This is an optimization exercise on Yosys and OpenROAD, whose aim is small area and a short achievable clock period, not a production implementation. Function was checked by simulation only, so behaviour that the tests miss may differ from the original. Some runs may be left out. An edit can pass the tests and still lose a function that they never use. No activity file was given, so power comes from the tool's default toggle rates.

$ cat flow/run.sh
#!/bin/bash
# synth_recipe.tcl (not shown) runs the flow's synth.tcl, then flattens the netlist and writes it again
# the make line also repeats each setting of config.mk as NAME=value (left out here)
make -C /OpenROAD-flow-scripts/flow DESIGN_CONFIG=/design/flow/config.mk WORK_HOME=/design/flow/orfs CLKGATE_MAP_FILE= SYNTH_SCRIPT=/design/flow/synth_recipe.tcl finish
$ cat flow/config.mk
export PLATFORM = sky130hd
export DESIGN_NAME = rv64_core
export DESIGN_NICKNAME = rv64_core
export VERILOG_FILES = /design/flow/design.v
export SDC_FILE = /design/flow/constraint.sdc
export NUM_CORES = 4
export LEC_CHECK = 0
export CAP_MARGIN = 20
export CORE_MARGIN = 2
export CORE_UTILIZATION = 40
export SLEW_MARGIN = 20
$ cat flow/constraint.sdc
create_clock -name core_clock -period 15.0 [get_ports {clk}]
set_input_delay 3.0000 -clock core_clock [delete_from_list [all_inputs] [get_ports {clk}]]
set_output_delay 3.0000 -clock core_clock [all_outputs]
set_load 0.01 [all_outputs]
$ cat flow/design.v
module alu(
    input  logic [63:0] a,
    input  logic [63:0] b,
    input  logic [3:0]  alu_op,
    output logic [63:0] result
);
    localparam ALU_ADD     = 4'b0000;
    localparam ALU_SUB     = 4'b0001;
    localparam ALU_SH1ADD  = 4'b0010;
    localparam ALU_SH2ADD  = 4'b0011;
    localparam ALU_SH3ADD  = 4'b0100;
    always_comb begin
        case(alu_op)
            ALU_ADD:     result = a + b;
            ALU_SUB:     result = a - b;
            ALU_SH1ADD:  result = a + (b << 1);
            ALU_SH2ADD:  result = a + (b << 2);
            ALU_SH3ADD:  result = a + (b << 3);
            default:     result = 0;
        endcase
    end
endmodule
module control(
    input  logic [6:0] opcode,
    input  logic [2:0] funct3,
    input  logic [6:0] funct7,
    output logic       mem_read,
    output logic       mem_write,
    output logic [3:0] alu_op
);
    localparam ALU_ADD     = 4'b0000;
    localparam ALU_SUB     = 4'b0001;
    localparam ALU_SH1ADD  = 4'b0010;
    localparam ALU_SH2ADD  = 4'b0011;
    localparam ALU_SH3ADD  = 4'b0100;
    always_comb begin
        mem_read  = 0;
        mem_write = 0;
        alu_op    = ALU_ADD;
        case (opcode)
            7'b0000011: mem_read = 1;         
            7'b0100011: mem_write = 1;        
            7'b0110011: begin                  
                case ({funct7, funct3})
                    10'b0000000000: alu_op = ALU_ADD;
                    10'b0100000000: alu_op = ALU_SUB;
                    10'b0010000010: alu_op = ALU_SH1ADD;
                    10'b0010000100: alu_op = ALU_SH2ADD;
                    10'b0010000110: alu_op = ALU_SH3ADD;
                    default: alu_op = ALU_ADD;
                endcase
            end
        endcase
    end
endmodule
module regfile(
    input  logic        clk,
    input  logic        we,
    input  logic [4:0]  ra1, ra2, wa,
    input  logic [63:0] wd,
    output logic [63:0] rd1, rd2
);
    logic [63:0] regs[31:0];
    assign rd1 = (ra1 == 5'd0) ? 64'd0 : regs[ra1];
    assign rd2 = (ra2 == 5'd0) ? 64'd0 : regs[ra2];
    always_ff @(posedge clk) begin
        if (we && wa != 0)
            regs[wa] <= wd;
    end
endmodule
module rv64_core (
    input  logic        clk,
    input  logic        reset,
    output logic [63:0] imem_addr,
    input  logic [31:0] imem_rdata,
    output logic        dmem_we,
    output logic [63:0] dmem_addr,
    output logic [63:0] dmem_wdata,
    input  logic [63:0] dmem_rdata
);
    logic [63:0] pc;
    always_ff @(posedge clk or posedge reset) begin
        if (reset) begin
            pc <= 64'h80000000;  
        end else begin
            pc <= pc + 4;  
        end
    end
    assign imem_addr = pc;
    logic [6:0] opcode;
    logic [2:0] funct3;
    logic [6:0] funct7;
    logic [4:0] rd_addr;
    logic [4:0] rs1_addr;
    logic [4:0] rs2_addr;
    assign opcode   = imem_rdata[6:0];
    assign funct3   = imem_rdata[14:12];
    assign funct7   = imem_rdata[31:25];
    assign rd_addr  = imem_rdata[11:7];
    assign rs1_addr = imem_rdata[19:15];
    assign rs2_addr = imem_rdata[24:20];
    logic       mem_read_ctrl;
    logic       mem_write_ctrl;
    logic [3:0] alu_op_ctrl;
    logic       reg_wr_en;
    assign reg_wr_en = (opcode == 7'b0110011) || mem_read_ctrl;
    control control_unit (
        .opcode(opcode),
        .funct3(funct3),
        .funct7(funct7),
        .mem_read(mem_read_ctrl),
        .mem_write(mem_write_ctrl),
        .alu_op(alu_op_ctrl)
    );
    logic [63:0] rs1_data;
    logic [63:0] rs2_data;
    logic [63:0] alu_result;
    logic [63:0] wb_data;
    assign wb_data = mem_read_ctrl ? dmem_rdata : alu_result;
    regfile reg_file (
        .clk(clk),
        .we(reg_wr_en),
        .ra1(rs1_addr),
        .ra2(rs2_addr),
        .wa(rd_addr),
        .wd(wb_data),     
        .rd1(rs1_data),
        .rd2(rs2_data)
    );
    alu alu_unit (
        .a(rs1_data),
        .b(rs2_data),
        .alu_op(alu_op_ctrl),
        .result(alu_result)
    );
    assign dmem_we    = mem_write_ctrl;
    assign dmem_addr  = alu_result;  
    assign dmem_wdata = rs2_data;    
endmodule
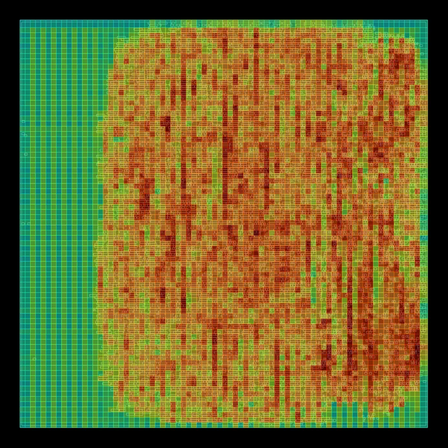
*Routing congestion map, run 1*
Avg WL per Cell: 37.2 um
Overall Global Routing Usage: 0.299
final core occ: 0.458
GRT met2 Usage: 0.471
Global Route met3 Usage: 0.0725

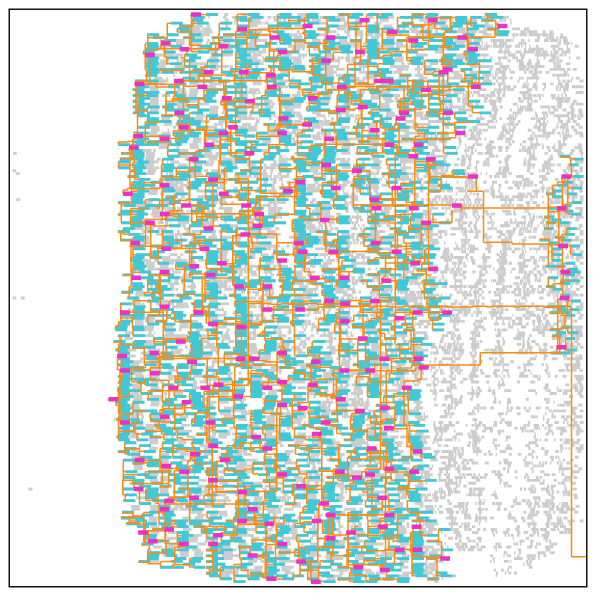
*Clock distribution, run 1*
[clock drivers] magenta | count: 215
[clock wires] orange | length: 25.8 mm
[flip-flops] cyan | count: 2107
routed clock nets: 216
Final Skew: 0.0730 ns
Clk pwr share: 0.299
clock latency on the worst-skew pair: 0.92 ns
clock network power: 5.41 mW

==> results_dict.tcl, run 1 <==
set metrics [dict create \
    instances_no_fill 12100 \
    crit_type "in -> out" \
    setup_viol 0 \
    antenna_left 0 \
    tightest_slew_ns 1.18 \
    initialDrtViolationCount 12200 \
    rsz0062_at_grt "false" \
    max_stage_delay_ns 0.77 \
    cts.clk_slew.worst_paths_ns 0.06 \
    whs_ns 0.464 \
    p_leak_nw 44.8 \
    required_ns 12.00 \
    route.met2.wl_mm 206 \
    gp_congestion 1.01 \
    maxSlewViolCount 0 \
    avgViaCountPerCell 6.69 \
    synth_fa_ha_area_frac 0.0271 \
    period_needed_ns 14.59 \
    crit_path_cell_trace "buf_8 > buf_12 > mux4_2 > mux4_2 > mux2i_1 > nor2_1 > ha_1 > and2_1 > o21ai_0 > a311oi_1 > a32o_1 > a31oi_1 > a2111o_1 > a211oi_1 > o21ai_1 > mux2i_1 > o22ai_1 > nor3_1 > nand2_1 > clkdlybuf4s50_1" \
    dieWidth_um 541 \
    drive_above_1_share 0.237 \
    p_per_area_nw_per_um2 138 \
    m1WireLength_mm 169 \
    layout_setup_ws_ns 0.415 \
    tns_ns 0 \
    cts_htree_levels 4 \
    antenna_found_initial 30 \
    peakVddDrop_v 0.000115 \
    yosys-top-cells-area "edfxtp_1 (53%), mux4_2 (20%), mux2i_1 (3.0%)" \
    drc_errors 0 \
    cp_slowest_cell "mux2i_1" \
    place_inst 11700 \
    ys_types 113 \
    clkSinkCount 2107 \
    core_um2 288000 \
    dieArea_um2 293000 \
    grt_max_degree 100 \
    synth_commonest_cells "edfxtp_1 (2045), mux4_2 (1015), nor2_1 (445), a21oi_1 (385), nand2_1 (373)" \
    synth.area.mux_share 0.232 \
    fmax_mhz 68.6 \
    cp_top_family "compound AO/OA/AOI/OAI gates" \
    synth_ff_type "edfxtp_1" \
    maxSlewHeadroom 0.206 \
    avgSynthCellArea_um2 15.2 \
    finalNetCount 8447 \
    cts.path.max_buffers 4 \
    status "timing/DRC/antenna clean" \
    worstPathMaxFanout 67 \
    cp_num_buf_inv 3 \
    cts_root_buffer "clkbuf_16" \
    first_pass_iters 6 \
    syn2layout_area_growth_pct 14.1 \
    cp-end-kind "primary output" \
    synth_compound_area_frac 0.0836 \
    arrival_ns 11.59 \
    postSynthCellCount 7598 \
    hold_viol 0 \
    yosysTopAreaCell "edfxtp_1" \
    synth_top_family_by_area "multiplexers" \
    synth-simple-area-share 0.0597 \
    cts_tree "done" \
    hold_class "reg -> reg" \
    synth_area_um2 116000 \
    synth_top_area_share 0.532 \
    io_buffers 288 \
    dpl_worst_slack_ns 0.568 \
    critPathLaunchType "primary input" \
    post-synth-top-count-cell "edfxtp_1" \
    drt-total-wl_mm 449 \
    synth-edff-count 2045 \
    numCtsBuffers 215 \
    highest_layer "met5" \
]
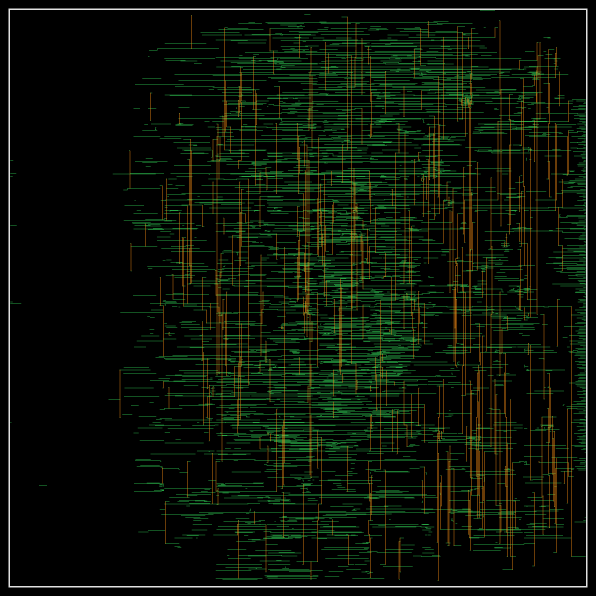
*Routed metal, one colour a layer, run 1*
Only two layers are drawn.
| layer | colour | wire length |
|---|---|---|
| metal 3 | green | 54.0 mm |
| metal 4 | orange | 19700 um |

-- run 1: metal layers --
layer  track usage  vias up
met5             0        -
met4         0.119        4
met3        0.0725      896
met2         0.471     5579
met1         0.399    42100
li1              -    32200
-- run 1: final timing paths --
check,start,endpoint,depth (start not counted)
setup / recovery,imem_rdata[15],dmem_addr[55],20
hold / removal,pc[63]$_DFF_PP0_,pc[63]$_DFF_PP0_,1
setup reg to reg,reg_file.regs[25][8]$_DFFE_PP_,reg_file.regs[15][60]$_DFFE_PP_,28
hold reg to reg,pc[63]$_DFF_PP0_,pc[63]$_DFF_PP0_,1
max in group asynchronous,reset,pc[8]$_DFF_PP0_,3
min in group asynchronous,reset,pc[58]$_DFF_PP0_,3
-- run 1: sequential cells by signal, summed over array words and instances (netlist names) --
| register | cells |
|---|---|
| reg_file.regs | 2045 |
| pc | 62 |
-- run 1: cell usage in the layout, fill, tap and decap left out, types with 39 or more instances in the layout --
cell,n
buf_4,398
nand2b_1,47
inv_1,119
nor2b_1,40
conb_1,63
a31oi_1,39
a211oi_1,47
clkdlybuf4s50_1,278
mux4_2,1015
o21ai_0,225
and3_1,59
nand3_1,120
nand2_1,373
xnor2_1,229
dfrtp_1,61
mux2_2,44
ha_1,234
nor2_4,45
a22oi_1,157
clkinv_1,43
and2_1,47
clkbuf_16,219
o22ai_1,58
xor2_1,116
a21oi_1,381
nor2_1,382
edfxtp_1,2045
nor3_1,58
mux2i_1,349
a21o_1,144
clkbuf_1,42
nand4_1,89
-- run 1: layout make-up --
cell class / count / area, um^2
Antenna cell: 5 / 12.5
Timing Repair Buffer: 709 / 6360
Clock buffer: 263 / 5670
Clock inverter: 123 / 1260
Fill cell: 24800 / 156000
Sequential cell: 2107 / 63000
Multi-Input combinational cell: 4954 / 50400
Tap cell: 3781 / 4730
Inverter: 124 / 467
-- run 1: metrics by stage --
step	power (mW)	cell area, um^2
final	18.1	132000
after global routing	18.6	132000
after CTS	18.0	132000
after detailed placement	12.7	125000
after global placement	12.6	125000
after floorplan	10.4	116000
-- run 1: report_power, final --
part           internal (mW)  switching, mW  leakage [nW]
registers               7.50         0.0276          19.3
clock network           3.09           2.33          3.38
logic                   1.64           3.55          22.2
-- run 1: repair_timing --
action | in CTS | in global routing
setup buffers | 0 | 0
gates resized for setup | 0 | 1
hold buffers | 0 | 0
endpoints found under the setup margin | 0 | 1
## Run 2: what changed since run 1
==> flow/design.v (replaced) <==
module alu(
    input  logic [63:0] a,
    input  logic [63:0] b,
    input  logic        sub,
    input  logic [1:0]  sh,
    output logic [63:0] result
);
    logic [63:0] bop;
    logic [64:0] sum;
    always_comb begin
        case (sh)
            2'd0:    bop = b;
            2'd1:    bop = {b[62:0], 1'b0};
            2'd2:    bop = {b[61:0], 2'b0};
            default: bop = {b[60:0], 3'b0};
        endcase
        if (sub)
            bop = ~b;
    end
    assign sum    = {a, 1'b1} + {bop, sub};
    assign result = sum[64:1];
endmodule
module control(
    input  logic [6:0] opcode,
    input  logic [2:0] funct3,
    input  logic [6:0] funct7,
    output logic       mem_read,
    output logic       mem_write,
    output logic       reg_write,
    output logic       sub,
    output logic [1:0] sh
);
    logic rtype;
    always_comb begin
        rtype     = (opcode == 7'b0110011);
        mem_read  = (opcode == 7'b0000011);
        mem_write = (opcode == 7'b0100011);
        reg_write = rtype | mem_read;
        sub       = rtype && ({funct7, funct3} == 10'b0100000_000);
        sh        = 2'd0;
        if (rtype && funct7 == 7'b0010000 && funct3[0] == 1'b0 && funct3 != 3'b000)
            sh = funct3[2:1] == 2'b01 ? 2'd1 : (funct3[2:1] == 2'b10 ? 2'd2 : 2'd3);
    end
endmodule
module regfile(
    input  logic        clk,
    input  logic        we,
    input  logic [4:0]  ra1, ra2, wa,
    input  logic [63:0] wd,
    output logic [63:0] rd1, rd2
);
    logic [31:1][63:0] regs;
    logic [31:1]       sel1, sel2, wsel;
    always_comb begin
        for (int r = 1; r < 32; r++) begin
            sel1[r] = (ra1 == r[4:0]);
            sel2[r] = (ra2 == r[4:0]);
            wsel[r] = we && (wa == r[4:0]);
        end
    end
    always_comb begin
        rd1 = '0;
        rd2 = '0;
        for (int r = 1; r < 32; r++) begin
            rd1 = rd1 | ({64{sel1[r]}} & regs[r]);
            rd2 = rd2 | ({64{sel2[r]}} & regs[r]);
        end
    end
    genvar g;
    generate
        for (g = 1; g < 32; g++) begin : gen_reg
            always_ff @(posedge clk) begin
                if (wsel[g])
                    regs[g] <= wd;
            end
        end
    endgenerate
endmodule
module rv64_core (
    input  logic        clk,
    input  logic        reset,
    output logic [63:0] imem_addr,
    input  logic [31:0] imem_rdata,
    output logic        dmem_we,
    output logic [63:0] dmem_addr,
    output logic [63:0] dmem_wdata,
    input  logic [63:0] dmem_rdata
);
    logic [63:0] pc;
    always_ff @(posedge clk or posedge reset) begin
        if (reset)
            pc <= 64'h80000000;
        else
            pc <= pc + 4;
    end
    assign imem_addr = pc;
    logic       mem_read, mem_write, reg_write, sub;
    logic [1:0] sh;
    control control_unit (
        .opcode(imem_rdata[6:0]),
        .funct3(imem_rdata[14:12]),
        .funct7(imem_rdata[31:25]),
        .mem_read(mem_read),
        .mem_write(mem_write),
        .reg_write(reg_write),
        .sub(sub),
        .sh(sh)
    );
    logic [63:0] rs1_data, rs2_data, alu_result, wb_data;
    assign wb_data = mem_read ? dmem_rdata : alu_result;
    regfile reg_file (
        .clk(clk),
        .we(reg_write),
        .ra1(imem_rdata[19:15]),
        .ra2(imem_rdata[24:20]),
        .wa(imem_rdata[11:7]),
        .wd(wb_data),
        .rd1(rs1_data),
        .rd2(rs2_data)
    );
    alu alu_unit (
        .a(rs1_data),
        .b(rs2_data),
        .sub(sub),
        .sh(sh),
        .result(alu_result)
    );
    assign dmem_we    = mem_write;
    assign dmem_addr  = alu_result;
    assign dmem_wdata = rs2_data;
endmodule
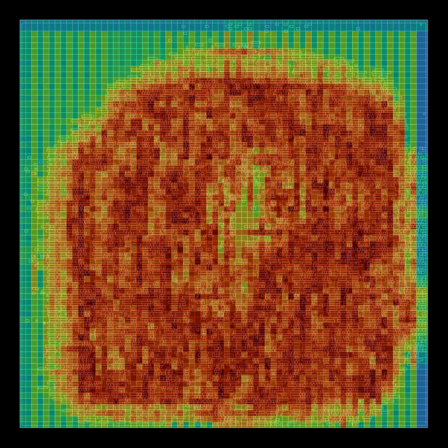
*Routing congestion map, run 2*
Global Route met3 Usage: 0.211
GRT busiest layer: met2
final core occ: 0.471

==> results_dict.tcl, run 2 <==
set metrics [dict create \
    period_needed_ns 15.03 \
    top_register "reg_file.regs" \
    use_met2 0.595 \
    tightest_slew_ns 1.34 \
    post_cts_resized 0 \
    cts.path.max_buffers 3 \
    peakVddDrop_v 0.000105 \
    m1WireLength_mm 167 \
    largest_reg_flops 1984 \
    rsz0062_at_grt "false" \
    route.met2.wl_mm 206 \
    drive_above_1_share 0.116 \
    reg_top3 "reg_file.regs: 1984 flops, pc: 62 flops" \
    max_stage_delay_ns 0.94 \
    clkLatencyLatePin_ns 0.92 \
    final_cell_mix "edfxtp_1 (1984), a22oi_1 (1378), nand2_1 (408)" \
    internal-power_mw 11.1 \
    dieArea_um2 233000 \
    dp_hpwl_mm 305 \
    dpl_worst_slack_ns 0.380 \
    tns_ns -0.0328 \
    avgSynthCellArea_um2 13.6 \
    postSynthCellCount 6736 \
    p_sw_mw 4.88 \
    regArea_um2 61100 \
    yosys-top-cells-area "edfxtp_1 (65%), a22oi_1 (11%), a221oi_1 (1.9%)" \
    arrival_ns 12.03 \
    cts_htree_levels 4 \
    pwr-share-comb 0.203 \
    required_ns 12.00 \
    critPathLaunchType "primary input" \
    setup_viol 1 \
    r2r_slack_ns 7.26 \
    fillerInstances 19700 \
    swShare 0.305 \
    cts_root_buffer "clkbuf_16" \
    io_buffers 288 \
    avgViaCountPerCell 8.01 \
    grt_pass1_vias 74800 \
    layout_setup_ws_ns -0.0328 \
    p_clk_frac 0.337 \
    grt_remaining_overflow 0 \
    multi_input_area_um2 29000 \
    io_pins 291 \
    gr-usage-met1 0.524 \
    seqPwrFrac 0.460 \
    fmax_mhz 66.5 \
    final_common_cell "edfxtp_1" \
    synth_top_area_share 0.651 \
    finalCritPeriodShare 1.00 \
    cp-end-kind "primary output" \
    cpMostUsedCell "nand4_1" \
    hold_buffers 0 \
    clock_skew_ns 0.0511 \
    status "failed layout checks" \
    synth-seq-cells 2046 \
    dieWidth_um 482 \
    crit_path_cell_trace "clkdlybuf4s50_1 > nand3b_1 > nor2_4 > buf_4 > a22oi_1 > nand4_1 > nor3_1 > nand2_1 > mux2i_1 > a221oi_1 > a21o_1 > ha_1 > nand4_1 > nor2_1 > nand4_1 > a21oi_1 > o2111ai_1 > a21oi_1 > o21ai_0 > buf_4 > a31o_2 > xnor2_1 > clkdlybuf4s50_1" \
    highest_layer "met5" \
    drc_errors 0 \
    gp_congestion 1.02 \
    hold_class "reg -> reg" \
    postCtsSetupBuffers 0 \
    first_pass_iters 13 \
    cts_tree "done" \
    cp_top_family "simple AND/OR/NAND/NOR gates" \
    maxSlewHeadroom 0.104 \
    maxSlewViolCount 0 \
    cp_slowest_cell "nor2_4" \
    antenna_found_initial 47 \
    cts.clk_slew.worst_paths_ns 0.06 \
    crit_type "in -> out" \
    clkSinkCount 2046 \
    die_h_um 482 \
    drt-total-wl_mm 526 \
    initialDrtViolationCount 22500 \
    grt_pass1_wl_mm 682 \
    syn2layout_area_growth_pct 17.2 \
    wire_per_inst_um 51.1 \
    core_um2 227000 \
    numCtsBuffers 208 \
    ys_types 77 \
    post-synth-top-count-cell "edfxtp_1" \
    synthArstFlopShare 0.0303 \
    synth_commonest_cells "edfxtp_1 (1984), a22oi_1 (1378), nand2_1 (410), clkbuf_1 (390), nand3_1 (272)" \
    antenna_left 0 \
    gr-usage-all-layers 0.436 \
    so_faults "setup timing" \
    hold_viol 0 \
    p_leak_nw 35.4 \
    p_per_area_nw_per_um2 149 \
    yosysTopAreaCell "edfxtp_1" \
    synth_ff_type "edfxtp_1" \
    worstPathMaxFanout 25 \
    finalNetCount 7223 \
    synth_area_um2 91500 \
    synth-edff-count 1984 \
    cp_num_buf_inv 4 \
    grt_max_degree 65 \
]
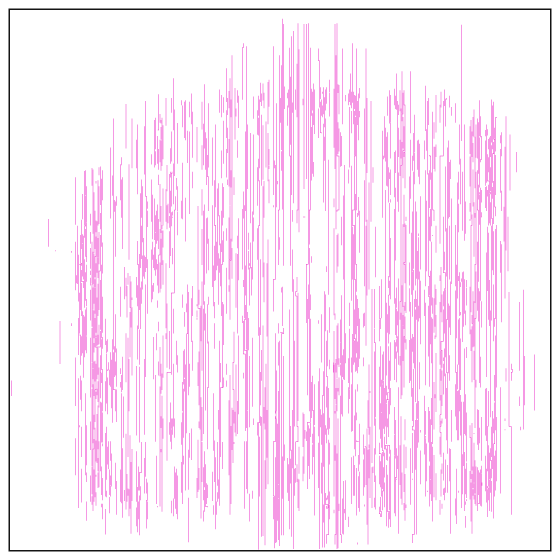
*M4 wires, run 2*
main direction: vertical
nets with wire on the layer: 558
wire length on this layer: 54.2 mm

run 2: cell types whose count changed after synthesis, moves of 107 or more:
cell / delta
a221oi_1: +173
a222oi_1: +107
mux2i_1: -328
a22o_1: +163
ha_1: -170
clkbuf_1: +170
nand3_1: +152
nand4_1: +116
a21oi_1: -193
mux4_2: -1015
o21ai_0: -152
a22oi_1: +1221
xnor2_1: -151
nor2_1: -203
run 2: per-stage QoR:
step,area [um^2],cells,power (mW),hold WS (ns)
2_1_floorplan,91500,6737,8.86,0.498
3_3_place_gp,100000,9853,10.5,0.463
3_5_place_dp,100000,9856,10.5,0.467
4_1_cts,107000,10200,15.7,0.476
5_1_grt,107000,10300,16.2,0.496
6_report,107000,10300,16.0,0.473
run 2: cell families (layout without fill, tap and decap cells):
kind of cell / after synthesis / in the layout / share of synthesized area
AOI/OAI and AO/OA: 2385 / 2385 / 0.198
DFF: 2046 / 2046 / 0.668
and+or+nand+nor: 1515 / 1515 / 0.0832
buffers and inverters: 545 / 1050 / 0.0234
xor gates and xnor gates: 124 / 124 / 0.0120
adders and majority gates: 65 / 65 / 0.00897
muxes: 55 / 55 / 0.00648
other: 1 / 40 / 0.0000410
run 2: area by class of cell:
class                           count  share of cell area
Sequential cell                  2046               0.570
Clock buffer                      249              0.0514
Timing Repair Buffer              629              0.0577
Multi-Input combinational cell   4146               0.271
Inverter                           29             0.00105
Antenna cell                       38            0.000887
Tap cell                         3009              0.0351
Clock inverter                    143              0.0131
run 2: worst paths after layout:
| kind | cells after the start | end | start |
|---|---|---|---|
| setup reg to reg | 20 | reg_file.regs[1975]$_DFFE_PP_ | reg_file.regs[142]$_DFFE_PP_ |
| min in group asynchronous | 3 | pc[27]$_DFF_PP0_ | reset |
| max in group asynchronous | 3 | pc[62]$_DFF_PP0_ | reset |
| hold reg to reg | 1 | pc[63]$_DFF_PP0_ | pc[63]$_DFF_PP0_ |
| setup / recovery | 23 | dmem_addr[63] | imem_rdata[22] |
| hold / removal | 1 | pc[63]$_DFF_PP0_ | pc[63]$_DFF_PP0_ |
run 2: power groups by stage:
stage	Sequential (mW)	Combinational [mW]	Clock (mW)
2_1_floorplan	7.46	1.40	0
5_1_grt	7.36	3.28	5.56
3_3_place_gp	7.48	2.99	0
6_report	7.36	3.25	5.39
3_5_place_dp	7.48	3.02	0
4_1_cts	7.36	3.02	5.35
==> run 3: too many edits to list; what changed since run 2 <==
flow/design.v: 131 -> 3828 lines; modules unchanged: 0
  alu: edited, 22 -> 1689 lines
  h_a22oi: new, 3 lines
  h_nand2: new, 3 lines
  h_xor2: new, 3 lines
  h_xnor2: new, 3 lines
  h_nor2: new, 3 lines
  h_inv: new, 3 lines
  h_aoi21: new, 3 lines
  h_oai21: new, 3 lines
  h_buf: new, 3 lines
  control: edited, 22 -> 24 lines
  regfile: edited, 34 -> 2016 lines
  g_a222oi: new, 3 lines
  g_nand2: new, 3 lines
  g_nand4: new, 3 lines
  g_nand3: new, 3 lines
  g_nor3: new, 3 lines
  g_or3: new, 3 lines
  rv64_core: edited, 53 -> 54 lines
==> module g_a222oi as of run 3 <==
module g_a222oi(input logic a1, b1, a2, b2, a3, b3, output logic y);
    assign y = ~((a1 & b1) | (a2 & b2) | (a3 & b3));
endmodule
==> module control as of run 3 <==
module control(
    input  logic [6:0] opcode,
    input  logic [2:0] funct3,
    input  logic [6:0] funct7,
    output logic       mem_read,
    output logic       mem_write,
    output logic       reg_write,
    output logic       sub,
    output logic [3:0] s
);
    logic rtype, zba;
    always_comb begin
        rtype     = (opcode == 7'b0110011);
        mem_read  = (opcode == 7'b0000011);
        mem_write = (opcode == 7'b0100011);
        reg_write = rtype | mem_read;
        sub       = rtype && funct7 == 7'b0100000 && funct3 == 3'b000;
        zba       = rtype && funct7 == 7'b0010000;
        s[1]      = zba && funct3 == 3'b010;
        s[2]      = zba && funct3 == 3'b100;
        s[3]      = zba && funct3 == 3'b110;
        s[0]      = !(s[1] | s[2] | s[3]);
    end
endmodule
==> module h_xnor2 as of run 3 <==
module h_xnor2(input logic a, b, output logic y);
    assign y = ~(a ^ b);
endmodule
==> module rv64_core as of run 3 <==
module rv64_core (
    input  logic        clk,
    input  logic        reset,
    output logic [63:0] imem_addr,
    input  logic [31:0] imem_rdata,
    output logic        dmem_we,
    output logic [63:0] dmem_addr,
    output logic [63:0] dmem_wdata,
    input  logic [63:0] dmem_rdata
);
    logic [63:0] pc;
    always_ff @(posedge clk or posedge reset) begin
        if (reset)
            pc <= 64'h80000000;
        else
            pc <= pc + 4;
    end
    assign imem_addr = pc;
    logic       mem_read, mem_write, reg_write, sub;
    logic [3:0] s;
    control control_unit (
        .opcode(imem_rdata[6:0]),
        .funct3(imem_rdata[14:12]),
        .funct7(imem_rdata[31:25]),
        .mem_read(mem_read),
        .mem_write(mem_write),
        .reg_write(reg_write),
        .sub(sub),
        .s(s)
    );
    logic [63:0] rs1_data_n, rs2_data, rs2_data_n, alu_result, wb_data;
    assign wb_data = mem_read ? dmem_rdata : alu_result;
    regfile reg_file (
        .clk(clk),
        .we(reg_write),
        .ra1(imem_rdata[19:15]),
        .ra2(imem_rdata[24:20]),
        .wa(imem_rdata[11:7]),
        .wd(wb_data),
        .rd1_n(rs1_data_n),
        .rd2(rs2_data),
        .rd2_n(rs2_data_n)
    );
    alu alu_unit (
        .a_n(rs1_data_n),
        .b_n(rs2_data_n),
        .s(s),
        .sub(sub),
        .result(alu_result)
    );
    assign dmem_we    = mem_write;
    assign dmem_addr  = alu_result;
    assign dmem_wdata = rs2_data;
endmodule
==> module g_nand3 as of run 3 <==
module g_nand3(input logic a, b, c, output logic y);
    assign y = ~(a & b & c);
endmodule
==> module h_buf as of run 3 <==
module h_buf(input logic a, output logic y);
    assign y = a;
endmodule
==> module h_xor2 as of run 3 <==
module h_xor2(input logic a, b, output logic y);
    assign y = a ^ b;
endmodule
==> module g_nand4 as of run 3 <==
module g_nand4(input logic a, b, c, d, output logic y);
    assign y = ~(a & b & c & d);
endmodule
==> module h_nand2 as of run 3 <==
module h_nand2(input logic a, b, output logic y);
    assign y = ~(a & b);
endmodule
==> module h_aoi21 as of run 3 <==
module h_aoi21(input logic a, b, c, output logic y);
    assign y = ~(a | (b & c));
endmodule
==> module h_nor2 as of run 3 <==
module h_nor2(input logic a, b, output logic y);
    assign y = ~(a | b);
endmodule
==> module h_oai21 as of run 3 <==
module h_oai21(input logic a, b, c, output logic y);
    assign y = ~(a & (b | c));
endmodule
==> module h_inv as of run 3 <==
module h_inv(input logic a, output logic y);
    assign y = ~a;
endmodule
==> module g_nand2 as of run 3 <==
module g_nand2(input logic a, b, output logic y);
    assign y = ~(a & b);
endmodule
==> module g_nor3 as of run 3 <==
module g_nor3(input logic a, b, c, output logic y);
    assign y = ~(a | b | c);
endmodule
==> module g_or3 as of run 3 <==
module g_or3(input logic a, b, c, output logic y);
    assign y = a | b | c;
endmodule
==> module h_a22oi as of run 3 <==
module h_a22oi(input logic a1, b1, a2, b2, output logic y);
    assign y = ~((a1 & b1) | (a2 & b2));
endmodule
==> flow/flow/run.sh (new file) <==
#!/bin/bash
set -euo pipefail
export BUFFER_PORTS_ARGS="-buffer_cell sky130_fd_sc_hd__buf_2"
bash standard.sh > standard_flow.log 2>&1
==> flow/standard.sh (new file) <==
#!/bin/bash
# synth_recipe.tcl (not shown) runs the flow's synth.tcl, then flattens the netlist and writes it again
# the make line also repeats each setting of config.mk as NAME=value (left out here)
make -C /OpenROAD-flow-scripts/flow DESIGN_CONFIG=/design/flow/config.mk WORK_HOME=/design/flow/orfs CLKGATE_MAP_FILE= SYNTH_SCRIPT=/design/flow/synth_recipe.tcl "${@:-finish}"
--- a/flow/config.mk
+++ b/flow/config.mk
@@ -9,3 +9,6 @@
 export CORE_MARGIN = 2
 export CORE_UTILIZATION = 40
+export SETUP_SLACK_MARGIN = 5
 export SLEW_MARGIN = 20
+export SYNTH_HIERARCHICAL = 1
+export TNS_END_PERCENT = 10
removed: flow/run.sh
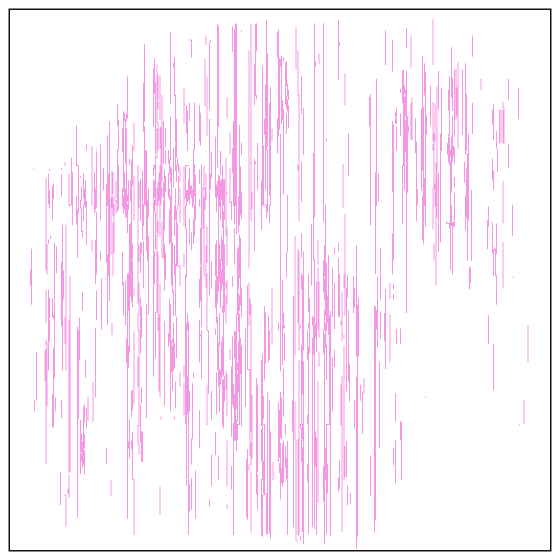
*M4 wires, run 3*
longest straight run: 216 um
wire length on this layer: 33.2 mm
share of all routed wire: 7.8%
main direction: vertical
nets with wire on the layer: 467

==> results_dict.tcl, run 3 <==
set metrics [dict create \
    status "timing/DRC/antenna clean" \
    maxSlewViolCount 0 \
    peakVddDrop_v 0.000151 \
    whs_ns 0.468 \
    period_needed_ns 10.41 \
    post-synth-top-count-cell "edfxtp_1" \
    io_pins 291 \
    drc_errors 0 \
    yosysWarnings 15 \
    clkSinkCount 2046 \
    finalNetCount 6898 \
    clock_skew_ns 0.0816 \
    synthArstFlopShare 0.0303 \
    cp_top_family "buffers and inverters" \
    reg_top3 "reg_file.regs: 1984 flops, pc: 62 flops" \
    final_cell_mix "edfxtp_1 (1984), a222oi_1 (1280), buf_4 (505)" \
    cp_slowest_cell "a222oi_1" \
    setup_viol 0 \
    cts_htree_levels 4 \
    maxSlewHeadroom 0.153 \
    yosysSeqAreaShare 0.688 \
    r2r_start "reg_file.regs[22][5]$_DFFE_PP_" \
    tns_ns 0 \
    dp_hpwl_mm 249 \
    first_pass_iters 15 \
    largest_reg_flops 1984 \
    antenna_left 0 \
    avgViaCountPerCell 7.53 \
    multi_input_area_um2 33400 \
    regArea_um2 61100 \
    io_buffers 288 \
    postCtsSetupBuffers 410 \
    die_h_um 475 \
    post_cts_resized 889 \
    cpMostUsedCell "buf_4" \
    p_leak_nw 37.1 \
    yosysTopAreaCell "edfxtp_1" \
    gr-usage-all-layers 0.358 \
    synth_ff_type "edfxtp_1" \
    ys_types 48 \
    finalCritPeriodShare 0.694 \
    min_from "pc[63]$_DFF_PP0_" \
    worstPathMaxFanout 9 \
    crit_path_cell_trace "buf_4 > or3b_4 > buf_4 > nor2_4 > buf_12 > buf_6 > a222oi_1 > nand4_1 > buf_4 > nor3_4 > buf_12 > a22oi_2 > nand2_2 > xor2_2 > nand2_2 > nor2_4 > nand2_2 > o21ai_4 > buf_4 > a21oi_4 > o21ai_4 > xor2_4 > buf_12 > buf_2" \
    rsz0062_at_grt "true" \
    top_register "reg_file.regs" \
    final_common_cell "edfxtp_1" \
    synth_top_area_share 0.671 \
    tightest_slew_ns 1.27 \
    core_um2 220000 \
    crit_type "in -> out" \
    grt_remaining_overflow 0 \
    p_per_area_nw_per_um2 146 \
    hold_buffers 0 \
    cts.clk_slew.worst_paths_ns 0.06 \
    grt_pass1_wl_mm 559 \
    required_ns 12.00 \
    cp-startpoint "imem_rdata[23]" \
    cp-end-kind "primary output" \
    clkLatencyLatePin_ns 0.93 \
    max_stage_delay_ns 0.43 \
    cts_root_buffer "clkbuf_16" \
    drt-total-wl_mm 425 \
    dieWidth_um 475 \
    synth_area_um2 88800 \
    drive_above_1_share 0.354 \
    cts.path.max_buffers 3 \
    grt_pass1_vias 69300 \
    critPathLaunchType "primary input" \
    postSynthCellCount 5562 \
    synth-edff-count 1984 \
    cts_tree "done" \
    synth_commonest_cells "edfxtp_1 (1984), a222oi_1 (1280), nand2_1 (370), nor2_1 (284), nand4_1 (277)" \
    fillerInstances 17800 \
    arrival_ns 7.41 \
    grt_max_degree 77 \
    wire_per_inst_um 42.7 \
    cp_num_buf_inv 9 \
    final_core_util 0.522 \
    antenna_found_initial 44 \
    initialDrtViolationCount 21900 \
    numCtsBuffers 208 \
    syn2layout_area_growth_pct 29.4 \
    yosys-top-cells-area "edfxtp_1 (67%), a222oi_1 (14%), xor2_1 (2.5%)" \
    dieArea_um2 226000 \
    hold_viol 0 \
    fmax_mhz 96.1 \
    gp_congestion 1.05 \
]
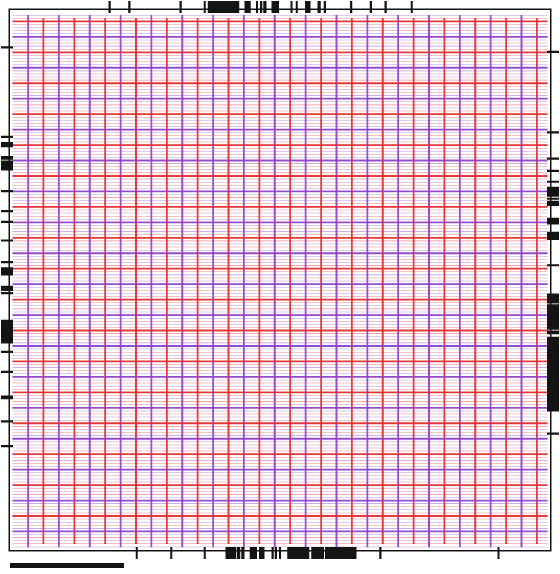
*Floorplan with the power grid, run 3*
Scale bar: 100 um. Pins as bars on the die edge.
| net | colour |
|---|---|
| VDD | red |
| VSS | purple |
rows: 172
met1 rails: 173
signal pins: 291

==> run 3: cell types whose count changed in the layout (fill, tap and decap cells not counted), moves of 112 or more <==
cell,before,now
a22oi_1,1378,0
a222oi_1,117,1280
clkdlybuf4s50_1,286,0
buf_2,1,274
buf_4,284,505
a221oi_1,201,0
a22o_1,193,0
a21oi_1,192,0
nand2_1,408,241
nand3_1,272,138
a22oi_2,0,128
a21oi_2,1,126
nand2_2,2,114
==> run 3: path summary, 6_finish.rpt <==
path	to	slack, ns	cells after the start
max	dmem_addr[61]	4.59	24
min	pc[63]$_DFF_PP0_	0.47	1
max reg2reg	reg_file.regs[18][50]$_DFFE_PP_	10.08	14
min reg2reg	pc[63]$_DFF_PP0_	0.47	1
max in group asynchronous	pc[44]$_DFF_PP0_	12.15	3
min in group asynchronous	pc[7]$_DFF_PP0_	2.34	3
==> run 3: kinds of logic (layout without fill, tap and decap cells) <==
family / count (synthesis) / after routing / share of synthesized area
compound gates: 1724 / 1724 / 0.187
xor+xnor: 316 / 316 / 0.0312
fa+ha+maj: 1 / 1 / 0.000141
buf+inv: 47 / 1444 / 0.00213
flops: 2046 / 2046 / 0.688
mux: 64 / 64 / 0.00812
other cells: 2 / 28 / 0.0000846
simple gates: 1362 / 1370 / 0.0827
==> run 3: final cells by class <==
class                   count  area share
diodes                     20    0.000436
clock buffers             259      0.0473
clock inverters           125      0.0116
inverters                  26    0.000882
multi-input cells        3483       0.291
flip-flops and latches   2046       0.532
well taps                2958      0.0322
repair buffers           1034      0.0848
==> run 3: stage by stage <==
| step | std cells | instance area (um^2) | setup slack (ns) | total power [mW] |
|---|---|---|---|---|
| global route | 9937 | 115000 | 4.55 | 17.0 |
| detailed placement | 9019 | 96700 | 2.58 | 10.4 |
| finish | 9951 | 115000 | 4.59 | 16.7 |
| floorplan | 5568 | 89000 | 1.12 | 8.90 |
| global placement | 9018 | 96700 | 2.28 | 10.4 |
| CTS | 9830 | 113000 | 4.80 | 16.4 |
==> run 3: power by group <==
part | internal, mW | switching, mW
combinational | 1.22 | 3.00
clock | 2.89 | 2.33
sequential | 7.30 | 0.00177
total | 11.4 | 5.33
==> run 3: metal layers <==
metal	global-route usage	vias to the layer above	wire (um)
li1	-	28100	-
met1	0.460	37100	142000
met2	0.517	8009	178000
met3	0.126	1660	72400
met4	0.223	26	33200
met5	0	-	200
## Run 4: what changed since run 3
--- a/flow/config.mk
+++ b/flow/config.mk
@@ -10,2 +10,4 @@
 export CORE_UTILIZATION = 40
+export CTS_CLUSTER_DIAMETER = 100
+export CTS_CLUSTER_SIZE = 30
 export SETUP_SLACK_MARGIN = 5
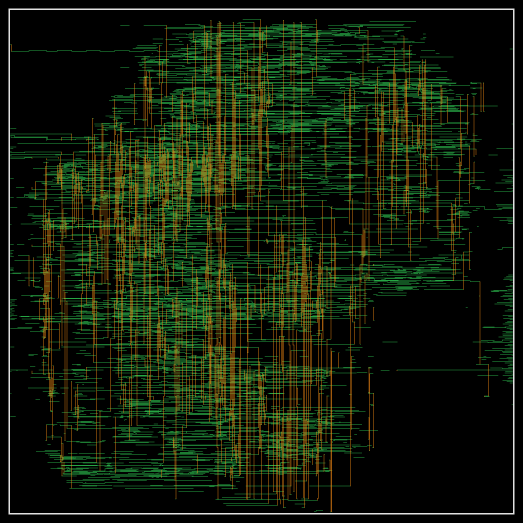
*Routed metal, one colour a layer, run 4*
Only two layers are drawn.
| layer | colour | wire length |
|---|---|---|
| metal 3 | green | 69.0 mm |
| metal 4 | orange | 31.8 mm |
Avg WL per Cell: 42.9 um
Vias: 73300
total wire length: 415 mm
Overall Global Routing Usage: 0.354

==> results_dict.tcl, run 4 <==
set metrics [dict create \
    status "timing/DRC/antenna clean" \
    power_mw 14.5 \
    dieWidth_um 475 \
    cts.clk_slew.worst_paths_ns 0.10 \
    drc_errors 0 \
    io_pins 291 \
    tns_ns 0 \
    synth_ff_type "edfxtp_1" \
    maxSlewViolCount 0 \
    p_clk_frac 0.208 \
    synth-simple-area-share 0.0827 \
    reg_top3 "reg_file.regs: 1984 flops, pc: 62 flops" \
    required_ns 12.00 \
    antenna_left 0 \
    gp_congestion 1.05 \
    cp-end-kind "primary output" \
    grt_max_degree 77 \
    p_per_area_nw_per_um2 132 \
    period_needed_ns 10.44 \
    first_pass_iters 15 \
    cts_tree "done" \
    ys_types 48 \
    clock_skew_ns 0.0619 \
    crit_type "in -> out" \
    synth_area_um2 88800 \
    dpl-instance-area_um2 96700 \
    seqPwrFrac 0.502 \
    synth_compound_area_frac 0.187 \
    synth_commonest_cells "edfxtp_1 (1984), a222oi_1 (1280), nand2_1 (370), nor2_1 (284), nand4_1 (277)" \
    yosysTopAreaCell "edfxtp_1" \
    arrival_ns 7.44 \
    avgViaCountPerCell 7.57 \
    synthArstFlopShare 0.0303 \
    place_inst 9019 \
    fmax_mhz 95.8 \
    p_sw_mw 4.84 \
    dieArea_um2 226000 \
    instances_no_fill 9674 \
    peakVddDrop_v 0.000151 \
    io_buffers 288 \
    setup_viol 0 \
    synth-edff-count 1984 \
    p_comb_mw 4.21 \
    hold_buffers 0 \
    yosysSeqAreaShare 0.688 \
    final_cell_mix "edfxtp_1 (1984), a222oi_1 (1280), buf_4 (533)" \
    swShare 0.333 \
    layout_setup_ws_ns 4.56 \
    initialDrtViolationCount 21400 \
    critPathLaunchType "primary input" \
    design_area_um2 110000 \
    synth_top_area_share 0.671 \
    yosysWarnings 15 \
    grt_pass1_wl_mm 552 \
    whs_ns 0.474 \
    fillerInstances 18200 \
    numCtsBuffers 85 \
    power-top-group "registers" \
]
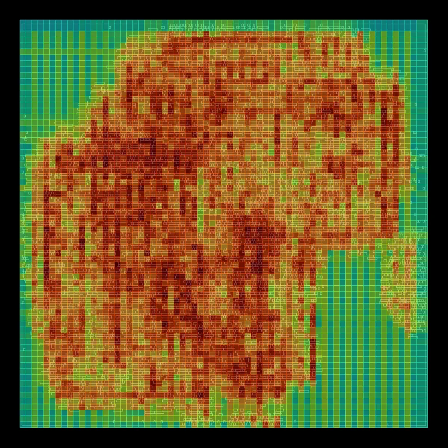
*Routing congestion map, run 4*
final core occ: 0.501
GRT met2 Usage: 0.516
grt met1 use: 0.452
Global Route met3 Usage: 0.122

-- run 4: area by class of cell --
| class | instances | area share |
|---|---|---|
| antenna | 16 | 0.000363 |
| clock buffer | 90 | 0.0196 |
| clock inverter | 28 | 0.00435 |
| inverter | 26 | 0.000918 |
| multi-input combinational | 3482 | 0.303 |
| sequential | 2046 | 0.554 |
| tap | 2958 | 0.0335 |
| timing repair buffer | 1028 | 0.0839 |
-- run 4: layer usage --
layer / track usage / up-vias / part of all wire
met2: 0.516 / 7573 / 0.42
li1: - / 27700 / -
met3: 0.122 / 1510 / 0.17
met1: 0.452 / 36400 / 0.34
met5: 0 / - / 0.00078
met4: 0.218 / 40 / 0.077
-- run 4: Yosys stat by module, one instance, submodules excluded, excerpt --
module     times used  area [um^2]  flip-flops and latches  cells inside
h_oai21           147         5.00                       0             1
h_nand2           211         3.75                       0             1
h_nor2            169         3.75                       0             1
g_nand3           128         5.00                       0             1
rv64_core           1         3650                      62           340
g_nand2           128         3.75                       0             1
h_xnor2            21         8.76                       0             1
h_inv              16         3.75                       0             1
g_or3              64         6.26                       0             1
-- run 4: what timing repair did --
item                                    in CTS  in global routing
gates resized for setup                    977                105
gates cloned                                16                  1
setup buffers                              431                 73
endpoints found under the setup margin      64                 59
hold endpoints to repair                     0                  0
pin swaps                                  499                137
-- run 4: final timing paths --
kind                                                    to                            start  slack [ns]  cells past startpoint
setup / recovery                             dmem_addr[21]                   imem_rdata[15]        4.56                     19
hold / removal                            pc[63]$_DFF_PP0_                 pc[63]$_DFF_PP0_        0.47                      1
setup reg to reg           reg_file.regs[18][50]$_DFFE_PP_  reg_file.regs[22][34]$_DFFE_PP_       10.06                     15
hold reg to reg                           pc[63]$_DFF_PP0_                 pc[63]$_DFF_PP0_        0.47                      1
max in group asynchronous                 pc[55]$_DFF_PP0_                            reset       12.06                      3
min in group asynchronous                  pc[7]$_DFF_PP0_                            reset        2.43                      3
-- run 4: worst max-delay path, cell delays in order --
cell	delay [ns]
clkbuf_4	0.17
or3b_4	0.34
nor2_4	0.11
buf_12	0.18
buf_16	0.19
a222oi_1	0.42
nand4_1	0.34
nor3_4	0.49
xor2_4	0.26
xor2_4	0.23
buf_4	0.16
nand2_4	0.08
nor2_4	0.18
nand2_4	0.11
o21ai_4	0.30
a21oi_4	0.10
buf_12	0.16
xnor2_4	0.35
buf_2	0.21
## Run 5: what changed since run 4
--- a/flow/config.mk
+++ b/flow/config.mk
@@ -10,4 +10,4 @@
 export CORE_UTILIZATION = 40
-export CTS_CLUSTER_DIAMETER = 100
-export CTS_CLUSTER_SIZE = 30
+export CTS_CLUSTER_DIAMETER = 80
+export CTS_CLUSTER_SIZE = 24
 export SETUP_SLACK_MARGIN = 5
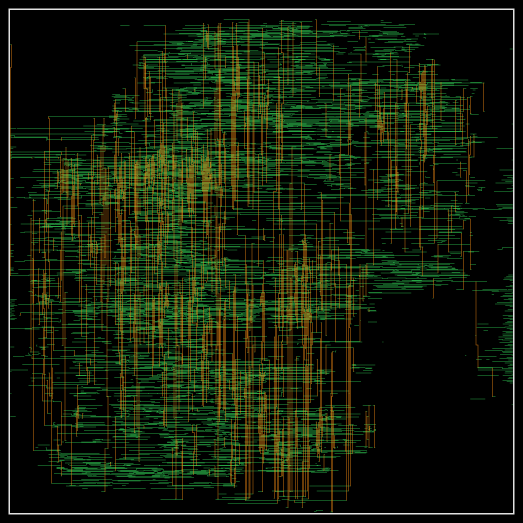
*Routed metal, one colour a layer, run 5*
Only two layers are drawn.
| layer | colour | wire length |
|---|---|---|
| metal 4 | orange | 33.8 mm |
| metal 3 | green | 71.0 mm |

==> results_dict.tcl, run 5 <==
set metrics [dict create \
    status "timing/DRC/antenna clean" \
    avgViaCountPerCell 7.56 \
    grt_pass1_wl_mm 553 \
    synth-edff-count 1984 \
    io_buffers 288 \
    yosysWarnings 15 \
    arrival_ns 7.43 \
    period_needed_ns 10.43 \
    hold_depth 1 \
    dpl-instance-area_um2 96700 \
    wire_per_inst_um 43.1 \
    clock_skew_ns 0.0913 \
    grt_busiest_layer "met2" \
    synth_commonest_cells "edfxtp_1 (1984), a222oi_1 (1280), nand2_1 (370), nor2_1 (284), nand4_1 (277)" \
    final_core_util 0.506 \
    yosysTopAreaCell "edfxtp_1" \
    min_from "pc[63]$_DFF_PP0_" \
    design_area_um2 111000 \
    r2r_start "reg_file.regs[22][15]$_DFFE_PP_" \
    synth_top_area_share 0.671 \
    synthArstFlopShare 0.0303 \
    gr-usage-all-layers 0.354 \
    final_cell_mix "edfxtp_1 (1984), a222oi_1 (1280), buf_4 (516)" \
    gp_congestion 1.05 \
    dieArea_um2 226000 \
    first_pass_iters 15 \
    m1WireLength_mm 139 \
    crit_type "in -> out" \
    power_mw 14.9 \
    dr_wl_met3_mm 71.0 \
    instances_no_fill 9726 \
    tns_ns 0 \
    reg2reg_to "reg_file.regs[18][50]$_DFFE_PP_" \
    peakVddDrop_v 0.000153 \
    route.met2.wl_mm 175 \
    antenna_left 0 \
    reg_top3 "reg_file.regs: 1984 flops, pc: 62 flops" \
    dieWidth_um 475 \
    required_ns 12.00 \
    whs_ns 0.472 \
    cts_tree "done" \
    layout_setup_ws_ns 4.57 \
    io_pins 291 \
    gr-usage-met1 0.453 \
    hold_buffers 0 \
    highest_layer "met5" \
    place_inst 9019 \
    initialDrtViolationCount 21200 \
    cts.clk_slew.worst_paths_ns 0.09 \
    reg2reg_depth 15 \
]
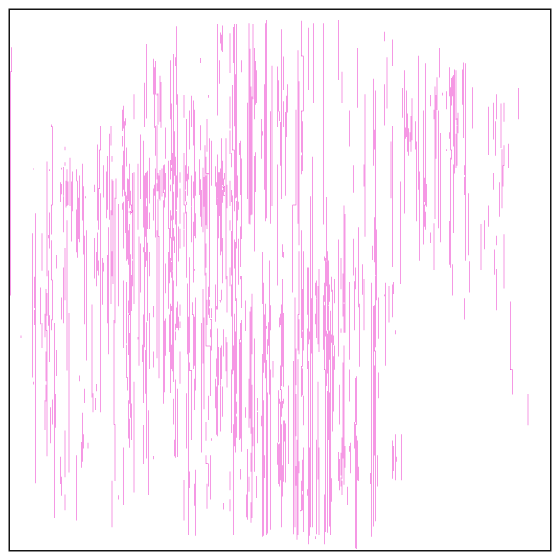
*M4 wires, run 5*
nets with wire on the layer: 431
main direction: vertical
share of all routed wire: 8.1%
longest straight run: 326 um
Vias: 73500
total wire length: 419 mm

## run 5: power by group
part | total, mW | internal, mW | switching [mW]
clock network | 3.42 | 1.44 | 1.98
logic | 4.23 | 1.22 | 3.00
registers | 7.29 | 7.29 | 0.00175
## run 5: modules after synthesis (local to each module, per instance), a selection
module     cell area, um^2  flip-flops and latches
regfile              60200                    1984
rv64_core             3650                      62
control                171                       0
h_a22oi               12.5                       0
g_nor3                10.0                       0
g_a222oi              10.0                       0
h_xor2                8.76                       0
h_xnor2               8.76                       0
h_aoi21               8.76                       0
h_buf                 7.51                       0
g_nand3               5.00                       0
g_nand2               3.75                       0
h_inv                 3.75                       0
## run 5: what timing repair did
item / CTS / global route
gates cloned: 16 / 8
setup endpoints to repair: 64 / 60
gates resized for setup: 949 / 146
setup buffers: 430 / 69
pin swaps: 490 / 175
## run 5: layout make-up
type                       instances  area [um^2]
antenna                           18         45.0
clock buffer                     121         2860
clock inverter                    45          579
fill                           18100       109000
inverter                          26          101
multi-input combinational       3482        33400
sequential                      2046        61100
tap                             2958         3700
timing repair buffer            1030         9530
## run 5: critical path, stage by stage
cell	delay (ns)
clkbuf_4	0.16
or3b_4	0.49
nor2_4	0.48
buf_8	0.38
a222oi_1	0.19
nand3_1	0.22
nor3_2	0.10
xor2_1	0.51
xor2_4	0.19
buf_4	0.19
a21oi_2	0.19
o21ai_2	0.12
a21oi_2	0.26
o21ai_2	0.13
a21oi_2	0.18
o21ai_4	0.09
xor2_4	0.16
buf_12	0.17
buf_2	0.14
## run 5: cells by family (layout without fill, tap and decap cells)
logic type / after synthesis / count (layout) / share of synthesized area
xor gates and xnor gates: 316 / 316 / 0.0312
muxes: 64 / 64 / 0.00812
and+or+nand+nor: 1362 / 1369 / 0.0827
AOI/OAI and AO/OA: 1724 / 1724 / 0.187
other: 2 / 26 / 0.0000846
DFF: 2046 / 2046 / 0.688
adders and majority gates: 1 / 1 / 0.000141
buffers and inverters: 47 / 1222 / 0.00213
## run 5: worst max-delay path by stage
stage                   startpoint            end  slack, ns  cells after the start
detailed placement  imem_rdata[24]  dmem_addr[62]       2.58                     18
global route        imem_rdata[20]  dmem_addr[60]       4.59                     23
floorplan           imem_rdata[26]  dmem_addr[49]       1.12                     12
global placement    imem_rdata[21]  dmem_addr[60]       2.28                     19
CTS                 imem_rdata[20]  dmem_addr[63]       4.83                     22
finish              imem_rdata[15]  dmem_addr[62]       4.57                     19
## Run 6: what changed since run 5
==> flow/run.sh (new file) <==
#!/bin/bash
# synth_recipe.tcl (not shown) runs the flow's synth.tcl, then flattens the netlist and writes it again
# the make line also repeats each setting of config.mk as NAME=value (left out here)
make -C /OpenROAD-flow-scripts/flow DESIGN_CONFIG=/design/flow/config.mk WORK_HOME=/design/flow/orfs CLKGATE_MAP_FILE= SYNTH_SCRIPT=/design/flow/synth_recipe.tcl finish
--- a/flow/config.mk
+++ b/flow/config.mk
@@ -10,4 +10,2 @@
 export CORE_UTILIZATION = 40
-export CTS_CLUSTER_DIAMETER = 80
-export CTS_CLUSTER_SIZE = 24
 export SETUP_SLACK_MARGIN = 5
removed: flow/flow/run.sh
removed: flow/standard.sh
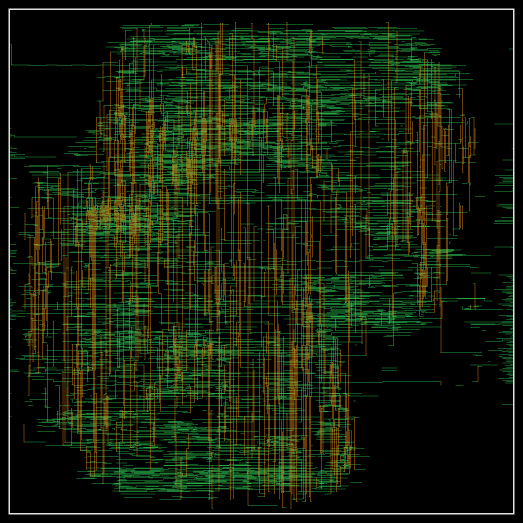
*Routed metal, one colour a layer, run 6*
Only two layers are drawn.
| layer | colour | wire length |
|---|---|---|
| metal 3 | green | 68.5 mm |
| metal 4 | orange | 38.2 mm |
Vias: 75300
Overall Global Routing Usage: 0.360

==> results_dict.tcl, run 6 <==
set metrics [dict create \
    power_mw 17.2 \
    cp_slowest_cell "buf_6" \
    internal-power_mw 11.9 \
    gp_congestion 1.05 \
    postSynthCellCount 5562 \
    dpl-instance-area_um2 98100 \
    antenna_left 0 \
    synth_top_family_by_area "compound AO/OA/AOI/OAI gates" \
    yosysWarnings 15 \
    cp-startpoint "imem_rdata[16]" \
    max_stage_delay_ns 0.54 \
    peakVddDrop_v 0.000152 \
    swShare 0.311 \
    p_clk_frac 0.317 \
    cts_tree "done" \
    reg2reg_depth 16 \
    antenna_found_initial 23 \
    clock_skew_ns 0.0807 \
    crit_type "in -> out" \
    maxSlewViolCount 0 \
    r2r_start "reg_file.regs[19][5]$_DFFE_PP_" \
    drc_errors 0 \
    synth_commonest_cells "edfxtp_1 (1984), a222oi_1 (1280), nand2_1 (370), nor2_1 (284), nand4_1 (277)" \
    design_area_um2 119000 \
    synth_fa_ha_area_frac 0.000141 \
    post-synth-top-count-cell "edfxtp_1" \
    period_needed_ns 10.38 \
    ys_types 48 \
    reg_top3 "reg_file.regs: 1984 flops, pc: 62 flops" \
    status "timing/DRC/antenna clean" \
    reg2reg_to "reg_file.regs[16][25]$_DFFE_PP_" \
    grt_pass1_wl_mm 566 \
    synth.area.mux_share 0.00812 \
    yosysTopAreaCell "edfxtp_1" \
    post_cts_resized 1480 \
    first_pass_iters 14 \
    cpMostUsedCell "buf_4" \
    clkSinkCount 2046 \
    synth-simple-area-share 0.0827 \
    crit_path_cell_trace "buf_6 > nand3b_1 > buf_4 > buf_4 > nor2_4 > buf_6 > a222oi_1 > nand3_1 > nor3_4 > xor2_2 > buf_4 > xor2_4 > buf_4 > a21oi_4 > o21ai_4 > a21oi_4 > inv_1 > a21oi_4 > xnor2_4 > buf_12 > dlygate4sd2_1" \
    p_sw_mw 5.35 \
    postCtsSetupBuffers 577 \
    drive_above_1_share 0.341 \
    finalNetCount 7036 \
    cts.path.max_buffers 3 \
    synth-edff-count 1984 \
    grt_pass1_vias 72000 \
    p_per_area_nw_per_um2 144 \
    yosysSeqAreaShare 0.688 \
    synth_xor_area_frac 0.0312 \
    required_ns 12.00 \
    synth_compound_area_frac 0.187 \
    initialDrtViolationCount 20500 \
    synth-seq-cells 2046 \
    arrival_ns 7.38 \
    seqPwrFrac 0.424 \
    wire_per_inst_um 42.1 \
    yosys-top-cells-area "edfxtp_1 (67%), a222oi_1 (14%), xor2_1 (2.5%)" \
    dieWidth_um 475 \
    hold_buffers 0 \
    pwr-share-comb 0.259 \
    avgViaCountPerCell 7.46 \
    cts.clk_slew.worst_paths_ns 0.06 \
    io_buffers 288 \
    synth_top_area_share 0.671 \
    hold_depth 1 \
    synthArstFlopShare 0.0303 \
    final_cell_mix "edfxtp_1 (1984), a222oi_1 (1280), buf_4 (563)" \
    tns_ns 0 \
    die_h_um 475 \
    whs_ns 0.467 \
    hold_class "reg -> reg" \
    min_to "pc[63]$_DFF_PP0_" \
    critical_path.endpoint "dmem_addr[23]" \
    dieArea_um2 226000 \
    io_pins 291 \
    min_from "pc[63]$_DFF_PP0_" \
    hold_viol 0 \
    fmax_mhz 96.3 \
    r2r_slack_ns 10.15 \
]
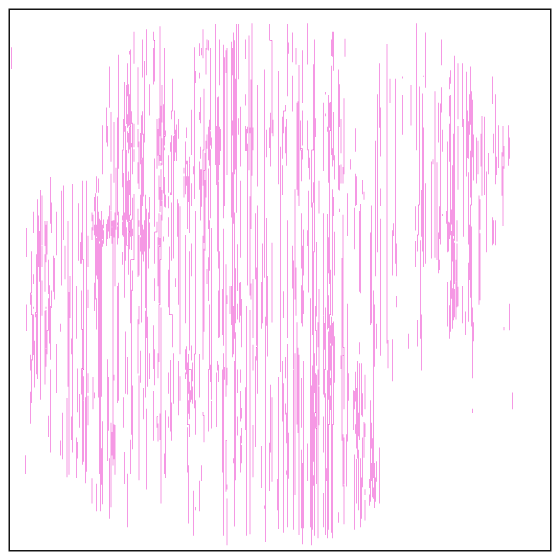
*M4 wires, run 6*
nets with wire on the layer: 480
share of all routed wire: 9.0%
total wire length: 425 mm

==> run 6: changes by cell type in the layout (fill, tap and decap cells not counted), sizes merged, moves of 10 or more <==
cell | before | now
dlygate4sd2 | 0 | 19
buf | 1015 | 901
inv | 46 | 32
clkbuf | 131 | 257
clkdlybuf4s15 | 0 | 10
clkinv | 20 | 94
clkdlybuf4s50 | 0 | 221
bufinv | 1 | 29
==> run 6: power by group through the flow <==
| stage | sequential [mW] | combinational, mW | clock, mW |
|---|---|---|---|
| after floorplan | 7.40 | 1.50 | 0 |
| after global placement | 7.41 | 2.99 | 0 |
| after detailed placement | 7.41 | 3.04 | 0 |
| after CTS | 7.29 | 4.20 | 5.44 |
| after global routing | 7.29 | 4.56 | 5.67 |
| final | 7.30 | 4.46 | 5.45 |
==> run 6: layout make-up <==
class                   instances  area [um^2]
clock buffers                 250         5430
multi-input cells            3482        34200
flip-flops and latches       2046        61100
well taps                    2958         3700
repair buffers               1172        12900
inverters                      26          104
clock inverters               141         1680
fillers                     17200       101000
diodes                         20         50.0
==> run 6: metrics by stage <==
stage,instances,util,setup slack (ns)
3_5_place_dp,9019,0.446,1.25
4_1_cts,10000,0.537,4.90
5_1_grt,10100,0.541,4.55
6_report,10100,0.542,4.62
3_3_place_gp,9019,0.446,0.871
2_1_floorplan,5568,-,1.12
==> run 6: worst max-delay path: cells and delay by family <==
family | cells | cell delay (ns)
xor gates and xnor gates | 3 | 0.51
and+or+nand+nor | 4 | 0.77
AOI/OAI and AO/OA | 5 | 1.13
buffers and inverters | 9 | 1.85
==> run 6: per-layer routing <==
| layer | up-vias | GRT usage | wire (um) |
|---|---|---|---|
| li1 | 28400 | - | - |
| met1 | 37400 | 0.441 | 139000 |
| met2 | 7738 | 0.527 | 180000 |
| met3 | 1698 | 0.127 | 68500 |
| met4 | 12 | 0.263 | 38200 |
| met5 | - | 0 | 79 |
==> run 6: cell families after synthesis <==
logic type	after synthesis
flops	2046
fa+ha+maj	1
mux	64
simple gates	1362
buf+inv	47
compound gates	1724
other cells	2
xor+xnor	316
==> run 6: per-module statistics from Yosys (local to each module, per instance), a selection <==
module,cells,flops+latches
h_inv,1,0
g_or3,1,0
control,20,0
g_nor3,1,0
h_nor2,1,0
h_aoi21,1,0
## Run 7: what changed since run 6
==> flow/flow/run.sh (new file) <==
#!/bin/bash
set -euo pipefail
export BUFFER_PORTS_ARGS="-buffer_cell sky130_fd_sc_hd__buf_2"
bash standard.sh > standard_flow.log 2>&1
==> flow/standard.sh (new file) <==
#!/bin/bash
# synth_recipe.tcl (not shown) runs the flow's synth.tcl, then flattens the netlist and writes it again
# the make line also repeats each setting of config.mk as NAME=value (left out here)
make -C /OpenROAD-flow-scripts/flow DESIGN_CONFIG=/design/flow/config.mk WORK_HOME=/design/flow/orfs CLKGATE_MAP_FILE= SYNTH_SCRIPT=/design/flow/synth_recipe.tcl "${@:-finish}"
--- a/flow/config.mk
+++ b/flow/config.mk
@@ -10,5 +10,7 @@
 export CORE_UTILIZATION = 40
-export SETUP_SLACK_MARGIN = 5
+export CTS_CLUSTER_DIAMETER = 100
+export CTS_CLUSTER_SIZE = 30
+export SETUP_SLACK_MARGIN = 4.6
 export SLEW_MARGIN = 20
 export SYNTH_HIERARCHICAL = 1
-export TNS_END_PERCENT = 10
+export TNS_END_PERCENT = 5
removed: flow/run.sh
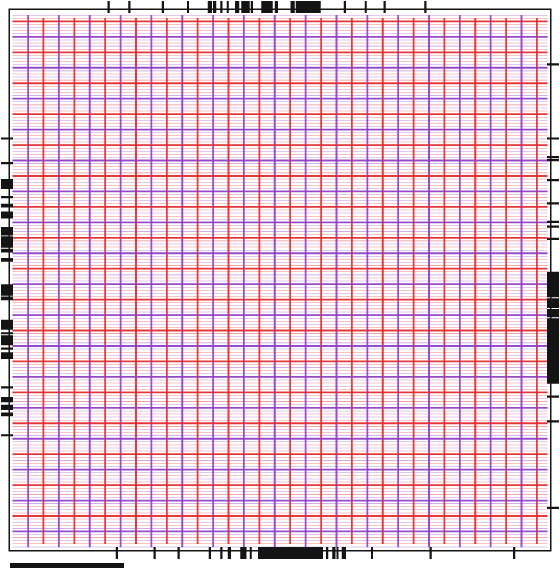
*Floorplan with the power grid, run 7*
Scale bar: 100 um. Pins as bars on the die edge.
| net | colour |
|---|---|
| VSS | purple |
| VDD | red |
met5 straps: 34
met1 rails: 173
signal pins: 291
rows: 172
met4 straps: 34
Die H: 475 um
VDD IR max: 0.000274 V
Core Box Area: 220000 um^2
Chip Width: 475 um

==> results_dict.tcl, run 7 <==
set metrics [dict create \
    status "timing/DRC/antenna clean" \
    whs_ns 0.484 \
    p_clk_frac 0.218 \
    crit_type "in -> out" \
    multi_input_area_share 0.295 \
    drt-total-wl_mm 403 \
    clkSinkCount 2046 \
    p_sw_mw 4.44 \
    inv_count 26 \
    numCtsBuffers 85 \
    final_cell_mix "edfxtp_1 (1984), a222oi_1 (1280), buf_4 (363)" \
    clock_skew_ns 0.0872 \
    pwr-share-comb 0.252 \
    cts_tree "done" \
    synth_ff_type "edfxtp_1" \
    synth-seq-cells 2046 \
    reg_top3 "reg_file.regs: 1984 flops, pc: 62 flops" \
    grt_remaining_overflow 0 \
    via_count 71300 \
    postSynthCellCount 5562 \
    layout_setup_ws_ns 4.31 \
    diodes 13 \
    grt_pass1_wl_mm 534 \
    synth_top_area_share 0.671 \
    gr-usage-all-layers 0.341 \
    regArea_um2 61100 \
    dieArea_um2 226000 \
    cp_top_family "simple AND/OR/NAND/NOR gates" \
    cts.path.max_buffers 3 \
    ys_types 48 \
    largest_class "flip-flops and latches" \
    yosysWarnings 15 \
    seq_cells 2046 \
    hold_class "reg -> reg" \
    syn2layout_area_growth_pct 18.7 \
    multi_input_area_um2 31100 \
    cts_root_buffer "clkbuf_16" \
    cpMostUsedCell "nand2_1" \
    rsz0062_at_grt "true" \
    cp_num_buf_inv 4 \
    tns_ns 0 \
    crit_path_cell_trace "buf_2 > or3b_4 > nor2_4 > buf_4 > buf_4 > a222oi_1 > nand4_1 > nor3_2 > xor2_1 > xor2_2 > nand2_1 > nor2_2 > nand2_1 > nor2_2 > nand2_1 > o21ai_2 > xor2_2 > buf_2" \
    wire_per_inst_um 42.8 \
    multi_input_gates 3475 \
    antenna_found_initial 27 \
    max_stage_delay_ns 0.56 \
    p_per_area_nw_per_um2 130 \
    dpl_worst_slack_ns 2.73 \
    seq_area_frac 0.580 \
    drive_above_1_share 0.283 \
    hold_buffers 0 \
    yosysTopAreaCell "edfxtp_1" \
    avgViaCountPerCell 7.56 \
    grt_max_degree 65 \
    clkCellAreaFrac 0.0247 \
    first_pass_iters 15 \
    design_area_um2 105000 \
    io_buffers 288 \
    final-nonclk-buf-share 0.0638 \
    cts_htree_levels 3 \
    final_core_util 0.479 \
    largest_reg_flops 1984 \
    fmax_mhz 93.5 \
    io_pins 291 \
    antenna_left 0 \
    cts.clk_slew.worst_paths_ns 0.10 \
    finalNetCount 6524 \
    initialDrtViolationCount 20800 \
    dpl-instance-area_um2 97000 \
    yosys-top-cells-area "edfxtp_1 (67%), a222oi_1 (14%), xor2_1 (2.5%)" \
    fillerInstances 18900 \
    drc_errors 0 \
    clockBufferCount 90 \
    cp_slowest_cell "a222oi_1" \
    gp_congestion 1.06 \
    arrival_ns 7.69 \
    post_cts_resized 364 \
    start_util 0.403 \
    hold_viol 0 \
    maxSlewViolCount 0 \
    tap_cells 2958 \
    postCtsSetupBuffers 173 \
    internal-power_mw 9.30 \
    required_ns 12.00 \
    period_needed_ns 10.69 \
    grt_pass1_vias 67600 \
    yosysSeqAreaShare 0.688 \
    swShare 0.323 \
    non_clock_buffer_count 791 \
    post-synth-top-count-cell "edfxtp_1" \
    seqPwrFrac 0.530 \
    synthArstFlopShare 0.0303 \
    synth-edff-count 1984 \
    top_register "reg_file.regs" \
    synth_commonest_cells "edfxtp_1 (1984), a222oi_1 (1280), nand2_1 (370), nor2_1 (284), nand4_1 (277)" \
    synth_area_um2 88800 \
]
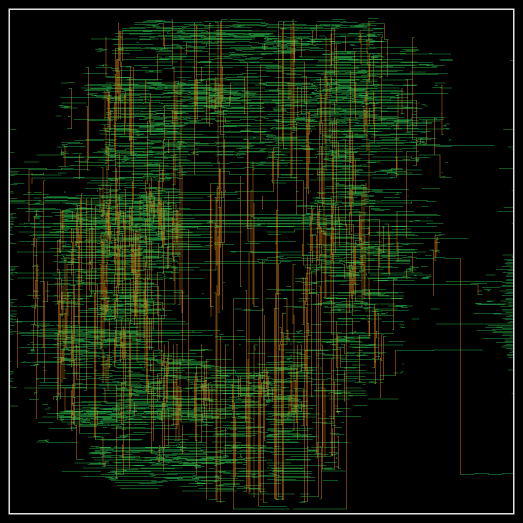
*Routed metal, one colour a layer, run 7*
Only two layers are drawn.
| layer | colour | wire length |
|---|---|---|
| metal 4 | orange | 29.2 mm |
| metal 3 | green | 65.2 mm |

run 7: per-module statistics from Yosys (local to each module, per instance), excerpt:
module / cells / flops+latches / copies in the design
g_nand4: 1 / 0 / 256
h_buf: 1 / 0 / 1
g_nand3: 1 / 0 / 128
alu: 1 / 0 / 1
g_or3: 1 / 0 / 64
h_xor2: 1 / 0 / 234
h_nand2: 1 / 0 / 211
h_a22oi: 1 / 0 / 128
h_nor2: 1 / 0 / 169
control: 20 / 0 / 1
regfile: 2122 / 1984 / 1
h_xnor2: 1 / 0 / 21
g_a222oi: 1 / 0 / 1280
h_aoi21: 1 / 0 / 168
run 7: power groups by stage:
stage	Sequential (mW)	Clock (mW)	Combinational (mW)
2_1_floorplan	7.40	0	1.50
3_3_place_gp	7.41	0	2.80
3_5_place_dp	7.41	0	2.85
4_1_cts	7.28	2.99	3.19
5_1_grt	7.29	3.17	3.56
6_report	7.29	3.00	3.46
run 7: layer usage:
layer / GRT usage / routed length [um] / vias up
met3: 0.112 / 65200 / 1382
met1: 0.430 / 136000 / 35700
li1: - / - / 27200
met2: 0.508 / 173000 / 6960
met4: 0.209 / 29200 / 24
met5: 0.00171 / 353 / -
run 7: per-stage QoR:
stage                     instances  power (mW)
after floorplan                5568        8.89
after global placement         9041        10.2
after detailed placement       9043        10.3
after CTS                      9336        13.5
after global routing           9418        14.0
final                          9429        13.7
run 7: path summary, 6_finish.rpt:
path | slack, ns | to | start | depth (start not counted)
setup / recovery | 4.31 | dmem_addr[46] | imem_rdata[16] | 18
hold / removal | 0.48 | pc[63]$_DFF_PP0_ | pc[63]$_DFF_PP0_ | 1
setup reg to reg | 10.05 | reg_file.regs[28][27]$_DFFE_PP_ | reg_file.regs[16][4]$_DFFE_PP_ | 15
hold reg to reg | 0.48 | pc[63]$_DFF_PP0_ | pc[63]$_DFF_PP0_ | 1
max in group asynchronous | 12.05 | pc[49]$_DFF_PP0_ | reset | 3
min in group asynchronous | 2.44 | pc[6]$_DFF_PP0_ | reset | 3
run 7: cell families after synthesis:
| kind of cell | share of synthesized area |
|---|---|
| simple gates | 0.0827 |
| flops | 0.688 |
| xor+xnor | 0.0312 |
| compound gates | 0.187 |
| fa+ha+maj | 0.000141 |
| mux | 0.00812 |
| buf+inv | 0.00213 |
| other cells | 0.0000846 |
==> run 8: too many edits to list; what changed since run 7 <==
flow/design.v: 3828 -> 3997 lines; modules unchanged: 18
  regfile: edited, 2016 -> 2179 lines
  g_inv: new, 3 lines
  g_nor2: new, 3 lines
==> module g_inv as of run 8 <==
module g_inv(input logic a, output logic y);
    assign y = ~a;
endmodule
==> module g_nor2 as of run 8 <==
module g_nor2(input logic a, b, output logic y);
    assign y = ~(a | b);
endmodule
--- a/flow/config.mk
+++ b/flow/config.mk
@@ -9,8 +9,6 @@
 export CORE_MARGIN = 2
 export CORE_UTILIZATION = 40
-export CTS_CLUSTER_DIAMETER = 100
-export CTS_CLUSTER_SIZE = 30
-export SETUP_SLACK_MARGIN = 4.6
+export SETUP_SLACK_MARGIN = 5
 export SLEW_MARGIN = 20
 export SYNTH_HIERARCHICAL = 1
-export TNS_END_PERCENT = 5
+export TNS_END_PERCENT = 10
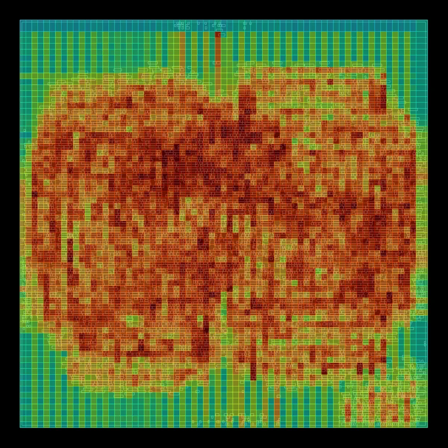
*Routing congestion map, run 8*
final core occ: 0.522
GRT met2 Usage: 0.502
Overall Global Routing Usage: 0.351
Global Route met3 Usage: 0.133
Avg WL per Cell: 41.8 um

==> results_dict.tcl, run 8 <==
set metrics [dict create \
    status "timing/DRC/antenna clean" \
    cts_tree "done" \
    drive_above_1_share 0.365 \
    antenna_left 0 \
    ys_types 45 \
    period_needed_ns 10.47 \
    synth_top_family_by_area "compound AO/OA/AOI/OAI gates" \
    gr-usage-met1 0.430 \
    layout_setup_ws_ns 4.53 \
    yosysWarnings 17 \
    synth_compound_area_frac 0.187 \
    antenna_found_initial 28 \
    synth-edff-count 1984 \
    power_mw 16.6 \
    grt_remaining_overflow 0 \
    grt_pass1_wl_mm 553 \
    cts.clk_slew.worst_paths_ns 0.06 \
    hold_viol 0 \
    cts_root_buffer "clkbuf_16" \
    cts.path.max_buffers 3 \
    postSynthCellCount 5631 \
    first_pass_iters 14 \
    avgViaCountPerCell 7.54 \
    crit_path_cell_trace "buf_12 > clkinvlp_4 > buf_4 > nand3_4 > buf_4 > nor2_4 > buf_12 > a222oi_1 > nand4_1 > buf_4 > nor3_4 > buf_4 > a22oi_2 > nand2_2 > xor2_4 > buf_4 > a21oi_2 > o21ai_1 > a21oi_2 > o21ai_2 > a21oi_2 > o21ai_4 > xor2_4 > buf_6" \
    numCtsBuffers 206 \
    cp_top_family "buffers and inverters" \
    start_util 0.402 \
    rsz0062_at_grt "true" \
    synth-simple-area-share 0.0847 \
    design_area_um2 116000 \
    maxSlewViolCount 0 \
    grt_pass1_vias 70900 \
    p_per_area_nw_per_um2 143 \
    synth_commonest_cells "edfxtp_1 (1984), a222oi_1 (1280), nand2_1 (377), nor2_1 (339), nand4_1 (277)" \
    dieWidth_um 476 \
    synth-seq-cells 2046 \
    clkSinkCount 2046 \
    top_register "reg_file.regs" \
    place_inst 9094 \
    cp_num_buf_inv 9 \
    die_h_um 476 \
    cpMostUsedCell "buf_4" \
    synth_area_um2 89000 \
    peakVddDrop_v 0.000200 \
    synthArstFlopShare 0.0303 \
    tns_ns 0 \
]
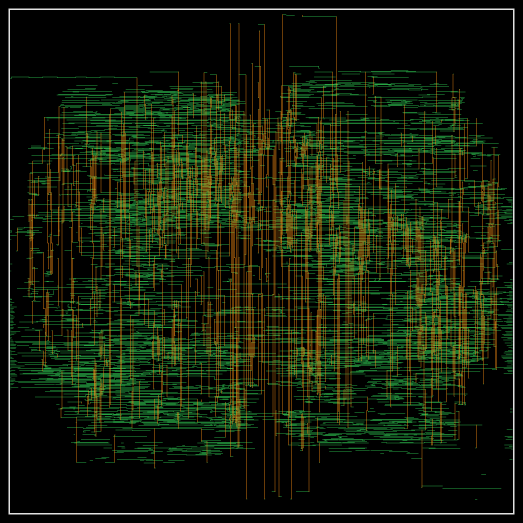
*Routed metal, one colour a layer, run 8*
Only two layers are drawn.
| layer | colour | wire length |
|---|---|---|
| metal 4 | orange | 36.6 mm |
| metal 3 | green | 69.5 mm |
total wire length: 419 mm
Vias: 75700

run 8: cell count changes in the layout (fill, tap and decap cells not counted), sizes merged, moves of 7 or more:
| cell | change |
|---|---|
| clkbuf | +175 |
| clkinv | +76 |
| nor2 | +65 |
| nand3 | +15 |
| buf | +225 |
| nor3 | +7 |
| nand2 | +7 |
| clkinvlp | +11 |
| bufinv | +20 |
| diode | +10 |
run 8: path summary, 6_finish.rpt:
check / from / endpoint / slack [ns] / depth (start not counted)
setup reg to reg: reg_file.regs[4][1]$_DFFE_PP_ / reg_file.regs[4][4]$_DFFE_PP_ / 10.30 / 10
hold reg to reg: pc[63]$_DFF_PP0_ / pc[63]$_DFF_PP0_ / 0.47 / 1
min in group asynchronous: reset / pc[16]$_DFF_PP0_ / 2.34 / 3
setup / recovery: imem_rdata[20] / dmem_addr[61] / 4.53 / 24
max in group asynchronous: reset / pc[37]$_DFF_PP0_ / 12.14 / 3
hold / removal: pc[63]$_DFF_PP0_ / pc[63]$_DFF_PP0_ / 0.47 / 1
run 8: cell type report:
class                           count  area [um^2]
Fill cell                       18000       106000
Sequential cell                  2046        61100
Multi-Input combinational cell   3550        34600
Timing Repair Buffer             1031         9300
Clock buffer                      252         5430
Tap cell                         2975         3720
Clock inverter                    127         1340
Inverter                           36          158
Antenna cell                       23         57.6
run 8: power by group:
| part | leakage, nW | total [mW] | switching (mW) | internal (mW) |
|---|---|---|---|---|
| registers | 18.7 | 7.29 | 0.00180 | 7.29 |
| logic | 15.3 | 4.02 | 2.89 | 1.13 |
| clock network | 3.30 | 5.28 | 2.30 | 2.97 |
| total | 37.3 | 16.6 | 5.20 | 11.4 |
run 8: repair_timing:
action | in CTS | in global routing
gates cloned | 12 | 14
pin swaps | 447 | 372
gates resized for setup | 841 | 393
setup endpoints to repair | 63 | 62
setup buffers | 369 | 149
run 8: layer usage:
layer / wire, um / share of wire / vias to the layer above
li1: - / - / 28400
met1: 138000 / 0.33 / 37500
met2: 174000 / 0.42 / 8018
met3: 69500 / 0.17 / 1768
met4: 36600 / 0.087 / 28
met5: 185 / 0.00044 / -

==> gallery <==
Clock distribution.
shot_01.png
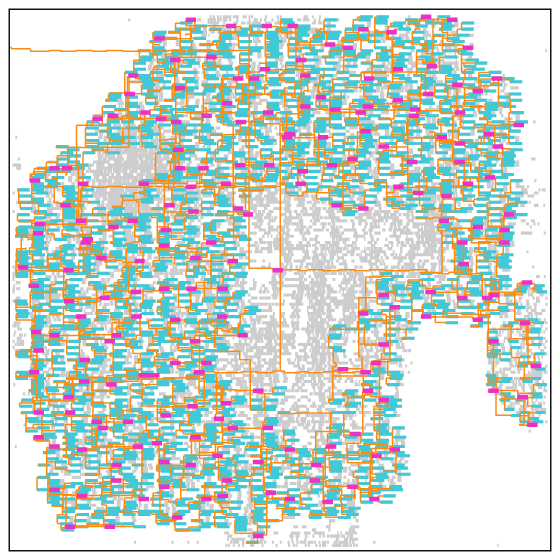
shot_02.png
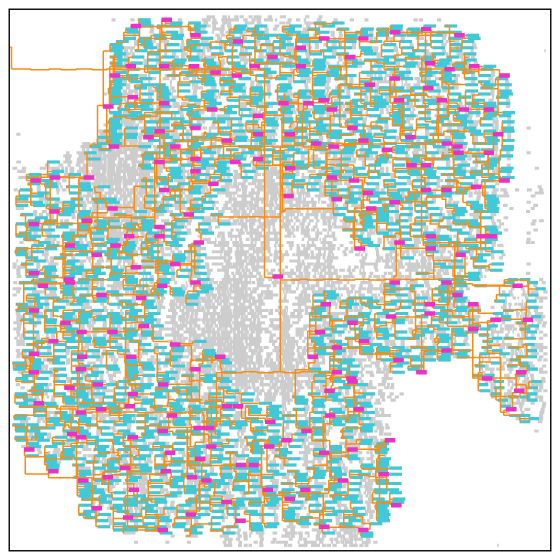
shot_03.png
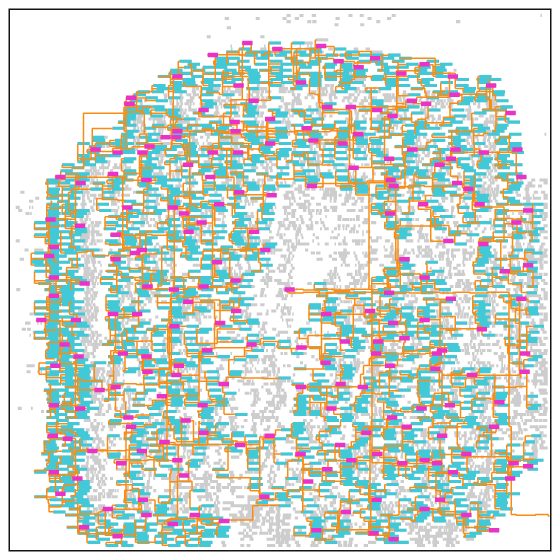
shot_04.png
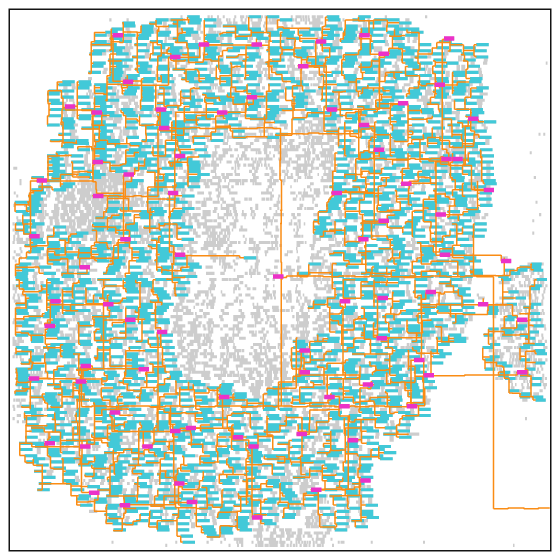
shot_05.png
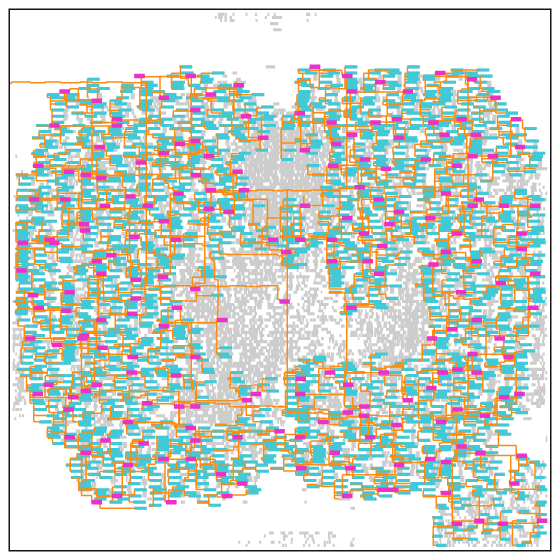
For run 7, see shot_04.png.
For run 3, see shot_01.png.
For run 6, see shot_02.png.
For run 2, see shot_03.png.
For run 8, see shot_05.png.


==> screenshots <==
M4 wires.
image #1
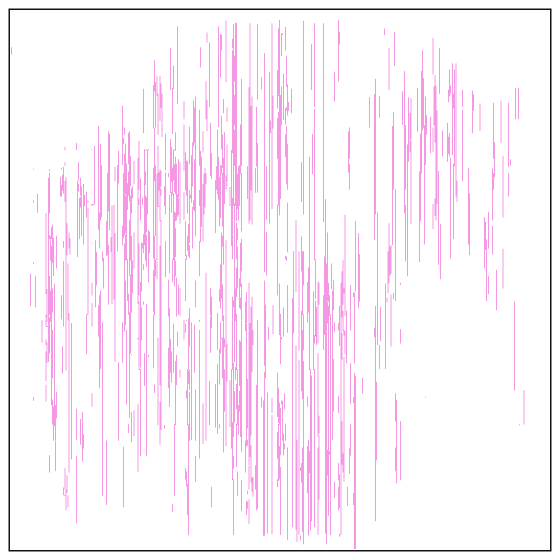
image #2
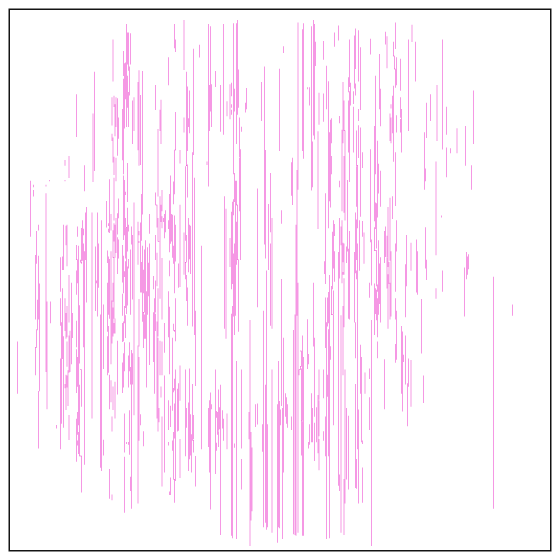
image #3
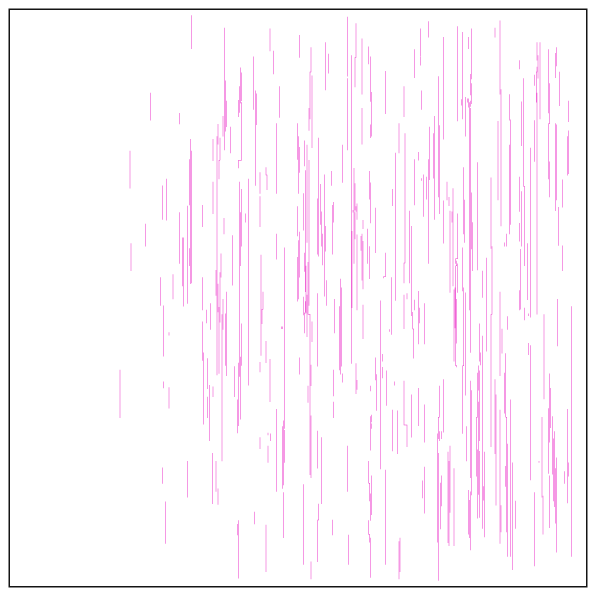
image #4
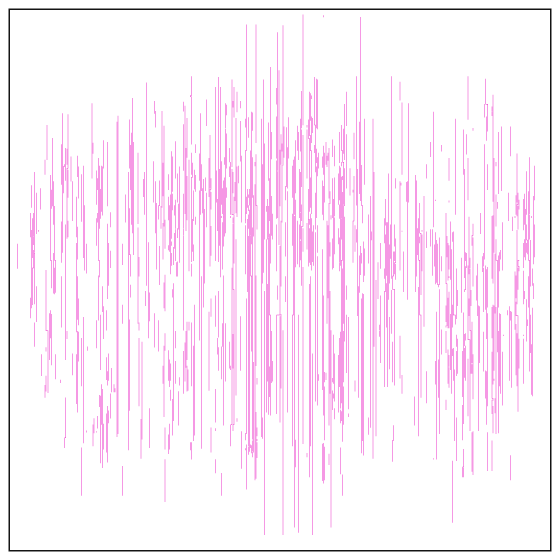
Image #1 is run 4.
Image #2 is run 7.
Image #3 is run 1.
Image #4 is run 8.

Key to image #4:
share of all routed wire: 8.7%
nets with wire on the layer: 461
longest straight run: 299 um

static timing again, ports no longer ideal:
No port has a modelled driver above. Below, the same layouts with a new extraction and two added sets of constraints.
Step 1 sets driving cells, clkbuf_16 on the clock port and buf_2 on the other inputs (assumed; they add their load-dependent delay and slew).
Step 2 also shifts input and output timing later by t, the mid clock arrival at the registers, as if the neighbouring blocks saw the same clock.
Slacks: ideal / step 1 / step 2; pairs: ideal / step 1.
run | t, ns | slack for setup (ns) | worst setup path at the end | worst register clock-pin slew, ns | worst data-port slew with drivers (ns)
run 1 | 0.994 | 0.415 / 0.366 / 0.366 | input to output | 0.08 / 0.08 | 0.15
run 2 | 1.002 | -0.033 / -0.056 / -0.056 | input to output | 0.07 / 0.07 | 0.09
run 3 | 0.984 | 4.594 / 4.509 / 4.509 | input to output | 0.07 / 0.07 | 0.17
run 4 | 0.883 | 4.563 / 4.503 / 4.503 | input to output | 0.12 / 0.12 | 0.17
run 5 | 0.924 | 4.566 / 4.479 / 4.479 | input to output | 0.10 / 0.10 | 0.17
run 6 | 0.990 | 4.620 / 4.564 / 4.564 | input to output | 0.08 / 0.08 | 0.13
run 7 | 0.898 | 4.308 / 4.277 / 4.277 | input to output | 0.12 / 0.12 | 0.08
run 8 | 0.976 | 4.526 / 4.409 / 4.409 | input to output | 0.07 / 0.07 | 0.14
For run 8, which loses most, drivers alone change the setup slack by -0.117 ns; drivers and shift together by -0.117 ns.
